From an optimization exercise on the open Yosys and OpenROAD flow, aimed at small area and a short achievable clock period; shortcuts taken in it are not production practice.
Function was checked by simulation only, so behaviour that the tests miss may differ from the original.
The series may have gaps, and a smaller design here may also do less where the tests do not look.
No activity file was given, so power comes from the tool's default toggle rates.

===== flow/constraint.sdc =====
create_clock -name core_clock -period 14.0 [get_ports {clk}]
set_input_delay 2.8000 -clock core_clock [delete_from_list [all_inputs] [get_ports {clk}]]
set_output_delay 2.8000 -clock core_clock [all_outputs]
set_load 0.01 [all_outputs]

===== flow/config.mk =====
export PLATFORM = sky130hd
export DESIGN_NAME = cpu
export DESIGN_NICKNAME = cpu
export VERILOG_FILES = /design/flow/design.v
export SDC_FILE = /design/flow/constraint.sdc
export NUM_CORES = 4
export LEC_CHECK = 0
export CAP_MARGIN = 20
export CORE_MARGIN = 5
export CORE_UTILIZATION = 40
export PLACE_DENSITY = 0.6
export SLEW_MARGIN = 20

===== flow/run.sh =====
#!/bin/bash
# synth_recipe.tcl (not shown) runs the flow's synth.tcl, then flattens the netlist and writes it again
# the make line also repeats each setting of config.mk as NAME=value (left out here)
make -C /OpenROAD-flow-scripts/flow DESIGN_CONFIG=/design/flow/config.mk WORK_HOME=/design/flow/orfs CLKGATE_MAP_FILE= SYNTH_SCRIPT=/design/flow/synth_recipe.tcl finish

===== flow/design.v =====
`timescale 1ns / 1ps
module pc(
    input clk,
    input rst,
    input [31:0] inPC,
    output reg [31:0] outPC,
    output reg [31:0] outPC4
    );
    always @(posedge clk or posedge rst) 
    begin
        if (rst) begin
            outPC <= 32'h00000000;
            outPC4 <= 32'h00000000;
        end else begin
            outPC <= inPC;
            outPC4 <= inPC + 32'h00000004;
        end
    end
endmodule
`timescale 1ns / 1ps
module RegFile(
    input clk,
    input rst,
    input RegW,
    input [4:0] Rs1,
    input [4:0] Rs2,
    input [4:0] Rd,
    input [31:0] Wd,
    output [31:0] rd1,
    output [31:0] rd2
    );
    reg [31:0] Registers [31:0];
    assign rd1 = Registers[Rs1];
    assign rd2 = Registers[Rs2];   
    always @(posedge clk or posedge rst) begin
        if (rst) begin
            Registers[0] <= 32'b0; 
            Registers[1] <= 32'b0;
            Registers[2] <= 32'b0;
            Registers[3] <= 32'b0;
            Registers[4] <= 32'b0;
            Registers[5] <= 32'b0;
            Registers[6] <= 32'b0;
            Registers[7] <= 32'b0;
            Registers[8] <= 32'b0;
            Registers[9] <= 32'b0;
            Registers[10] <= 32'b0;
            Registers[11] <= 32'b0;
            Registers[12] <= 32'b0;
            Registers[13] <= 32'b0;
            Registers[14] <= 32'b0;
            Registers[15] <= 32'b0;
            Registers[16] <= 32'b0;
            Registers[17] <= 32'b0;
            Registers[18] <= 32'b0;
            Registers[19] <= 32'b0;
            Registers[20] <= 32'b0;
            Registers[21] <= 32'b0;
            Registers[22] <= 32'b0;
            Registers[23] <= 32'b0;
            Registers[24] <= 32'b0;
            Registers[25] <= 32'b0;
            Registers[26] <= 32'b0;
            Registers[27] <= 32'b0;
            Registers[28] <= 32'b0;
            Registers[29] <= 32'b0;
            Registers[30] <= 32'b0;
            Registers[31] <= 32'b0;
        end
        else if (RegW && Rd != 5'b00000) begin
            Registers[Rd] <= Wd;
        end
    end
endmodule
`timescale 1ns / 1ps
module immGen(
    input [31:0] ins,
    input [2:0] sel,
    output reg [31:0] imm31_0
);
    always @(*) begin
        case (sel)
            3'b000: imm31_0 = {{20{ins[31]}}, ins[31:20]};
            3'b001: imm31_0 = {{20{ins[31]}}, ins[31:25], ins[11:7]};
            3'b010: imm31_0 = {{19{ins[31]}}, ins[31], ins[7], ins[30:25], ins[11:8], 1'b0};
            3'b011: imm31_0 = {ins[31:12], 12'b0};
            3'b100: imm31_0 = {{11{ins[31]}}, ins[31], ins[19:12], ins[20], ins[30:21], 1'b0};
            default: imm31_0 = 32'b0;
        endcase
    end
endmodule
`timescale 1ns / 1ps
module mux2to1(
    input [31:0] in0,
    input [31:0] in1,
    input sel,
    output [31:0] out
    );
    assign out = (sel) ? in1 : in0;
endmodule
`timescale 1ns / 1ps
module alu(
    input [31:0] op1,
    input [31:0] op2,
    input [3:0] alu_sel,
    output reg [31:0] alu_out,
    output zero,
    output reg carry,
    output reg overflow
);
    reg [31:0] add_result, logic_result, shift_result, cmp_result;
    reg add_carry, add_overflow;
    reg cmp_zero, cmp_lt;
    wire [31:0] B_in = op2 ^ {32{alu_sel[0]}};  
    wire [32:0] sum = {1'b0, op1} + {1'b0, B_in} + alu_sel[0];
    always @(*) begin
        add_result = sum[31:0];
        add_carry = sum[32];
        add_overflow = (op1[31] == B_in[31]) && (add_result[31] != op1[31]);
    end
    always @(*) begin
        case (alu_sel[1:0])
            2'b00: logic_result = op1 & op2;
            2'b01: logic_result = op1 | op2;
            2'b10: logic_result = op1 ^ op2;
            default: logic_result = 32'd0;
        endcase
    end
    always @(*) begin
        case (alu_sel[1:0])
            2'b00: shift_result = op1 << op2[4:0];
            2'b01: shift_result = op1 >> op2[4:0];
            2'b10: shift_result = $signed(op1) >>> op2[4:0];
            default: shift_result = 32'd0;
        endcase
    end
    always @(*) begin
        cmp_lt = (alu_sel[0] == 1'b0) ? (op1 < op2) : ($signed(op1) < $signed(op2));
        cmp_zero = (op1 == op2);
        cmp_result = {31'd0, cmp_lt};  
    end
    always @(*) begin
        case (alu_sel[3:2])
            2'b00: alu_out = add_result;
            2'b01: alu_out = logic_result;
            2'b10: alu_out = shift_result;
            2'b11: alu_out = cmp_result;
            default: alu_out = 32'd0;
        endcase
    end
    assign zero = (alu_out == 32'd0);
    always @(*) begin
        carry = (alu_sel[3:2] == 2'b00) ? add_carry : 1'b0;
        overflow = (alu_sel[3:2] == 2'b00) ? add_overflow : 1'b0;
    end
endmodule
`timescale 1ns / 1ps
module Branch(
    input [31:0] dataA,          
    input [31:0] dataB,          
    input brUn,                  
    output brEq,                 
    output brLt  
    );
    wire signed [31:0] signedA = dataA;   
    wire signed [31:0] signedB = dataB;   
    wire brEq_t;                          
    wire brLt_signed_t;                   
    wire brLt_unsigned_t;                 
    assign brEq_t = (dataA == dataB);
    assign brLt_signed_t = (signedA < signedB);     
    assign brLt_unsigned_t = (dataA < dataB);       
    assign brLt = brUn ? brLt_unsigned_t : brLt_signed_t;
    assign brEq = brEq_t;
endmodule
`timescale 1ns / 1ps
module ctrl_unit(
    input wire [6:0] opcode,
    output reg branch, MemRead, MemtoReg, MemWrite, ALUsrc, RegWrite, ResultSrc,
    output reg [3:0] ALUop,
    output reg [2:0] immsel,
    input wire [2:0] funct3,
    input wire [6:0] funct7,
    input wire [4:0] rs1, rs2,
    input wire brEq, brLt    
    );
    always @(*) begin
    branch = 0;
    immsel = 3'b000;
    MemRead = 0;
    MemtoReg = 0;
    MemWrite = 0;
    ALUsrc = 0;
    ResultSrc = 0;
    RegWrite = 0;
    ALUop = 4'b0000;
    case (opcode)
        7'b0110011: begin   
            MemRead = 0;
            MemtoReg = 0;
            ALUsrc = 0;     
            RegWrite = 1;   
            case (funct3)
                3'b000: begin   
                    case (funct7)
                        7'b0000000: ALUop = 4'b0000;   
                        7'b0100000: ALUop = 4'b0001;   
                    endcase
                end
                3'b100: ALUop = 4'b0110;  
                3'b110: ALUop = 4'b0101;  
                3'b111: ALUop = 4'b0100;  
                3'b001: ALUop = 4'b1000;  
                3'b101: begin
                    case (funct7)
                        7'b0000000: ALUop = 4'b1001;  
                        7'b0100000: ALUop = 4'b1010;  
                    endcase
                end
                3'b010: ALUop = 4'b1101;  
                3'b011: ALUop = 4'b1110;  
                default: ALUop = 4'bxxxx;   
            endcase
        end
        7'b0010011: begin  
            MemRead = 0;
            MemtoReg = 0;
            ALUsrc = 1;      
            RegWrite = 1;    
            ALUop = 4'b0000;
            immsel = 3'b000;
            case (funct3)
                3'b000: ALUop = 4'b0000;   
                3'b100: ALUop = 4'b0110;  
                3'b110: ALUop = 4'b0101;  
                3'b111: ALUop = 4'b0100;  
                3'b001: ALUop = 4'b1000;  
                3'b101: begin
                    case (funct7)
                        7'b0000000: ALUop = 4'b1001;  
                        7'b0100000: ALUop = 4'b1010;  
                    endcase
                end
                3'b010: ALUop = 4'b1101;  
                3'b011: ALUop = 4'b1110;  
                default: ALUop = 4'bxxxx;   
            endcase
        end
        7'b0000011: begin  
            MemRead = 1;
            MemtoReg = 1;
            ALUsrc = 1;
            RegWrite = 1;
            ResultSrc = 1;
            ALUop = 4'b0000;
            immsel = 3'b000;  
        end
        7'b0100011: begin  
            MemWrite = 1;
            ALUsrc = 1;
            ALUop = 4'b0000;  
            immsel = 3'b001;  
        end
        7'b0110111: begin  
            MemtoReg = 0;
            MemWrite = 0;
            ALUsrc = 1;
            RegWrite = 1;
            ResultSrc = 1;
            ALUop = 4'b0000;
            immsel = 3'b011;  
        end
        7'b1100011: begin  
            ALUsrc = 0;     
            RegWrite = 0;
            MemRead = 0;
            MemWrite = 0;
            ALUop = 4'b0000;   
            immsel = 3'b010;   
            case (funct3)
                3'b000: if (brEq) branch = 1;  
                3'b001: if (!brEq) branch = 1;  
                3'b100: if (brLt) branch = 1;  
                3'b101: if (!brLt || brEq) branch = 1;  
                3'b110: if (brLt) branch = 1;  
                3'b111: if (!brLt || brEq) branch = 1;  
                default: branch = 0;  
            endcase
        end
        default: begin
            branch = 0;
            MemRead = 0;
            MemtoReg = 0;
            MemWrite = 0;
            ALUsrc = 0;
            RegWrite = 0;
            ResultSrc = 0;
            ALUop = 4'b0000;
        end
    endcase
end
endmodule
`timescale 1ns / 1ps
module cpu( 
    input clk,
    input reset,
    output [31:0] imem_addr,
    input  [31:0] imem_rdata,
    output        dmem_re,
    output        dmem_we,
    output [31:0] dmem_addr,
    output [31:0] dmem_wdata,
    input  [31:0] dmem_rdata
    );
    wire [31:0] PCp4, outPC;              
    wire [31:0] instruction;              
    wire [31:0] alu_result, mem_data;     
    wire [31:0] read_data1, read_data2;   
    wire [31:0] imm_out, bsel;            
    wire [3:0] ALUop;                     
    wire [31:0] ResultMux;
    wire branch, MemRead, MemtoReg, MemWrite, ALUsrc, RegWrite, ResultSrc;  
    wire zero, carry, overflow, PCSrc;    
    wire brEq, brLt;                      
    wire brUn;                            
    wire [2:0] immsel;                    
    wire [31:0] pc_in, pc_out;
    wire [6:0] opcode = instruction[6:0];
    wire [2:0] funct3 = instruction[14:12];
    wire [6:0] funct7 = instruction[31:25];
    wire [4:0] rs1 = instruction[19:15];
    wire [4:0] rs2 = instruction[24:20];
    wire [4:0] rd = instruction[11:7];
    pc program_counter (
        .clk(clk),
        .rst(reset),
        .inPC(pc_in),
        .outPC(outPC)
    );
    assign PCp4 = outPC + 4;
    assign PCSrc = branch;  
    assign brUn = funct3[1];  
    assign pc_in = PCSrc ? (outPC + imm_out) : PCp4;
    assign imem_addr = outPC;
    assign instruction = imem_rdata;
    RegFile reg_file (
        .clk(clk),
        .rst(reset),
        .Rs1(rs1),
        .Rs2(rs2),
        .Rd(rd),
        .RegW(RegWrite),
        .Wd(ResultMux),   
        .rd1(read_data1),
        .rd2(read_data2)
    );
    immGen immgen (
        .ins(instruction),
        .sel(immsel),
        .imm31_0(imm_out)
    );
    mux2to1 ALUsrc_m2_1 (
        .in0(read_data2),
        .in1(imm_out),
        .sel(ALUsrc),
        .out(bsel)
    );
     alu alu_inst (
        .op1(read_data1),
        .op2(bsel),
        .alu_sel(ALUop),
        .alu_out(alu_result),
        .zero(zero),
        .carry(carry),
        .overflow(overflow)
    );
    assign dmem_re = MemRead;
    assign dmem_we = MemWrite;
    assign dmem_addr = alu_result;
    assign dmem_wdata = read_data2;
    assign mem_data = dmem_rdata;
    wire [31:0] ext_data = MemtoReg ? mem_data : imm_out;  
    mux2to1 DMEM_m2_1 (
        .in0(alu_result),
        .in1(ext_data),
        .sel(ResultSrc),
        .out(ResultMux)
    );
     Branch brancher_inst (
        .dataA(read_data1),
        .dataB(read_data2),
        .brUn(brUn),      
        .brEq(brEq),      
        .brLt(brLt)       
    );
    ctrl_unit cu (
        .opcode(opcode),
        .funct3(funct3),
        .funct7(funct7),
        .branch(branch),
        .MemRead(MemRead),
        .MemtoReg(MemtoReg),
        .MemWrite(MemWrite),
        .ALUsrc(ALUsrc),
        .RegWrite(RegWrite),
        .ALUop(ALUop),
        .immsel(immsel),
        .ResultSrc(ResultSrc),
        .brEq(brEq),     
        .brLt(brLt)      
    );
endmodule

==> reports/results.txt, run 1 <==
Sw Share -> 0.294
Post-CTS Resized -> 0
Pint -> 5.37 mW
CP Depth -> 23
drt pass-1 iters -> 9
post-CTS setup buffer count -> 0
largest net degree at the start of global routing -> 168
delay-heaviest family, CP -> compound AO/OA/AOI/OAI gates
Layout Cells excl Fill -> 10,300
initial core utilization -> 0.401
leak pwr -> 31.2 nW
PortBufs -> 163
YS warnings -> 6
CTS max path bufs -> 3
Yosys reg bits -> 1,056
RSZ-0062 raised after global routing -> false
Worst Hold End -> reg_file.Registers[0][11]
dominant synthesized flop cell -> dfrtp_1
Net Sw Power -> 2.23 mW
synth top area cells -> dfrtp_1, nand3_1, o21ai_0
Core Area -> 162,000 sq um
worst hold path depth -> 0
Die Y-Extent -> 413 um
Yosys cell types -> 109
Fin Clk Skew -> 48.6 ps
Power per Cell Area -> 103 nW/um^2
area leader, netlist -> dfrtp_1
total of max-cap violations -> 0
Worst path most repeated cell -> a21o_1
Die X -> 413 um
DP HPWL -> 239,000 um
Synth async-reset ratio -> 1.00
status -> timing/DRC/antenna clean
CP peak stage delay -> 930 ps
Worst setup startpoint -> imem_rdata[22]
slowest CP cell -> clkdlybuf4s50_1
DRC -> 0
site row count -> 148
fmax -> 0.0727 GHz
worst path buffer plus inverter count -> 3
Area Growth Syn to Fin -> 13.0%
Slew @ Worst Pin -> 1220 ps
run 1: synth_stat cells, types with 24 or more instances:
| library cell | n |
|---|---|
| a221oi_1 | 26 |
| o21ai_0 | 971 |
| xnor2_1 | 70 |
| ha_1 | 190 |
| buf_4 | 31 |
| nor2b_1 | 27 |
| nor2_1 | 465 |
| xor2_1 | 39 |
| nor4_1 | 99 |
| a31oi_1 | 53 |
| nand3_1 | 1099 |
| dfrtp_1 | 1056 |
| clkbuf_1 | 485 |
| inv_1 | 138 |
| nor3_1 | 116 |
| o211ai_1 | 49 |
| nand2_1 | 1205 |
| o21ai_1 | 45 |
| a211oi_1 | 28 |
| a22oi_1 | 413 |
| buf_2 | 181 |
| nand2b_1 | 24 |
| and2_1 | 26 |
| nand4_1 | 299 |
| mux2i_1 | 28 |
| buf_1 | 75 |
| o21ai_2 | 28 |
| a21oi_1 | 394 |
| a21o_1 | 36 |
| and3_1 | 71 |
run 1: power groups by stage:
stage | Clock (mW) | Sequential (mW) | Combinational [mW]
after floorplan | 0 | 3.24 | 0.596
after detailed placement | 0 | 3.25 | 1.03
after global placement | 0 | 3.25 | 1.02
after global routing | 3.46 | 3.20 | 1.12
final | 3.33 | 3.20 | 1.07
after CTS | 3.33 | 3.19 | 1.04
run 1: cell usage in the layout, fill, tap and decap left out, types with 41 or more instances in the layout:
cell type        instances
inv_1                  137
dfrtp_1               1056
nor3_1                 112
xnor2_1                 70
nand4_1                299
clkbuf_16              115
and3_1                  70
nand2_1               1180
clkdlybuf4s50_1        159
buf_4                  283
a31oi_1                 50
nor2_4                  41
o21ai_1                 44
o21ai_0                966
nand3_1               1091
a21oi_1                391
o211ai_1                49
nor4_1                  98
ha_1                   190
nor2_1                 423
a22oi_1                402
run 1: cell families after synthesis:
logic type | after synthesis | synth area share
AOI/OAI and AO/OA | 2318 | 0.219
and+or+nand+nor | 3523 | 0.254
muxes | 46 | 0.00846
DFF | 1056 | 0.406
adders and majority gates | 192 | 0.0371
xor gates and xnor gates | 109 | 0.0147
buffers and inverters | 937 | 0.0606
run 1: area by class of cell:
type / count / area (sq um)
clock buffers: 160 / 3280
flip-flops and latches: 1056 / 26400
diodes: 18 / 45.0
multi-input cells: 6188 / 35600
repair buffers: 468 / 4170
fillers: 16200 / 88700
clock inverters: 52 / 778
well taps: 2175 / 2720
inverters: 146 / 552
run 1: state kept, by name, summed over array words and instances (netlist names):
| register | count |
|---|---|
| reg_file.Registers | 1024 |
| program_counter.outPC | 32 |
run 1: worst max-delay path by stage:
stage                               end  slack [ps]
2_1_floorplan  program_counter.outPC[0]       -3360
5_1_grt                   dmem_addr[31]         250
3_3_place_gp              dmem_addr[31]         810
6_report                  dmem_addr[31]         240
4_1_cts                   dmem_addr[31]         680
3_5_place_dp              dmem_addr[31]         710
run 1: through the flow:
stage / utilization / setup TNS, ps / hold WS (ps)
6_report: 0.453 / 0 / 407
5_1_grt: 0.453 / 0 / 414
4_1_cts: 0.453 / 0 / 404
3_5_place_dp: 0.428 / 0 / 390
3_3_place_gp: 0.428 / 0 / 387
2_1_floorplan: - / -3549780 / 451
run 1: per-layer routing:
| metal | routed length (um) | up-vias | GRT usage |
|---|---|---|---|
| met5 | 118 | - | 0 |
| met2 | 146000 | 5889 | 0.587 |
| met3 | 47200 | 1672 | 0.121 |
| met4 | 32800 | 10 | 0.288 |
| met1 | 135000 | 33800 | 0.524 |
| li1 | - | 29200 | - |
Figure 1. Met1 routing (run 1).
Supply wires on this layer in gray.
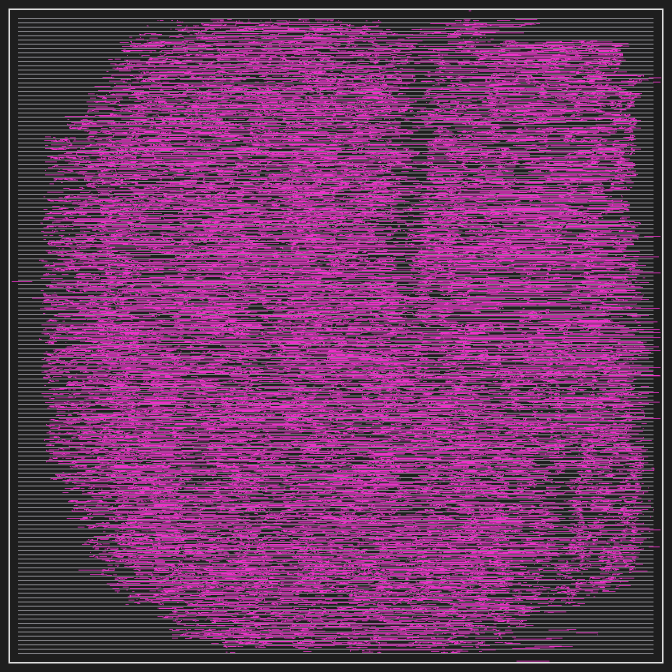
The layer holds 37% of the routed length. 7,692 nets have wire on it.
Routed WL: 362,000 um
routed vias: 70,600
met1 usage: 0.524

Figure 2. Signal wires on met2 (run 1).
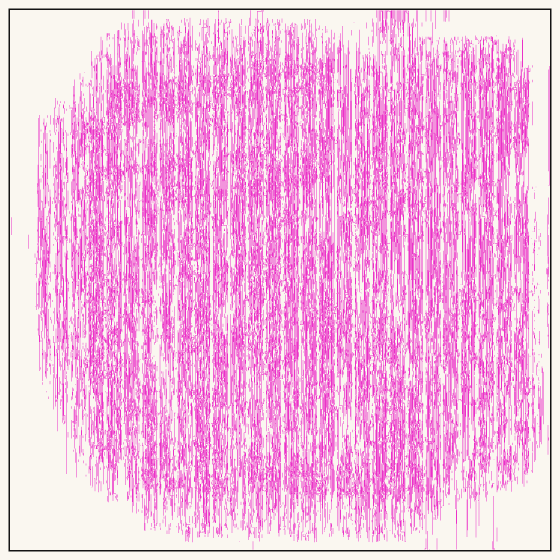
The layer carries 146 mm of wire. The layer holds 40% of the routed length. 6,264 nets have wire on it. The longest straight run is 114 um.
grt met2 use: 0.587

Figure 3. Signal wires on met3 (run 1).
Scale bar: 100 um. Cells faint in the background.
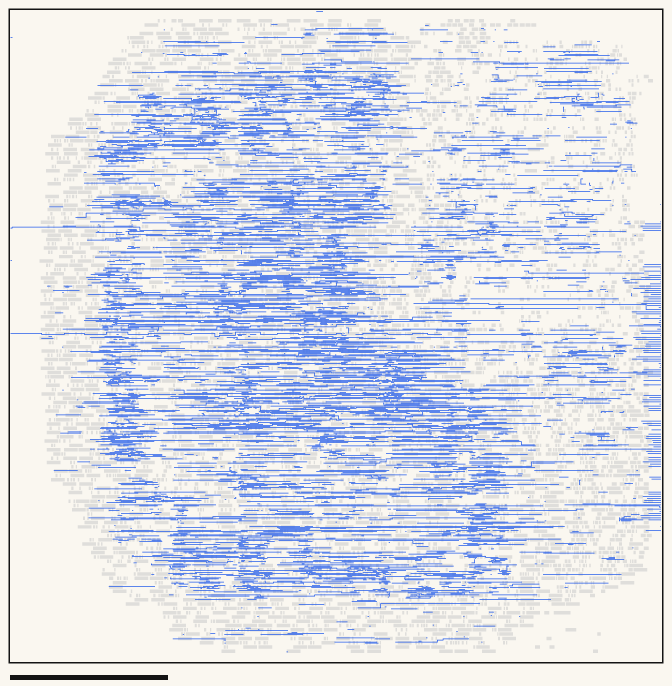
The longest straight run is 231 um. The wires run mostly horizontal.
met3 usage: 0.121

Figure 4. Cell sizes after repair (run 1).
Scale bar: 100 um.
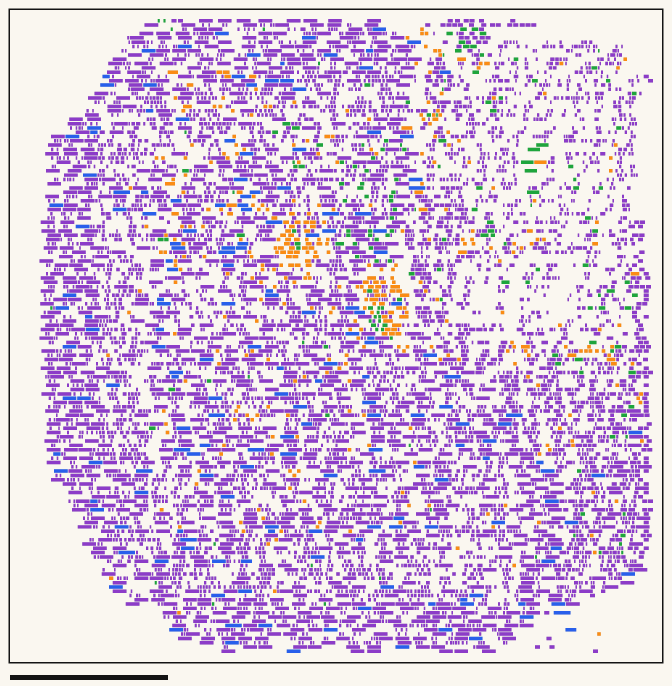

--- run 2 (diff from run 1) ---
==> flow/design.v (replaced) <==
`timescale 1ns / 1ps
module cpu(
    input clk,
    input reset,
    output [31:0] imem_addr,
    input  [31:0] imem_rdata,
    output        dmem_re,
    output        dmem_we,
    output [31:0] dmem_addr,
    output [31:0] dmem_wdata,
    input  [31:0] dmem_rdata
    );
    wire [31:0] ins = imem_rdata;
    wire [6:0] opcode = ins[6:0];
    wire [2:0] funct3 = ins[14:12];
    wire [6:0] funct7 = ins[31:25];
    wire [4:0] rs1 = ins[19:15];
    wire [4:0] rs2 = ins[24:20];
    wire [4:0] rd  = ins[11:7];
    wire is_op    = (opcode == 7'b0110011);
    wire is_opimm = (opcode == 7'b0010011);
    wire is_load  = (opcode == 7'b0000011);
    wire is_store = (opcode == 7'b0100011);
    wire is_lui   = (opcode == 7'b0110111);
    wire is_br    = (opcode == 7'b1100011);
    wire [31:0] imm_i = {{20{ins[31]}}, ins[31:20]};
    wire [31:0] imm_s = {{20{ins[31]}}, ins[31:25], ins[11:7]};
    wire [31:0] imm_b = {{20{ins[31]}}, ins[7], ins[30:25], ins[11:8], 1'b0};
    wire [31:0] imm_u = {ins[31:12], 12'b0};
    reg [31:1] pc;
    assign imem_addr = {pc, 1'b0};
    wire [31:0] xq [1:31];
    wire [31:1] xv;
    reg [31:0] rv1, rv2;
    integer k;
    always @(*) begin
        rv1 = 32'd0;
        rv2 = 32'd0;
        for (k = 1; k < 32; k = k + 1) begin
            rv1 = rv1 | (xq[k] & {32{xv[k] && rs1 == k}});
            rv2 = rv2 | (xq[k] & {32{xv[k] && rs2 == k}});
        end
    end
    assign dmem_re = is_load;
    assign dmem_we = is_store;
    assign dmem_addr = rv1 + (ins[5] ? imm_s : imm_i);
    assign dmem_wdata = rv2;
    wire [31:0] op2 = ins[5] ? rv2 : imm_i;
    wire f7_zero = (funct7 == 7'b0000000);
    wire f7_alt  = (funct7 == 7'b0100000);
    wire sub = ins[5] & f7_alt;
    wire [31:0] sum = sub ? (rv1 - op2) : (rv1 + op2);
    wire lt  = ($signed(rv1) < $signed(op2));
    wire ltu = (rv1 < op2);
    wire sh_left = ~funct3[2];
    wire [31:0] rv1_rev;
    genvar b;
    generate
        for (b = 0; b < 32; b = b + 1) begin : rev_in
            assign rv1_rev[b] = rv1[31 - b];
        end
    endgenerate
    wire [31:0] sh0 = sh_left ? rv1_rev : rv1;
    wire fill = f7_alt & rv1[31] & ~sh_left;
    wire [4:0] shamt = op2[4:0];
    wire [31:0] sh1 = shamt[0] ? {fill, sh0[31:1]} : sh0;
    wire [31:0] sh2 = shamt[1] ? {{2{fill}}, sh1[31:2]} : sh1;
    wire [31:0] sh3 = shamt[2] ? {{4{fill}}, sh2[31:4]} : sh2;
    wire [31:0] sh4 = shamt[3] ? {{8{fill}}, sh3[31:8]} : sh3;
    wire [31:0] shr = shamt[4] ? {{16{fill}}, sh4[31:16]} : sh4;
    wire [31:0] shl;
    generate
        for (b = 0; b < 32; b = b + 1) begin : rev_out
            assign shl[b] = shr[31 - b];
        end
    endgenerate
    reg [31:0] alu;
    always @(*) begin
        case (funct3)
            3'b000: alu = sum;
            3'b001: alu = shl;
            3'b010: alu = {31'd0, lt};
            3'b011: alu = {31'd0, ltu};
            3'b100: alu = rv1 ^ op2;
            3'b101: alu = (f7_zero | f7_alt) ? shr : (rv1 + op2);
            3'b110: alu = rv1 | op2;
            default: alu = rv1 & op2;
        endcase
    end
    wire [31:0] wd = is_load ? dmem_rdata : (is_lui ? imm_u : alu);
    wire we = (is_op | is_opimm | is_load | is_lui) & (rd != 5'd0);
    wire beq  = (rv1 == rv2);
    wire blt  = ($signed(rv1) < $signed(rv2));
    wire bltu = (rv1 < rv2);
    reg cond;
    always @(*) begin
        case (funct3)
            3'b000: cond = beq;
            3'b001: cond = ~beq;
            3'b100: cond = blt;
            3'b101: cond = ~blt;
            3'b110: cond = bltu;
            3'b111: cond = ~bltu;
            default: cond = 1'b0;
        endcase
    end
    wire taken = is_br & cond;
    wire [31:1] pc_next = taken ? (pc + imm_b[31:1]) : (pc + 31'd2);
    always @(posedge clk or posedge reset) begin
        if (reset) pc <= 31'd0;
        else pc <= pc_next;
    end
    genvar r;
    generate
        for (r = 1; r < 32; r = r + 1) begin : regs
            reg v;
            reg [31:0] q;
            always @(posedge clk or posedge reset) begin
                if (reset) v <= 1'b0;
                else if (we && rd == r) v <= 1'b1;
            end
            always @(posedge clk) begin
                if (we && rd == r) q <= wd;
            end
            assign xq[r] = q;
            assign xv[r] = v;
        end
    endgenerate
endmodule
--- a/flow/config.mk
+++ b/flow/config.mk
@@ -9,4 +9,5 @@
 export CORE_MARGIN = 5
 export CORE_UTILIZATION = 40
 export PLACE_DENSITY = 0.6
+export SETUP_SLACK_MARGIN = 4
 export SLEW_MARGIN = 20
Figure 5. Cell sizes after repair (run 2).
Scale bar: 100 um.
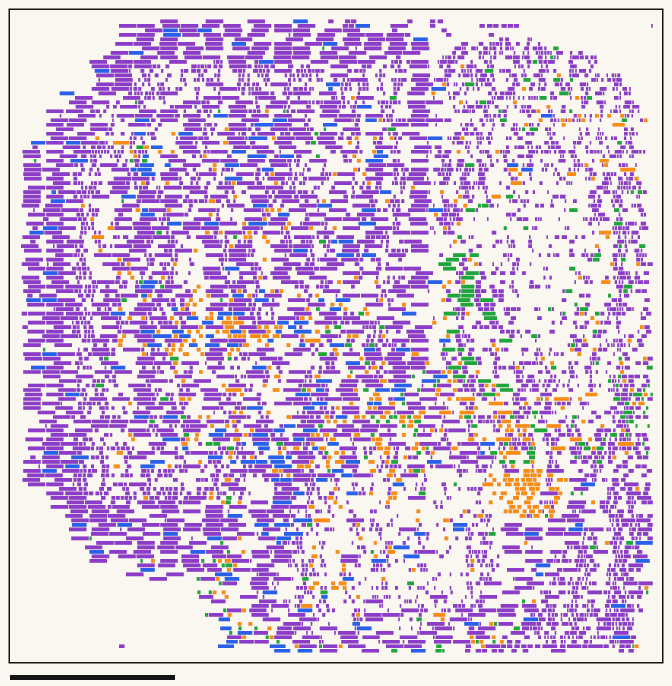
Key: orange = drive 3 to 4 [cells 575]; purple = drive 1 or less [cells 4,797]; blue = drive 6 and up [cells 227]; green = drive 2 [cells 250]
Design Area, Final: 71,400 sq um
final worst setup slack: 3560 ps

Figure 6. Met1 routing (run 2).
Supply wires on this layer in gray.
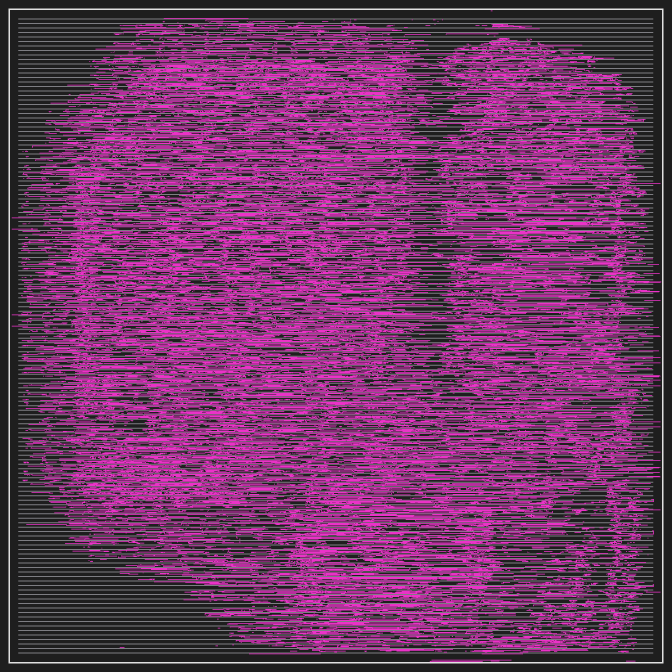
The wires run mostly horizontal. The layer carries 126 mm of wire. The layer holds 34% of the routed length. 5,657 nets have wire on it. The longest straight run is 99.4 um.
met1 usage: 0.541
routed vias: 61,300
Routed WL: 373,000 um

==> reports/results.txt, run 2 <==
Die X -> 394 um (-4.6%)
commonest cells after routing, fill and taps aside -> edfxtp_1, nand3_1, buf_4
Syn Area/Cell -> 10.9 sq um
synth top area cells -> edfxtp_1, a22oi_1, ha_1
initial core utilization -> 0.401 (about the same)
delay-heaviest family, CP -> compound AO/OA/AOI/OAI gates
Net Sw Power -> 2.22 mW (-0.55%)
Setup TNS -> 0 ps (unchanged)
area leader, netlist -> edfxtp_1
worst path buffer plus inverter count -> 5 (+2)
Sw Share -> 0.281 (-0.0127)
worst hold path depth -> 1 (+1)
fmax -> 0.0958 GHz (+32%)
Slew @ Worst Pin -> 2790 ps (+1570 ps)
Slew Limit Fails -> 3
Pint -> 5.68 mW (+5.8%)
Die Y-Extent -> 394 um (-4.6%)
Yosys cell types -> 99 (-9.2%)
Largest register FFs -> 992 (-3.1%)
# fillers -> 13,300 (-18%)
top post-synthesis cells by count -> edfxtp_1, nand3_1, a22oi_1
leak pwr -> 25.1 nW (-20%)
Violated Checks -> capacitance limit, slew limit
dominant synthesized flop cell -> edfxtp_1
Core Area -> 147,000 sq um (-9.2%)
Largest regs -> regs.q: 992 flops, pc: 31 flops, regs.v: 31 flops
fin util -> 0.485 (+0.0315)
status -> complete, but fails checks
slowest CP cell -> a2111oi_1
PortBufs -> 162 (-0.61%)
DP HPWL -> 233,000 um (-2.3%)
CTS max path bufs -> 3 (unchanged)
most common cell after layout, fill and taps aside -> edfxtp_1
drt pass-1 iters -> 15 (+6)
largest net degree at the start of global routing -> 63 (-63%)
Area Growth Syn to Fin -> 20.8%
count leader, synth -> edfxtp_1
site row count -> 141 (-4.7%)
CP peak stage delay -> 440 ps (-490 ps)
DRC -> 0 (unchanged)
Top reg by flops -> regs.q
CP Depth -> 19 (-17%)
Yosys reg bits -> 1,054 (-0.19%)
total of max-cap violations -> 1 (+1)
RSZ-0062 raised after global routing -> true
Synth async-reset ratio -> 0.0588 (-0.941)
-- run 2: power groups by stage --
stage	Combinational, mW	Sequential (mW)	Clock [mW]
after floorplan	0.597	3.65	0
after global placement	1.09	3.65	0
after detailed placement	1.09	3.65	0
after CTS	1.16	3.59	3.05
after global routing	1.27	3.59	3.19
final	1.24	3.59	3.07
-- run 2: per-stage QoR --
stage	hold slack [ps]	setup slack [ps]	instance area, sq um	std cells
2_1_floorplan	504	3980	59100	5419
3_3_place_gp	460	1060	64400	7402
3_5_place_dp	481	1160	64400	7402
4_1_cts	490	3580	70700	7751
5_1_grt	516	3560	71300	7794
6_report	482	3560	71400	7823
-- run 2: path summary, 6_finish.rpt --
path	start	to
max	imem_rdata[19]	dmem_addr[31]
min	pc[31]	pc[31]
max reg2reg	regs[17].v	regs[2].q[0]
min reg2reg	pc[31]	pc[31]
max in group asynchronous	reset	regs[16].v
min in group asynchronous	reset	pc[19]
-- run 2: timing repair --
item                                    CTS  global route
cloned                                   22             2
resized for setup                       358            75
buffers inserted                        120            26
hold buffers                              0             0
endpoints found under the setup margin  739           219
pin swaps                                68            29
-- run 2: area by class of cell --
cell class,count,area (sq um),share of cell area
inverter,153,578,0.00809
multi-input combinational,3781,26900,0.377
clock inverter,70,727,0.0102
antenna,44,110,0.00154
clock buffer,137,2970,0.0416
sequential,1054,31300,0.439
tap,1930,2410,0.0338
timing repair buffer,654,6340,0.0888
-- run 2: per-layer routing --
metal / up-vias / share of wire / wire [um] / global-route usage
met1: 29700 / 0.34 / 126000 / 0.541
met2: 6953 / 0.39 / 144000 / 0.625
met4: 27 / 0.10 / 39000 / 0.341
met3: 2312 / 0.17 / 62300 / 0.224
li1: 22300 / - / - / -
met5: - / 0.0023 / 858 / 0.0231
-- run 2: logic make-up (layout without fill, tap and decap cells) --
| kind of cell | after synthesis | after routing | share of synthesized area |
|---|---|---|---|
| other | 1 | 45 | 0.0000634 |
| AO/OA/AOI/OAI | 1394 | 1397 | 0.171 |
| flip-flops | 1054 | 1054 | 0.530 |
| adder cells (fa/ha/maj) | 194 | 194 | 0.0416 |
| XOR/XNOR | 112 | 112 | 0.0166 |
| multiplexers | 114 | 114 | 0.0252 |
| AND/OR/NAND/NOR | 1959 | 1963 | 0.174 |
| buffers and inverters | 591 | 1014 | 0.0414 |
Figure 7. Signal wires on met3 (run 2).
Scale bar: 100 um. Cells faint in the background.
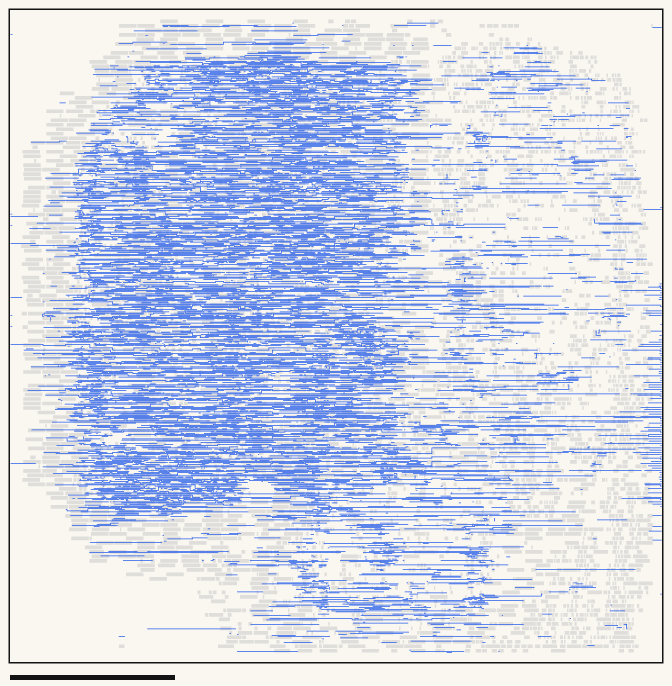

--- run 3 (diff from run 2) ---
--- a/flow/design.v
+++ b/flow/design.v
@@ -1,3 +1,11 @@
+`timescale 1ns / 1ps
+module addr_add(
+    input [31:0] base,
+    input [31:0] offset,
+    output [31:0] addr
+    );
+    assign addr = base + offset;
+endmodule
 `timescale 1ns / 1ps
 module cpu(
     input clk,
@@ -43,13 +51,13 @@
     end
     assign dmem_re = is_load;
     assign dmem_we = is_store;
-    assign dmem_addr = rv1 + (ins[5] ? imm_s : imm_i);
+    addr_add addr_adder (.base(rv1), .offset(ins[5] ? imm_s : imm_i), .addr(dmem_addr));
     assign dmem_wdata = rv2;
     wire [31:0] op2 = ins[5] ? rv2 : imm_i;
     wire f7_zero = (funct7 == 7'b0000000);
     wire f7_alt  = (funct7 == 7'b0100000);
     wire sub = ins[5] & f7_alt;
-    wire [31:0] sum = sub ? (rv1 - op2) : (rv1 + op2);
+    wire [31:0] sum = rv1 + (op2 ^ {32{sub}}) + {31'd0, sub};
     wire lt  = ($signed(rv1) < $signed(op2));
     wire ltu = (rv1 < op2);
     wire sh_left = ~funct3[2];
@@ -82,7 +90,7 @@
             3'b010: alu = {31'd0, lt};
             3'b011: alu = {31'd0, ltu};
             3'b100: alu = rv1 ^ op2;
-            3'b101: alu = (f7_zero | f7_alt) ? shr : (rv1 + op2);
+            3'b101: alu = (f7_zero | f7_alt) ? shr : sum;
             3'b110: alu = rv1 | op2;
             default: alu = rv1 & op2;
         endcase
==> flow/flow/run.sh (new file) <==
#!/bin/bash
# The standard layout (standard.sh, ORFS synth to finish) with one change:
# repair_timing does not clone gates (SKIP_GATE_CLONING=1). Cloned gates could
# be legalised far from their loads, leaving long nets that break max slew.
set -euo pipefail
bash standard.sh SKIP_GATE_CLONING=1 finish > standard_flow.log 2>&1
==> flow/standard.sh (new file) <==
#!/bin/bash
# synth_recipe.tcl (not shown) runs the flow's synth.tcl, then flattens the netlist and writes it again
# the make line also repeats each setting of config.mk as NAME=value (left out here)
make -C /OpenROAD-flow-scripts/flow DESIGN_CONFIG=/design/flow/config.mk WORK_HOME=/design/flow/orfs CLKGATE_MAP_FILE= SYNTH_SCRIPT=/design/flow/synth_recipe.tcl "${@:-finish}"
--- a/flow/config.mk
+++ b/flow/config.mk
@@ -8,6 +8,7 @@
 export CAP_MARGIN = 20
 export CORE_MARGIN = 5
 export CORE_UTILIZATION = 40
-export PLACE_DENSITY = 0.6
+export PLACE_DENSITY = 0.5
 export SETUP_SLACK_MARGIN = 4
 export SLEW_MARGIN = 20
+export SYNTH_HIERARCHICAL = 1
removed: flow/run.sh
Figure 8. Signal wires on met3 (run 3).
Scale bar: 100 um. Cells faint in the background.
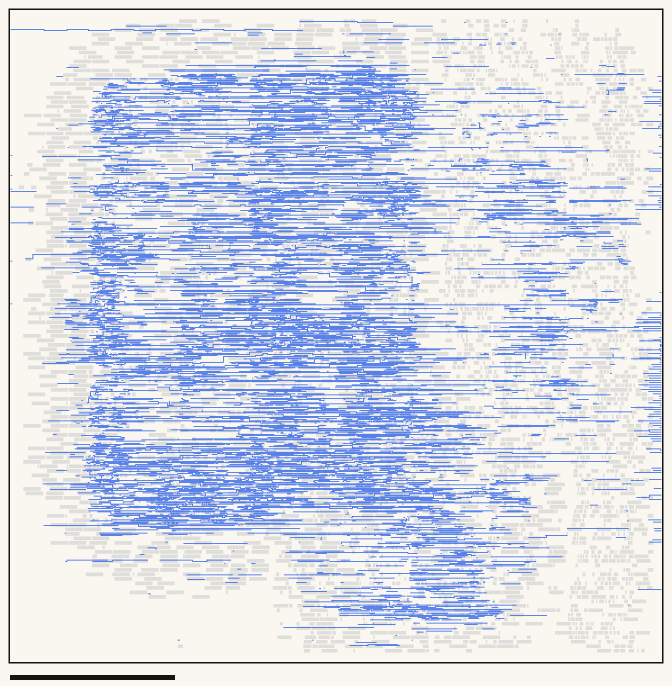
The layer carries 53.6 mm of wire. 1,357 nets have wire on it. The wires run mostly horizontal. The layer holds 16% of the routed length. The longest straight run is 215 um.
routed vias: 57,900
Routed WL: 343,000 um
met3 usage: 0.188

==> reports/results.txt, run 3 <==
Die X -> 394 um (about the same)
area leader, netlist -> edfxtp_1
Yosys cell types -> 108 (+9.1%)
Area Growth Syn to Fin -> 19.6%
synth top area cells -> edfxtp_1, a22oi_1, ha_1
total global-route track usage -> 0.419
Slew Limit Fails -> 0 (-3)
Compound-Gate Fraction of Synth Area -> 0.181 (+0.0102)
Max Fanout on Critical Path -> 18
Worst Hold Launch -> pc[31]
DP HPWL -> 211,000 um (-9.6%)
RSZ-0062 raised after global routing -> true
Hold Slack -> 467 ps (-15.6 ps)
Syn Area/Cell -> 11.3 sq um (+3.4%)
Avg WL per Cell -> 45.3 um
drt pass-1 iters -> 15 (unchanged)
initial core utilization -> 0.401 (-0.000408)
Crit Reg-Reg Startpoint -> regs[10].v
count leader, synth -> edfxtp_1
DP Worst Slack -> 1680 ps (+519 ps)
adder and majority gate portion of the synthesized area -> 0.0476 (+0.00606)
DRC -> 0 (unchanged)
Die Y-Extent -> 394 um (about the same)
total of max-cap violations -> 0 (-1)
fmax -> 0.0977 GHz (+2.0%)
Largest register FFs -> 992 (unchanged)
PortBufs -> 162 (unchanged)
largest family of logic cells by synthesized area -> compound AO/OA/AOI/OAI gates
CP peak stage delay -> 530 ps (+90 ps)
CTS hold repair buffers -> 0 (unchanged)
Top reg by flops -> regs.q
mux share of post-synthesis cell area -> 0.0279 (+0.00265)
Setup TNS -> 0 ps (unchanged)
Synth Area in XOR/XNOR -> 0.0154 (-0.00117)
dominant synthesized flop cell -> edfxtp_1
Largest regs -> regs.q: 992 flops, pc: 31 flops, regs.v: 31 flops
largest net degree at the start of global routing -> 63 (unchanged)
status -> timing/DRC/antenna clean
final worst setup slack -> 3770 ps (+201 ps)
Slew @ Worst Pin -> 1150 ps (-1640 ps)
Core Area -> 147,000 sq um (unchanged)
commonest cells after routing, fill and taps aside -> edfxtp_1, a22oi_1, nand2_1
simple-gate share of the synthesized area -> 0.157 (-0.0175)
Synth async-reset ratio -> 0.0588 (unchanged)
Worst setup startpoint -> imem_rdata[17]
slowest CP cell -> a2111oi_2
Figure 9. IR drop map (run 3).
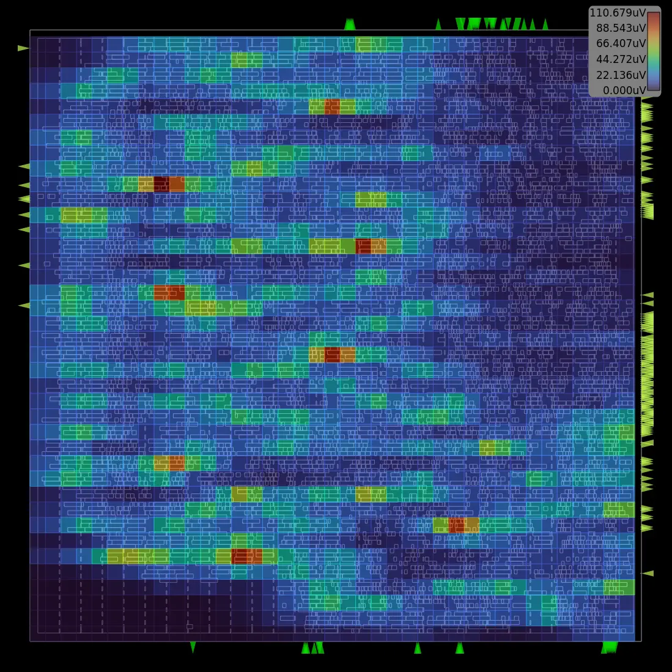
Power per Cell Area: 114 nW/um^2
Net Sw Power: 2.26 mW
Pint: 5.82 mW

-- run 3: cell count changes after synthesis, moves of 31 or more --
cell	delta
a21oi_1	-52
nand4_1	-39
nand3_1	-240
a22oi_1	+42
nor3_1	-44
and3_1	+181
a31oi_1	-31
nor2_1	-74
a2111oi_0	+65
-- run 3: metal layers --
metal / part of all wire / vias up / global-route usage
met5: 0.0012 / - / 0.00616
met3: 0.16 / 1880 / 0.188
met4: 0.096 / 14 / 0.298
li1: - / 21500 / -
met2: 0.40 / 6371 / 0.589
met1: 0.35 / 28100 / 0.509
-- run 3: modules after synthesis (local to each module, per instance) --
module    area [sq um]  times used
cpu              57300           1
addr_add          1740           1
-- run 3: metrics by stage --
step | instance area (sq um) | cells | power [mW]
after floorplan | 59100 | 5238 | 4.30
after global placement | 63900 | 7172 | 4.82
after detailed placement | 63900 | 7174 | 4.82
after global routing | 70500 | 7520 | 8.26
final | 70700 | 7569 | 8.08
after CTS | 69900 | 7488 | 8.01
-- run 3: layout make-up --
| class | count | area (sq um) |
|---|---|---|
| fillers | 13200 | 76700 |
| diodes | 55 | 138 |
| multi-input cells | 3615 | 27100 |
| inverters | 146 | 574 |
| clock inverters | 73 | 968 |
| well taps | 1930 | 2410 |
| flip-flops and latches | 1054 | 31300 |
| repair buffers | 555 | 5160 |
| clock buffers | 141 | 2940 |
-- run 3: critical path: cells and delay by family --
kind            cells  cell delay, ps
simple gates        6            1470
compound gates      5            1370
buf+inv             7            1240
fa+ha+maj           1             490
-- run 3: final timing paths --
path	end	slack (ps)	cells after the start
min in group asynchronous	pc[31]	2600	3
hold / removal	pc[31]	470	1
setup reg to reg	regs[17].q[28]	6480	24
setup / recovery	dmem_addr[31]	3770	19
hold reg to reg	pc[31]	470	1
max in group asynchronous	regs[9].v	10730	3
-- run 3: cells by family after synthesis --
group | after synthesis
flip-flops | 1054
adder cells (fa/ha/maj) | 223
AO/OA/AOI/OAI | 1437
multiplexers | 130
buffers and inverters | 569
AND/OR/NAND/NOR | 1720
other | 1
XOR/XNOR | 104
-- run 3: power breakdown --
group | internal, mW | leakage, nW | total, mW | switching (mW)
Clock | 1.82 | 1.86 | 3.20 | 1.38
Combinational | 0.440 | 14.4 | 1.27 | 0.832
Sequential | 3.56 | 9.79 | 3.60 | 0.0424
-- run 3: timing repair --
item	in CTS	in global routing
setup endpoints to repair	633	248
pin swaps	49	34
cloned	0	0
buffers inserted	100	26
gates resized for setup	323	92
Figure 10. Signal wires on met2 (run 3).
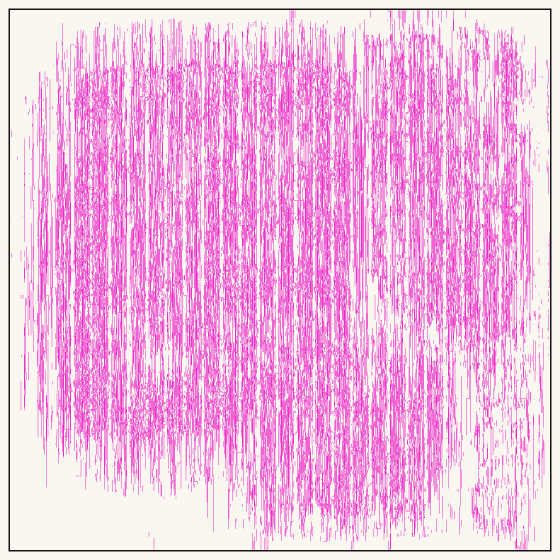

--- run 4 (diff from run 3) ---
==> flow/flow/run.sh (replaced) <==
#!/bin/bash
# The standard layout (standard.sh: ORFS from synthesis to finish) with
# three settings changed:
#  - repair_timing does not clone gates (SKIP_GATE_CLONING=1): a clone can be
#    legalised far from its loads, leaving a long net that breaks max slew;
#  - clock tree: no dummy loads, and clkbuf_8 as the clock buffer;
#  - ports are buffered with buf_1 (repair_timing upsizes the critical ones).
set -euo pipefail
bash standard.sh SKIP_GATE_CLONING=1 \
  "CTS_ARGS=-sink_clustering_enable -repair_clock_nets -dont_use_dummy_load -buf_list sky130_fd_sc_hd__clkbuf_8" \
  "BUFFER_PORTS_ARGS=-buffer_cell sky130_fd_sc_hd__buf_1" \
  finish > standard_flow.log 2>&1
Figure 11. Signal wires on met2 (run 4).
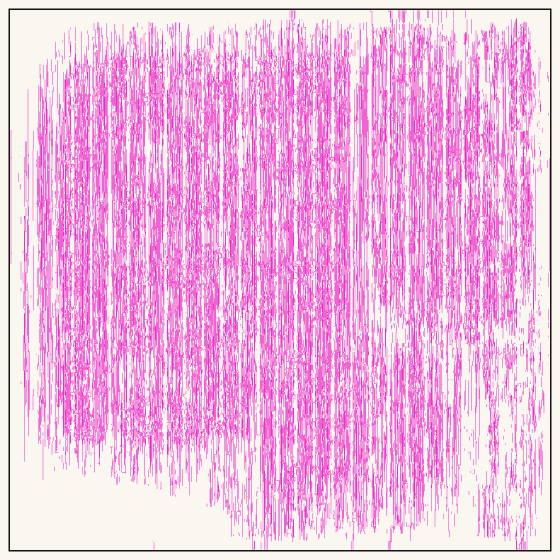
4,888 nets have wire on it. The layer carries 138 mm of wire. The wires run mostly vertical. The longest straight run is 140 um.
routed vias: 57,200
grt met2 use: 0.595
Routed WL: 345,000 um

==> reports/results.txt, run 4 <==
RR Endpoint -> regs[18].q[28]
# fillers -> 13,600 (+2.6%)
Crit Reg-Reg Startpoint -> regs[10].v
Worst setup startpoint -> imem_rdata[23]
fmax -> 0.0996 GHz (+1.9%)
part of the power in registers -> 0.504 (+0.058)
synth top area cells -> edfxtp_1, a22oi_1, ha_1
Layout Cells excl Fill -> 7,489 (-1.1%)
Cell Count Post-Placement -> 7,163 (-0.15%)
largest family of logic cells by synthesized area -> compound AO/OA/AOI/OAI gates
Area Growth Syn to Fin -> 15.2%
Area after DPL -> 62,900 sq um (-1.7%)
Synth Area in XOR/XNOR -> 0.0154 (unchanged)
CTS hold repair buffers -> 0 (unchanged)
PortBufs -> 162 (unchanged)
RSZ-0062 raised after global routing -> true
total global-route track usage -> 0.422 (+0.00316)
Die X -> 394 um (unchanged)
total of max-cap violations -> 0 (unchanged)
area leader, netlist -> edfxtp_1
DRC -> 0 (unchanged)
Largest register FFs -> 992 (unchanged)
Yosys cell types -> 108 (unchanged)
Synth async-reset ratio -> 0.0588 (unchanged)
final worst setup slack -> 3960 ps (+189 ps)
Power per Cell Area -> 105 nW/um^2 (-8.0%)
simple-gate share of the synthesized area -> 0.157 (unchanged)
Largest regs -> regs.q: 992 flops, pc: 31 flops, regs.v: 31 flops
dominant synthesized flop cell -> edfxtp_1
leak pwr -> 24.9 nW
Design Area, Final -> 68,100 sq um (-3.7%)
Hold Slack -> 473 ps (+6.48 ps)
Tot Pwr -> 7.16 mW (-11%)
crit path to -> regs[18].q[28]
initial core utilization -> 0.401 (unchanged)
R2R setup slack -> 6070 ps (-410 ps)
Core Area -> 147,000 sq um (unchanged)
Sw Share -> 0.290 (+0.0108)
Pint -> 5.08 mW (-13%)
status -> timing/DRC/antenna clean
drt pass-1 iters -> 12 (-3)
Avg WL per Cell -> 46.1 um (+1.9%)
boundary pin count -> 164
Max Fanout on Critical Path -> 31 (+13)
combinational power share -> 0.169 (+0.011)
commonest cells after routing, fill and taps aside -> edfxtp_1, a22oi_1, nand2_1
DP HPWL -> 209,000 um (-1.1%)
Compound-Gate Fraction of Synth Area -> 0.181 (unchanged)
largest net degree at the start of global routing -> 63 (unchanged)
Net Sw Power -> 2.08 mW (-7.9%)
Top reg by flops -> regs.q
Die Y-Extent -> 394 um (unchanged)
Slew @ Worst Pin -> 1200 ps (+45.2 ps)
Setup TNS -> 0 ps (unchanged)
Slew Limit Fails -> 0 (unchanged)
Figure 12. Met1 routing (run 4).
Supply wires on this layer in gray.
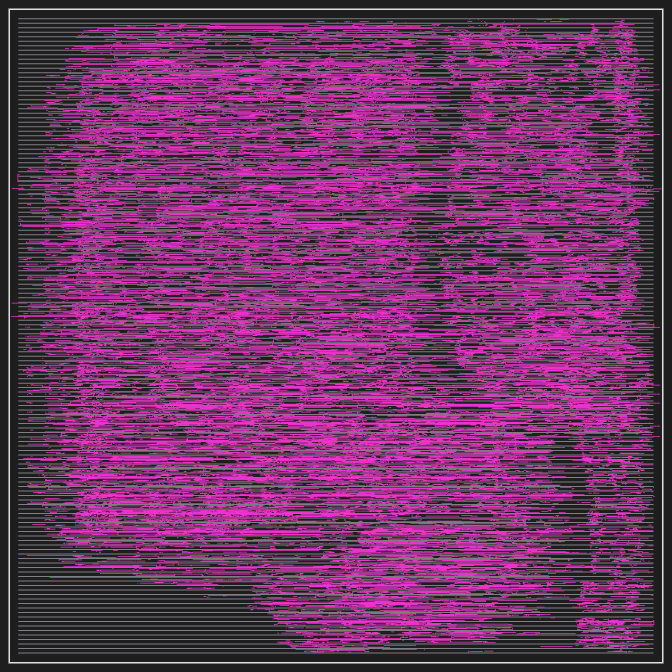
The wires run mostly horizontal. 5,414 nets have wire on it. The layer holds 35% of the routed length. The longest straight run is 102 um. The layer carries 122 mm of wire.
met1 usage: 0.523

-- run 4: cell counts after synthesis --
Identical to the previous run, type by type.
-- run 4: power groups by stage --
stage                     sequential [mW]  clock (mW)  combinational (mW)
after CTS                            3.61        2.34                1.14
after detailed placement             3.67           0                1.09
after global placement               3.67           0                1.09
after global routing                 3.61        2.47                1.26
after floorplan                      3.66           0               0.634
final                                3.61        2.34                1.21
-- run 4: kinds of logic after synthesis --
family          after synthesis
xor+xnor                    104
other cells                   1
mux                         130
simple gates               1720
buf+inv                     569
flops                      1054
compound gates             1437
fa+ha+maj                   223
-- run 4: what timing repair did --
item / 4_1_cts / 5_1_grt
buffers inserted: 55 / 52
endpoints found under the setup margin: 123 / 138
pin swaps: 26 / 48
resized for setup: 254 / 121
-- run 4: per-module statistics from Yosys, one instance, submodules excluded --
| module | flops+latches | times used | area (sq um) | cells |
|---|---|---|---|---|
| addr_add | 0 | 1 | 1740 | 241 |
| cpu | 1054 | 1 | 57300 | 4997 |
-- run 4: critical path, stage by stage --
cell,delay [ps]
clkbuf_2,90
buf_4,390
or3b_2,700
nor3_4,690
buf_4,360
a222oi_1,140
nand4_1,130
nor4_1,60
nand4_1,550
inv_1,380
o31ai_1,850
ha_1,340
nand2_1,140
or4_1,520
a211oi_1,330
nor2_1,170
o211ai_1,190
buf_4,180
a2111oi_4,80
o41ai_2,490
xor2_1,240
a221oi_1,130
a21oi_2,230
buf_4,380
-- run 4: final cells by class --
type                    count  area [sq um]  share of cell area
diodes                     36          90.1             0.00132
clock buffers             182          2500              0.0368
inverters                 146           559             0.00822
multi-input cells        3615         27000               0.397
flip-flops and latches   1054         31300               0.460
well taps                1930          2410              0.0355
repair buffers            526          4100              0.0603
-- run 4: layer usage --
metal,track usage,part of all wire,wire (um),up-vias
li1,-,-,-,21500
met1,0.523,0.35,122000,28100
met2,0.595,0.40,138000,5925
met3,0.185,0.16,54000,1780
met4,0.281,0.090,31100,8
met5,0,0.00025,85,-
-- run 4: worst min path at each step --
stage	slack, ps	endpoint	cells after the start	from
after global routing	490	pc[31]	1	pc[31]
after detailed placement	460	pc[31]	1	pc[31]
final	470	pc[31]	1	pc[31]
after CTS	470	pc[31]	1	pc[31]
after floorplan	450	regs[4].v	1	regs[4].v
after global placement	460	pc[31]	1	pc[31]
Figure 13. Cell sizes after repair (run 4).
Scale bar: 100 um.
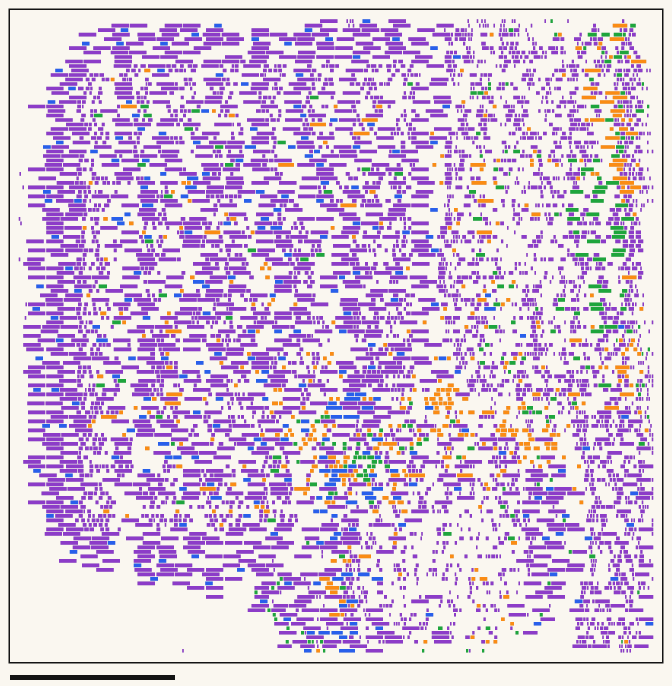

--- run 5 (diff from run 4) ---
--- a/flow/design.v
+++ b/flow/design.v
@@ -1,3 +1,20 @@
+`timescale 1ns / 1ps
+module RegFile(
+    input [32*31-1:0] q,
+    input [31:1] v,
+    input [4:0] rs,
+    output [31:0] rd
+    );
+    wire [31:0] x [0:31];
+    assign x[0] = 32'd0;
+    genvar k;
+    generate
+        for (k = 1; k < 32; k = k + 1) begin : g
+            assign x[k] = v[k] ? q[(k-1)*32 +: 32] : 32'd0;
+        end
+    endgenerate
+    assign rd = x[rs];
+endmodule
 `timescale 1ns / 1ps
 module addr_add(
     input [31:0] base,
@@ -37,18 +54,11 @@
     wire [31:0] imm_u = {ins[31:12], 12'b0};
     reg [31:1] pc;
     assign imem_addr = {pc, 1'b0};
-    wire [31:0] xq [1:31];
+    wire [32*31-1:0] xq;
     wire [31:1] xv;
-    reg [31:0] rv1, rv2;
-    integer k;
-    always @(*) begin
-        rv1 = 32'd0;
-        rv2 = 32'd0;
-        for (k = 1; k < 32; k = k + 1) begin
-            rv1 = rv1 | (xq[k] & {32{xv[k] && rs1 == k}});
-            rv2 = rv2 | (xq[k] & {32{xv[k] && rs2 == k}});
-        end
-    end
+    wire [31:0] rv1, rv2;
+    RegFile rport1 (.q(xq), .v(xv), .rs(rs1), .rd(rv1));
+    RegFile rport2 (.q(xq), .v(xv), .rs(rs2), .rd(rv2));
     assign dmem_re = is_load;
     assign dmem_we = is_store;
     addr_add addr_adder (.base(rv1), .offset(ins[5] ? imm_s : imm_i), .addr(dmem_addr));
@@ -130,7 +140,7 @@
             always @(posedge clk) begin
                 if (we && rd == r) q <= wd;
             end
-            assign xq[r] = q;
+            assign xq[(r-1)*32 +: 32] = q;
             assign xv[r] = v;
         end
     endgenerate
Figure 14. Cell sizes after repair (run 5).
Scale bar: 100 um.
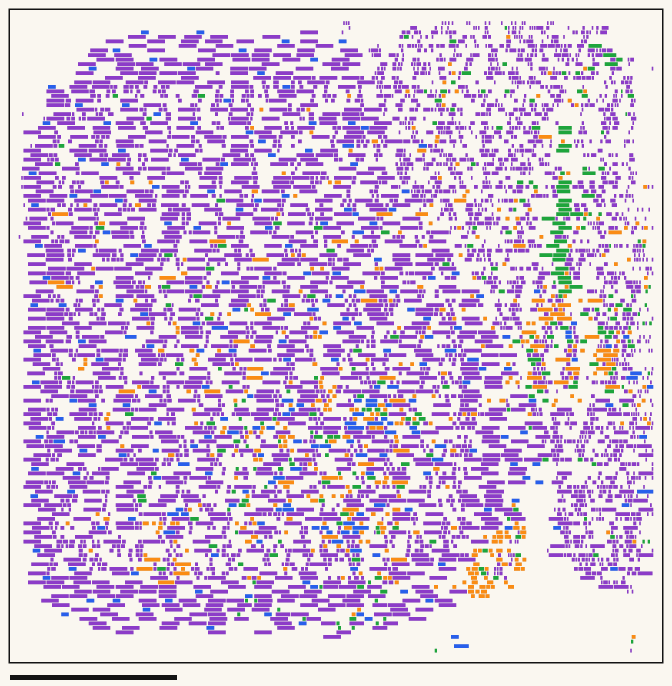
Key: orange = drive 3 to 4 [cells 458]; green = drive 2 [cells 264]; blue = drive 6 and up [cells 252]; purple = drive 1 or less [cells 4,297]
final worst setup slack: 3720 ps
Non-CTS buffers: 539
Design Area, Final: 67,000 sq um
Area Growth Syn to Fin: 15.9%

Figure 15. Signal wires on met3 (run 5).
Scale bar: 100 um. Cells faint in the background.
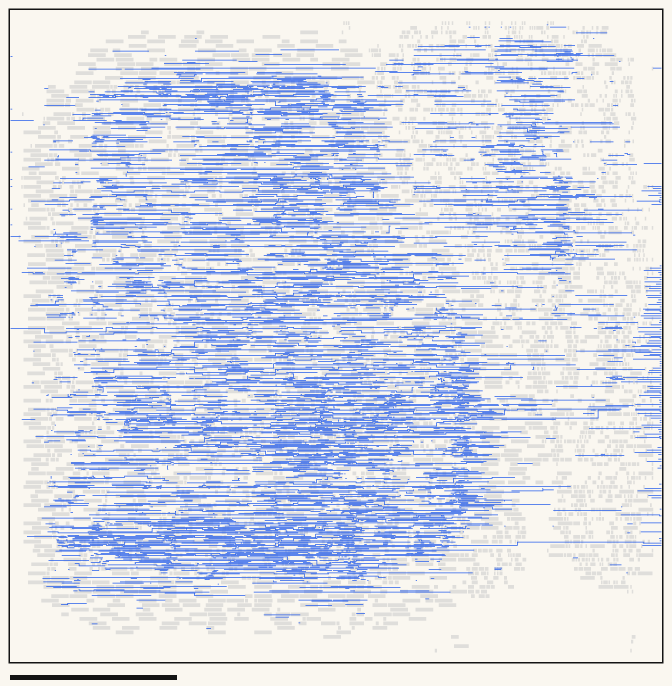
The wires run mostly horizontal. The layer carries 49.0 mm of wire.
routed vias: 53,700
met3 usage: 0.159
Routed WL: 326,000 um

==> reports/results.txt, run 5 <==
PortBufs -> 162 (unchanged)
DRC -> 0 (unchanged)
CP peak stage delay -> 610 ps (-240 ps)
largest net degree at the start of global routing -> 64 (+1.6%)
Worst Hold End -> regs[26].v
Largest regs -> regs.q: 992 flops, pc: 31 flops, regs.v: 31 flops
Crit Reg-Reg Startpoint -> regs[26].v
Core Area -> 144,000 sq um (-2.5%)
RSZ-0062 raised after global routing -> true
first-pass GRT wire length -> 428,000 um
Top reg by flops -> regs.q
Arr. time, crit path -> 7480 ps
Power per Cell Area -> 103 nW/um^2 (-2.3%)
Worst path most repeated cell -> buf_4
R2R setup slack -> 6310 ps (+240 ps)
CP Cell Sequence -> clkbuf_8 > and3b_1 > buf_4 > and2_2 > buf_6 > a22oi_1 > nand4_1 > or4_4 > ha_4 > a211o_1 > buf_4 > o22ai_2 > a21oi_2 > a311o_1 > a211o_1 > a21o_1 > buf_4 > a31oi_2 > xnor2_1 > buf_2
DP HPWL -> 200,000 um (-4.3%)
Slew Limit Fails -> 0 (unchanged)
CTS hold repair buffers -> 0 (unchanged)
layout cells sized above 1 -> 0.185
Fin. Hold Viols -> 0
top cell type's share of synthesized area -> 0.516
Largest register FFs -> 992 (unchanged)
Yosys reg bits -> 1,054
Synth async-reset ratio -> 0.0588 (unchanged)
RR Endpoint -> regs[5].q[31]
Yosys cell types -> 90 (-17%)
Num CTS Buffers -> 181
Layout Cells excl Fill -> 7,199 (-3.9%)
Setup TNS -> 0 ps (unchanged)
drt pass-1 iters -> 11 (-1)
Slew @ Worst Pin -> 1300 ps (+104 ps)
Die Y-Extent -> 390 um (-1.1%)
Area after DPL -> 61,700 sq um (-1.9%)
status -> timing/DRC/antenna clean
slowest CP cell -> or4_4
boundary pin count -> 164 (unchanged)
Setup crit end kind -> primary output
leak pwr -> 24.7 nW (-0.82%)
synth top area cells -> edfxtp_1, a22oi_1, and3_1
Max Fanout on Critical Path -> 14 (-55%)
worst hold path depth -> 1 (unchanged)
Avg WL per Cell -> 45.2 um (-1.9%)
dominant synthesized flop cell -> edfxtp_1
total global-route track usage -> 0.411 (-0.0108)
Cell Count Post-Placement -> 6,877 (-4.0%)
area leader, netlist -> edfxtp_1
Tot Pwr -> 6.88 mW (-3.8%)
Worst Hold Launch -> regs[26].v
vias in the first global route -> 49,400
Die X -> 390 um (-1.1%)
commonest cells after routing, fill and taps aside -> edfxtp_1, a22oi_1, and3_1
total of max-cap violations -> 0 (unchanged)
fmax -> 0.0973 GHz (-2.3%)
initial core utilization -> 0.402 (+0.00125)
-- run 5: routing by layer --
metal | GRT usage | share of wire | vias to the layer above
li1 | - | - | 20400
met5 | 0.00638 | 0.0014 | -
met3 | 0.159 | 0.15 | 1435
met2 | 0.590 | 0.41 | 5269
met4 | 0.277 | 0.086 | 16
met1 | 0.512 | 0.35 | 26600
-- run 5: per-stage QoR --
step | hold slack (ps) | util
finish | 488 | 0.466
CTS | 480 | 0.460
global route | 491 | 0.466
detailed placement | 462 | 0.429
floorplan | 446 | -
global placement | 461 | 0.429
-- run 5: timing repair --
| item | CTS | global route |
|---|---|---|
| pin swaps | 60 | 56 |
| buffers inserted | 89 | 26 |
| setup endpoints to repair | 168 | 337 |
| resized for setup | 285 | 105 |
-- run 5: cell type report --
class / instances / area [sq um]
antenna: 25 / 62.6
clock buffer: 181 / 2490
fill: 13200 / 76700
inverter: 134 / 505
multi-input combinational: 3363 / 26000
sequential: 1054 / 31300
tap: 1903 / 2380
timing repair buffer: 539 / 4160
-- run 5: critical path: cells and delay by family --
family	cells	cell delay, ps
xor+xnor	1	150
simple gates	4	1300
buf+inv	6	1190
fa+ha+maj	1	260
compound gates	8	1750
-- run 5: kinds of logic (layout without fill, tap and decap cells) --
kind of cell,after synthesis,in the layout,share of synthesized area
and+or+nand+nor,1457,1457,0.141
DFF,1054,1054,0.542
buffers and inverters,493,854,0.0370
other,1,26,0.0000649
xor gates and xnor gates,122,122,0.0185
AOI/OAI and AO/OA,1447,1447,0.184
adders and majority gates,230,230,0.0502
muxes,106,106,0.0264
-- run 5: how the worst max path moves through the flow --
| stage | startpoint | end | cells past startpoint |
|---|---|---|---|
| 6_report | imem_rdata[17] | dmem_addr[26] | 20 |
| 5_1_grt | imem_rdata[17] | dmem_addr[30] | 18 |
| 4_1_cts | imem_rdata[19] | dmem_addr[30] | 21 |
| 3_5_place_dp | imem_rdata[15] | dmem_addr[30] | 18 |
| 3_3_place_gp | imem_rdata[16] | dmem_addr[30] | 18 |
| 2_1_floorplan | imem_rdata[19] | dmem_addr[30] | 19 |
-- run 5: per-module statistics from Yosys (local to each module, per instance) --
module | flip-flops and latches | times used | cells | area [sq um]
RegFile | 0 | 2 | 999 | 6790
addr_add | 0 | 1 | 202 | 1500
cpu | 1054 | 1 | 2710 | 42700
-- run 5: power breakdown --
part / internal, mW / switching [mW]
sequential: 3.52 / 0.0467
combinational: 0.325 / 0.668
clock: 1.13 / 1.20
Figure 16. Met1 routing (run 5).
Supply wires on this layer in gray.
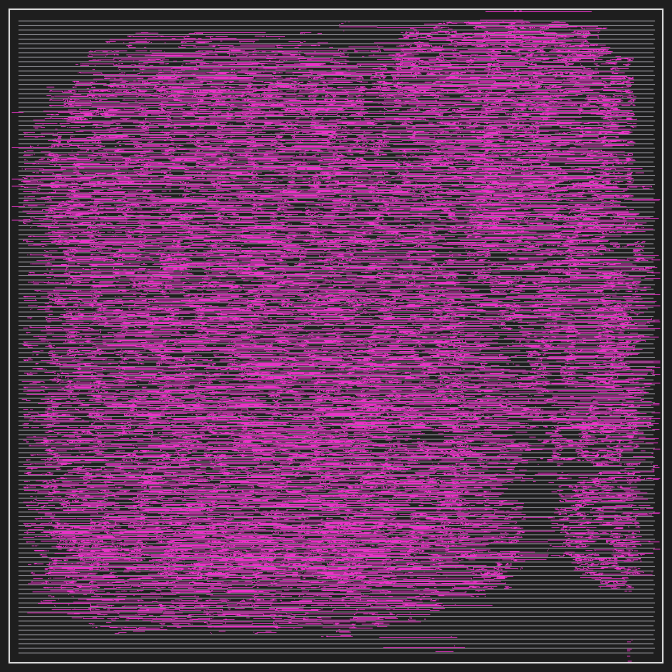

--- run 6 (diff from run 5) ---
--- a/flow/design.v
+++ b/flow/design.v
@@ -1,27 +1,31 @@
-`timescale 1ns / 1ps
-module RegFile(
-    input [32*31-1:0] q,
-    input [31:1] v,
-    input [4:0] rs,
-    output [31:0] rd
-    );
-    wire [31:0] x [0:31];
-    assign x[0] = 32'd0;
-    genvar k;
-    generate
-        for (k = 1; k < 32; k = k + 1) begin : g
-            assign x[k] = v[k] ? q[(k-1)*32 +: 32] : 32'd0;
-        end
-    endgenerate
-    assign rd = x[rs];
-endmodule
 `timescale 1ns / 1ps
 module addr_add(
     input [31:0] base,
     input [31:0] offset,
     output [31:0] addr
     );
-    assign addr = base + offset;
+    wire [31:0] p0 = base ^ offset;
+    wire [31:0] g0 = base & offset;
+    wire [31:0] g [0:5];
+    wire [31:0] p [0:5];
+    assign g[0] = g0;
+    assign p[0] = p0;
+    genvar l, i;
+    generate
+        for (l = 0; l < 5; l = l + 1) begin : lvl
+            for (i = 0; i < 32; i = i + 1) begin : bit_
+                if (((i >> l) & 1) == 1) begin : comb
+                    localparam integer j = ((i >> l) << l) - 1;
+                    assign g[l+1][i] = g[l][i] | (p[l][i] & g[l][j]);
+                    assign p[l+1][i] = p[l][i] & p[l][j];
+                end else begin : pass
+                    assign g[l+1][i] = g[l][i];
+                    assign p[l+1][i] = p[l][i];
+                end
+            end
+        end
+    endgenerate
+    assign addr = p0 ^ {g[5][30:0], 1'b0};
 endmodule
 `timescale 1ns / 1ps
 module cpu(
@@ -54,11 +58,18 @@
     wire [31:0] imm_u = {ins[31:12], 12'b0};
     reg [31:1] pc;
     assign imem_addr = {pc, 1'b0};
-    wire [32*31-1:0] xq;
+    wire [31:0] xq [1:31];
     wire [31:1] xv;
-    wire [31:0] rv1, rv2;
-    RegFile rport1 (.q(xq), .v(xv), .rs(rs1), .rd(rv1));
-    RegFile rport2 (.q(xq), .v(xv), .rs(rs2), .rd(rv2));
+    reg [31:0] rv1, rv2;
+    integer k;
+    always @(*) begin
+        rv1 = 32'd0;
+        rv2 = 32'd0;
+        for (k = 1; k < 32; k = k + 1) begin
+            rv1 = rv1 | (xq[k] & {32{xv[k] && rs1 == k}});
+            rv2 = rv2 | (xq[k] & {32{xv[k] && rs2 == k}});
+        end
+    end
     assign dmem_re = is_load;
     assign dmem_we = is_store;
     addr_add addr_adder (.base(rv1), .offset(ins[5] ? imm_s : imm_i), .addr(dmem_addr));
@@ -140,7 +151,7 @@
             always @(posedge clk) begin
                 if (we && rd == r) q <= wd;
             end
-            assign xq[(r-1)*32 +: 32] = q;
+            assign xq[r] = q;
             assign xv[r] = v;
         end
     endgenerate
Figure 17. Met1 routing (run 6).
Supply wires on this layer in gray.
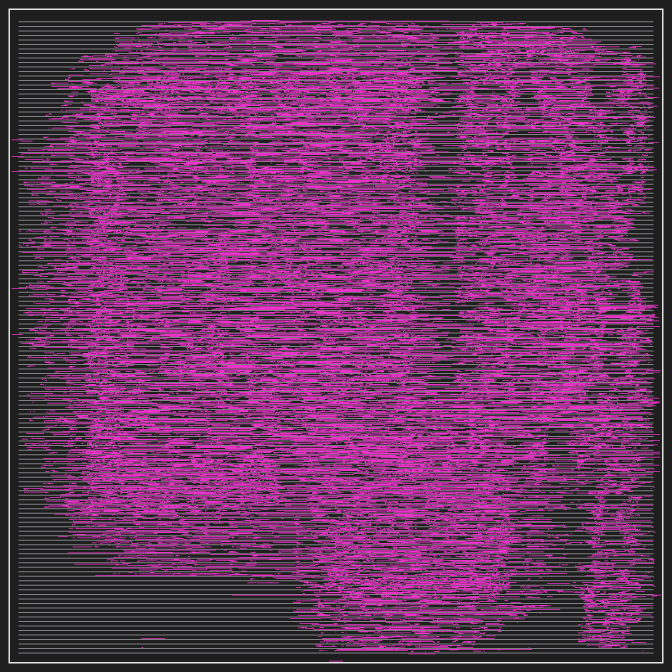
The layer carries 120 mm of wire. The wires run mostly horizontal.
routed vias: 57,400
met1 usage: 0.521
Routed WL: 346,000 um

Figure 18. IR drop map (run 6).
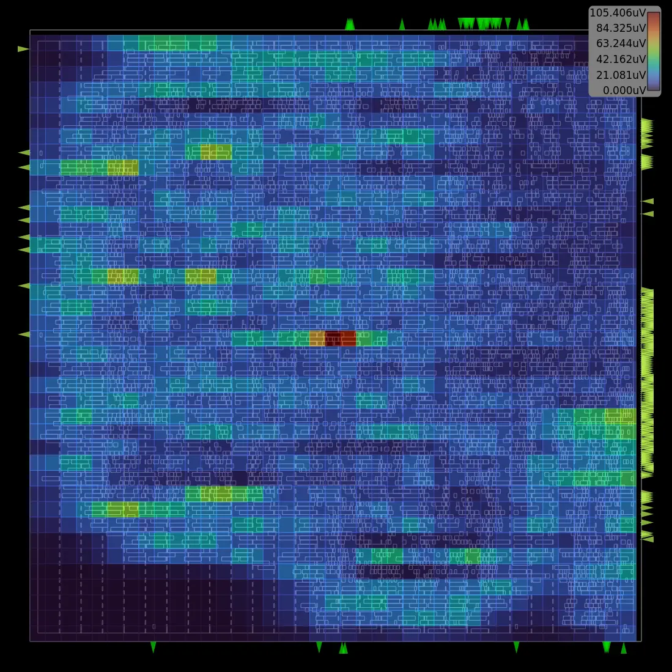
Net Sw Power: 2.29 mW
Pint: 5.16 mW
Tot Pwr: 7.44 mW
Power per Cell Area: 112 nW/um^2

==> reports/results.txt, run 6 <==
status -> timing/DRC/antenna clean
Design Area, Final -> 66,600 sq um (-0.57%)
Slew @ Worst Pin -> 1210 ps (-92.1 ps)
Die X -> 393 um (+0.86%)
Slew Limit Fails -> 0 (unchanged)
Synth async-reset ratio -> 0.0588 (unchanged)
Num CTS Buffers -> 177 (-2.2%)
area leader, netlist -> edfxtp_1
Fin. Hold Viols -> 0 (unchanged)
RSZ-0062 raised after global routing -> true
Area after DPL -> 62,600 sq um (+1.5%)
Synth Area in XOR/XNOR -> 0.0159 (-0.00255)
fin util -> 0.456 (-0.00985)
R2R setup slack -> 5800 ps (-510 ps)
Largest register FFs -> 992 (unchanged)
synth top area cells -> edfxtp_1, a22oi_1, ha_1
Die Y-Extent -> 393 um (+0.86%)
Arr. time, crit path -> 7270 ps (-210 ps)
Worst path most repeated cell -> buf_4
Core Area -> 146,000 sq um (+1.6%)
commonest cells after routing, fill and taps aside -> edfxtp_1, a22oi_1, nand2_1
Setup crit end kind -> primary output
simple-gate share of the synthesized area -> 0.155 (+0.0137)
Largest regs -> regs.q: 992 flops, pc: 31 flops, regs.v: 31 flops
layout cells sized above 1 -> 0.153 (-0.0316)
Area Growth Syn to Fin -> 13.2%
CTS hold repair buffers -> 0 (unchanged)
top cell type's share of synthesized area -> 0.507 (-0.00894)
CP Cell Sequence -> buf_6 > and3b_4 > buf_4 > and2_4 > buf_12 > a22oi_1 > nand3_1 > or4_1 > buf_4 > ha_2 > a211oi_4 > o211ai_1 > a22oi_2 > a21oi_2 > a221o_2 > mux2i_1 > buf_2
total global-route track usage -> 0.426 (+0.0145)
Yosys cell types -> 104 (+16%)
Avg WL per Cell -> 46.3 um (+2.3%)
CP peak stage delay -> 550 ps (-60 ps)
drt pass-1 iters -> 14 (+3)
Sw Share -> 0.307 (+0.0295)
Hold Slack -> 514 ps (+26.8 ps)
dominant synthesized flop cell -> edfxtp_1
Clock power frac -> 0.309 (-0.029)
worst path buffer plus inverter count -> 5 (-1)
delay-heaviest family, CP -> compound AO/OA/AOI/OAI gates
largest net degree at the start of global routing -> 63 (-1.6%)
adder and majority gate portion of the synthesized area -> 0.0490 (-0.00121)
first-pass GRT wire length -> 456,000 um (+6.6%)
Top reg by flops -> regs.q
total of max-cap violations -> 0 (unchanged)
PortBufs -> 162 (unchanged)
Compound-Gate Fraction of Synth Area -> 0.178 (-0.00649)
mux share of post-synthesis cell area -> 0.0269 (+0.000564)
[run 6: final timing paths]
path / from / end / cells after the start
max: imem_rdata[19] / dmem_addr[31] / 17
min: pc[31] / pc[31] / 1
max reg2reg: regs[13].v / regs[29].q[27] / 24
min reg2reg: pc[31] / pc[31] / 1
max in group asynchronous: reset / regs[28].v / 3
min in group asynchronous: reset / pc[28] / 3
[run 6: cell families (layout without fill, tap and decap cells)]
kind of cell             after synthesis  after routing
buffers and inverters                588            843
flip-flops                          1054           1054
AND/OR/NAND/NOR                     1744           1744
multiplexers                         125            125
adder cells (fa/ha/maj)              226            226
other                                  1             40
AO/OA/AOI/OAI                       1409           1409
XOR/XNOR                             107            107
[run 6: power groups by stage]
stage / registers [mW] / clock network [mW] / logic, mW
2_1_floorplan: 3.69 / 0 / 0.830
3_3_place_gp: 3.69 / 0 / 1.40
3_5_place_dp: 3.69 / 0 / 1.40
4_1_cts: 3.63 / 2.30 / 1.43
5_1_grt: 3.63 / 2.43 / 1.58
6_report: 3.63 / 2.30 / 1.51
[run 6: modules after synthesis, one instance, submodules excluded]
| module | flip-flops and latches | cells | area [sq um] | times used |
|---|---|---|---|---|
| cpu | 1054 | 5064 | 57300 | 1 |
| addr_add | 0 | 190 | 1460 | 1 |
[run 6: what timing repair did]
item	in CTS	in global routing
gates resized for setup	134	98
pin swaps	17	13
endpoints found under the setup margin	61	360
setup buffers	40	30
[run 6: final cells by class]
type                            count  area [sq um]
Inverter                          167           629
Multi-Input combinational cell   3612         26100
Antenna cell                       39          97.6
Fill cell                       13500         79300
Sequential cell                  1054         31300
Clock buffer                      177          2440
Timing Repair Buffer              499          3590
Tap cell                         1917          2400
[run 6: routing by layer]
| metal | share of wire | wire [um] | global-route usage |
|---|---|---|---|
| met5 | 0.00039 | 136 | 0.000313 |
| met2 | 0.40 | 138000 | 0.603 |
| met4 | 0.095 | 32900 | 0.297 |
| met3 | 0.16 | 54700 | 0.182 |
| met1 | 0.35 | 120000 | 0.521 |
[run 6: worst reg2reg max path, stage by stage, from the launching register on]
cell	delay, ps
dfrtp_1	730
inv_1	270
nor3_2	530
buf_4	420
buf_6	420
a22oi_1	180
nand2_1	110
nor4_1	50
nand2_1	340
inv_1	150
o31ai_1	510
ha_1	370
and3_1	230
a221o_1	390
nand2_1	70
nand2_1	60
a21o_1	180
a21o_1	190
a221oi_1	580
o41a_1	510
o31ai_4	130
xnor2_1	160
o221a_1	290
a311oi_4	830
buf_4	360
Figure 19. Signal wires on met2 (run 6).
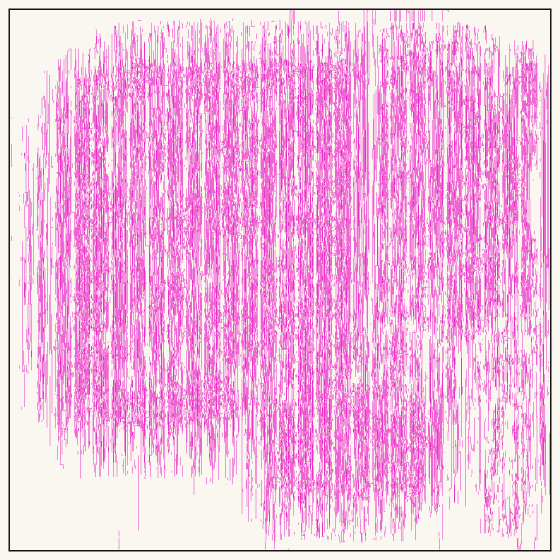

--- run 7 (diff from run 6) ---
==> flow/flow/run.sh (replaced) <==
#!/bin/bash
# The standard layout (standard.sh: ORFS from synthesis to finish) with
# these settings changed:
#  - repair_timing does not clone gates (SKIP_GATE_CLONING=1): a clone can be
#    legalised far from its loads, leaving a long net that breaks max slew;
#  - resizing may change a cell's footprint (MATCH_CELL_FOOTPRINT=0);
#  - clock tree: no dummy loads, and clkbuf_8 as the clock buffer;
#  - ports are buffered with buf_1 (repair_timing upsizes the critical ones).
set -euo pipefail
bash standard.sh SKIP_GATE_CLONING=1 MATCH_CELL_FOOTPRINT=0 \
  "CTS_ARGS=-sink_clustering_enable -repair_clock_nets -dont_use_dummy_load -buf_list sky130_fd_sc_hd__clkbuf_8" \
  "BUFFER_PORTS_ARGS=-buffer_cell sky130_fd_sc_hd__buf_1" \
  finish > standard_flow.log 2>&1
--- a/flow/config.mk
+++ b/flow/config.mk
@@ -9,6 +9,6 @@
 export CORE_MARGIN = 5
 export CORE_UTILIZATION = 40
 export PLACE_DENSITY = 0.5
-export SETUP_SLACK_MARGIN = 4
+export SETUP_SLACK_MARGIN = 5
 export SLEW_MARGIN = 20
 export SYNTH_HIERARCHICAL = 1
Figure 20. Signal wires on met2 (run 7).
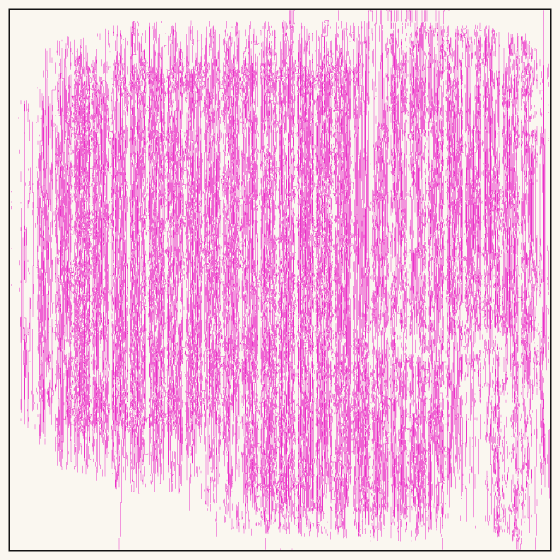
The layer carries 141 mm of wire. The layer holds 40% of the routed length.
Routed WL: 348,000 um
grt met2 use: 0.613
routed vias: 57,600

Figure 21. Signal wires on met3 (run 7).
Scale bar: 100 um. Cells faint in the background.
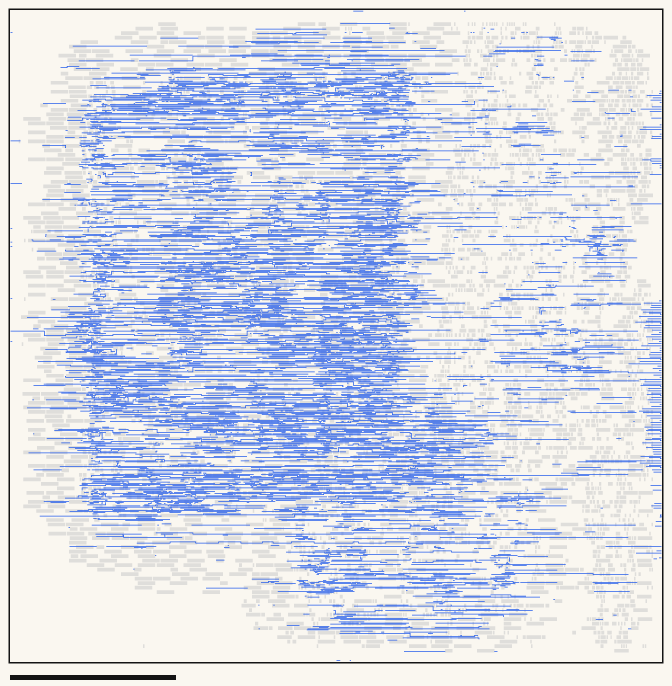
The longest straight run is 220 um. The layer carries 52.9 mm of wire. The wires run mostly horizontal. 1,229 nets have wire on it.
met3 usage: 0.169

==> reports/results.txt, run 7 <==
Largest register FFs -> 992 (unchanged)
commonest cells after routing, fill and taps aside -> edfxtp_1, a22oi_1, nand2_1
Arr. time, crit path -> 7190 ps (-80 ps)
# H-tree levels -> 4
Yosys reg bits -> 1,054
most common cell after layout, fill and taps aside -> edfxtp_1
# fillers -> 13,500 (+0.096%)
Fin Clk Skew -> 124 ps
initial antenna violation count -> 33
fin crit period -> 9990 ps
Die Y-Extent -> 393 um (unchanged)
Avg WL per Cell -> 46.2 um (-0.27%)
Slew @ Worst Pin -> 1170 ps (-39.1 ps)
top post-synthesis cells by count -> edfxtp_1, a22oi_1, nand2_1
Largest regs -> regs.q: 992 flops, pc: 31 flops, regs.v: 31 flops
Top reg by flops -> regs.q
status -> timing/DRC/antenna clean
PortBufs -> 162 (unchanged)
layout cells sized above 1 -> 0.188 (+0.0343)
GP Congestion -> 1.01
drt pass-1 iters -> 10 (-4)
Setup crit end kind -> primary output
Synth async-reset ratio -> 0.0588 (unchanged)
Synth Net Count -> 5,546
classification of the worst setup path -> input port to primary output
Tcrit/Tclk final -> 0.713
Area after DPL -> 62,900 sq um (+0.52%)
Hold Slack -> 475 ps (-39.0 ps)
largest net degree at the start of global routing -> 56 (-11%)
Area Growth Syn to Fin -> 16.7%
Num CTS Buffers -> 180 (+1.7%)
total of max-cap violations -> 0 (unchanged)
DP HPWL -> 207,000 um
Design Area, Final -> 68,600 sq um (+3.1%)
total global-route track usage -> 0.427 (+0.00151)
Fin. Hold Viols -> 0 (unchanged)
Yosys cell types -> 104 (unchanged)
top cell type's share of synthesized area -> 0.507 (unchanged)
Slew Limit Fails -> 0 (unchanged)
Core Area -> 146,000 sq um (unchanged)
Final Setup Violations -> 0
Power per Cell Area -> 110 nW/um^2 (-1.6%)
dominant synthesized flop cell -> edfxtp_1
Die X -> 393 um (unchanged)
area leader, netlist -> edfxtp_1
max_slew headroom -> 0.219
area of the mapped netlist -> 58,800 sq um
CTS max path bufs -> 3
synth top area cells -> edfxtp_1, a22oi_1, ha_1
first-pass GRT wire length -> 458,000 um (+0.39%)
DRC -> 0
Hold/Removal Path Class -> flip-flop to flip-flop
Max IR drop VDD -> 0.0000709 V
RSZ-0062 raised after global routing -> true
[run 7: cell count changes in the layout (fill, tap and decap cells not counted), sizes merged]
cell    before  now
buf        486  563
diode       39   44
clkbuf     190  188
[run 7: critical path, stage by stage]
cell	delay (ps)
buf_1	80
buf_6	140
buf_8	150
nor3b_4	200
buf_6	150
buf_12	130
buf_6	110
nand4_1	120
o2111ai_2	110
or4_4	560
or4_4	670
ha_4	300
a211oi_4	270
o211ai_1	110
buf_4	200
a211oi_4	240
a21oi_2	100
a221o_2	410
mux2i_2	160
buf_2	150
[run 7: stage by stage]
stage          instances  utilization  power (mW)  worst slack (ps)
2_1_floorplan       5254            -        4.54              4710
3_3_place_gp        7170        0.431        5.10              2610
3_5_place_dp        7170        0.431        5.10              2540
4_1_cts             7446        0.462        7.45              4080
5_1_grt             7511        0.470        7.75              3980
6_report            7545        0.470        7.55              4010
[run 7: cell families after synthesis]
family,count (synthesis),synth area share
AO/OA/AOI/OAI,1409,0.178
other,1,0.0000638
AND/OR/NAND/NOR,1744,0.155
multiplexers,125,0.0269
flip-flops,1054,0.533
XOR/XNOR,107,0.0159
adder cells (fa/ha/maj),226,0.0490
buffers and inverters,588,0.0424
[run 7: area by class of cell]
| cell class | instances | area [sq um] | area share |
|---|---|---|---|
| multi-input cells | 3612 | 27000 | 0.394 |
| well taps | 1917 | 2400 | 0.0350 |
| inverters | 167 | 634 | 0.00924 |
| repair buffers | 571 | 4650 | 0.0678 |
| flip-flops and latches | 1054 | 31300 | 0.457 |
| clock buffers | 180 | 2480 | 0.0361 |
| diodes | 44 | 110 | 0.00160 |
[run 7: Yosys stat by module (local to each module, per instance)]
module | cell area (sq um) | cells
addr_add | 1460 | 190
cpu | 57300 | 5064
[run 7: repair_timing]
action                                  CTS  global route
hold buffers                              0             0
cloned                                    0             0
endpoints found under the setup margin  812           326
pin swaps                                73            55
setup buffers                            96            55
gates resized for setup                 365           129
[run 7: report_power, final]
part / switching [mW] / internal, mW / leakage, nW
combinational: 1.07 / 0.528 / 14.1
clock: 1.21 / 1.12 / 1.29
sequential: 0.0444 / 3.58 / 9.75
[run 7: worst paths after layout]
path | from | to | slack, ps | cells after the start
max | imem_rdata[17] | dmem_addr[31] | 4010 | 20
min | pc[31] | pc[31] | 480 | 1
max reg2reg | regs[30].v | regs[18].q[30] | 6790 | 26
min reg2reg | pc[31] | pc[31] | 480 | 1
max in group asynchronous | reset | regs[10].v | 10960 | 3
min in group asynchronous | reset | pc[24] | 1890 | 2
[run 7: metal layers]
metal  routed length (um)  vias to the layer above  track usage
li1                     -                    21400            -
met1               122000                    28100        0.527
met2               141000                     6058        0.613
met3                52900                     1900        0.169
met4                32700                       27        0.295
met5                  499                        -      0.00125

what the ideal ports hide:
Ports are ideal in the flow. The routed layouts listed here were re-timed in OpenROAD.
Step 1: set_driving_cell puts a clkbuf_16 on clk and a buf_2 on each other input, an assumption about the parent block.
Step 2 moves the port delays by t, midway between the first and last clock arrival at a register: inputs arrive t later, outputs are due t later. That takes back most of the time a late clock gives input paths.
Slacks: ideal ports / drivers / drivers and shift; pairs: ideal ports / drivers.
| run | t (ns) | slack for setup (ns) | worst hold slack (ns) | worst setup path at the end |
|---|---|---|---|---|
| run 1 | 0.867 | 0.240 / 0.141 / 0.141 | 0.407 / 0.407 / 0.407 | input to output |
| run 2 | 0.819 | 3.565 / 3.390 / 3.096 | 0.482 / 0.482 / 0.482 | input to register |
| run 3 | 0.853 | 3.766 / 3.704 / 3.098 | 0.467 / 0.467 / 0.467 | input to register |
| run 4 | 0.983 | 3.955 / 3.905 / 3.027 | 0.473 / 0.473 / 0.473 | input to register |
| run 5 | 0.942 | 3.721 / 3.682 / 3.026 | 0.488 / 0.488 / 0.488 | input to register |
| run 6 | 0.991 | 3.928 / 3.819 / 3.029 | 0.514 / 0.514 / 0.514 | input to register |
| run 7 | 1.007 | 4.011 / 3.970 / 3.926 | 0.475 / 0.475 / 0.475 | input to register |
The setup slack of run 4, which loses most, moves by -0.050 ns with the drivers and by -0.928 ns with both steps.
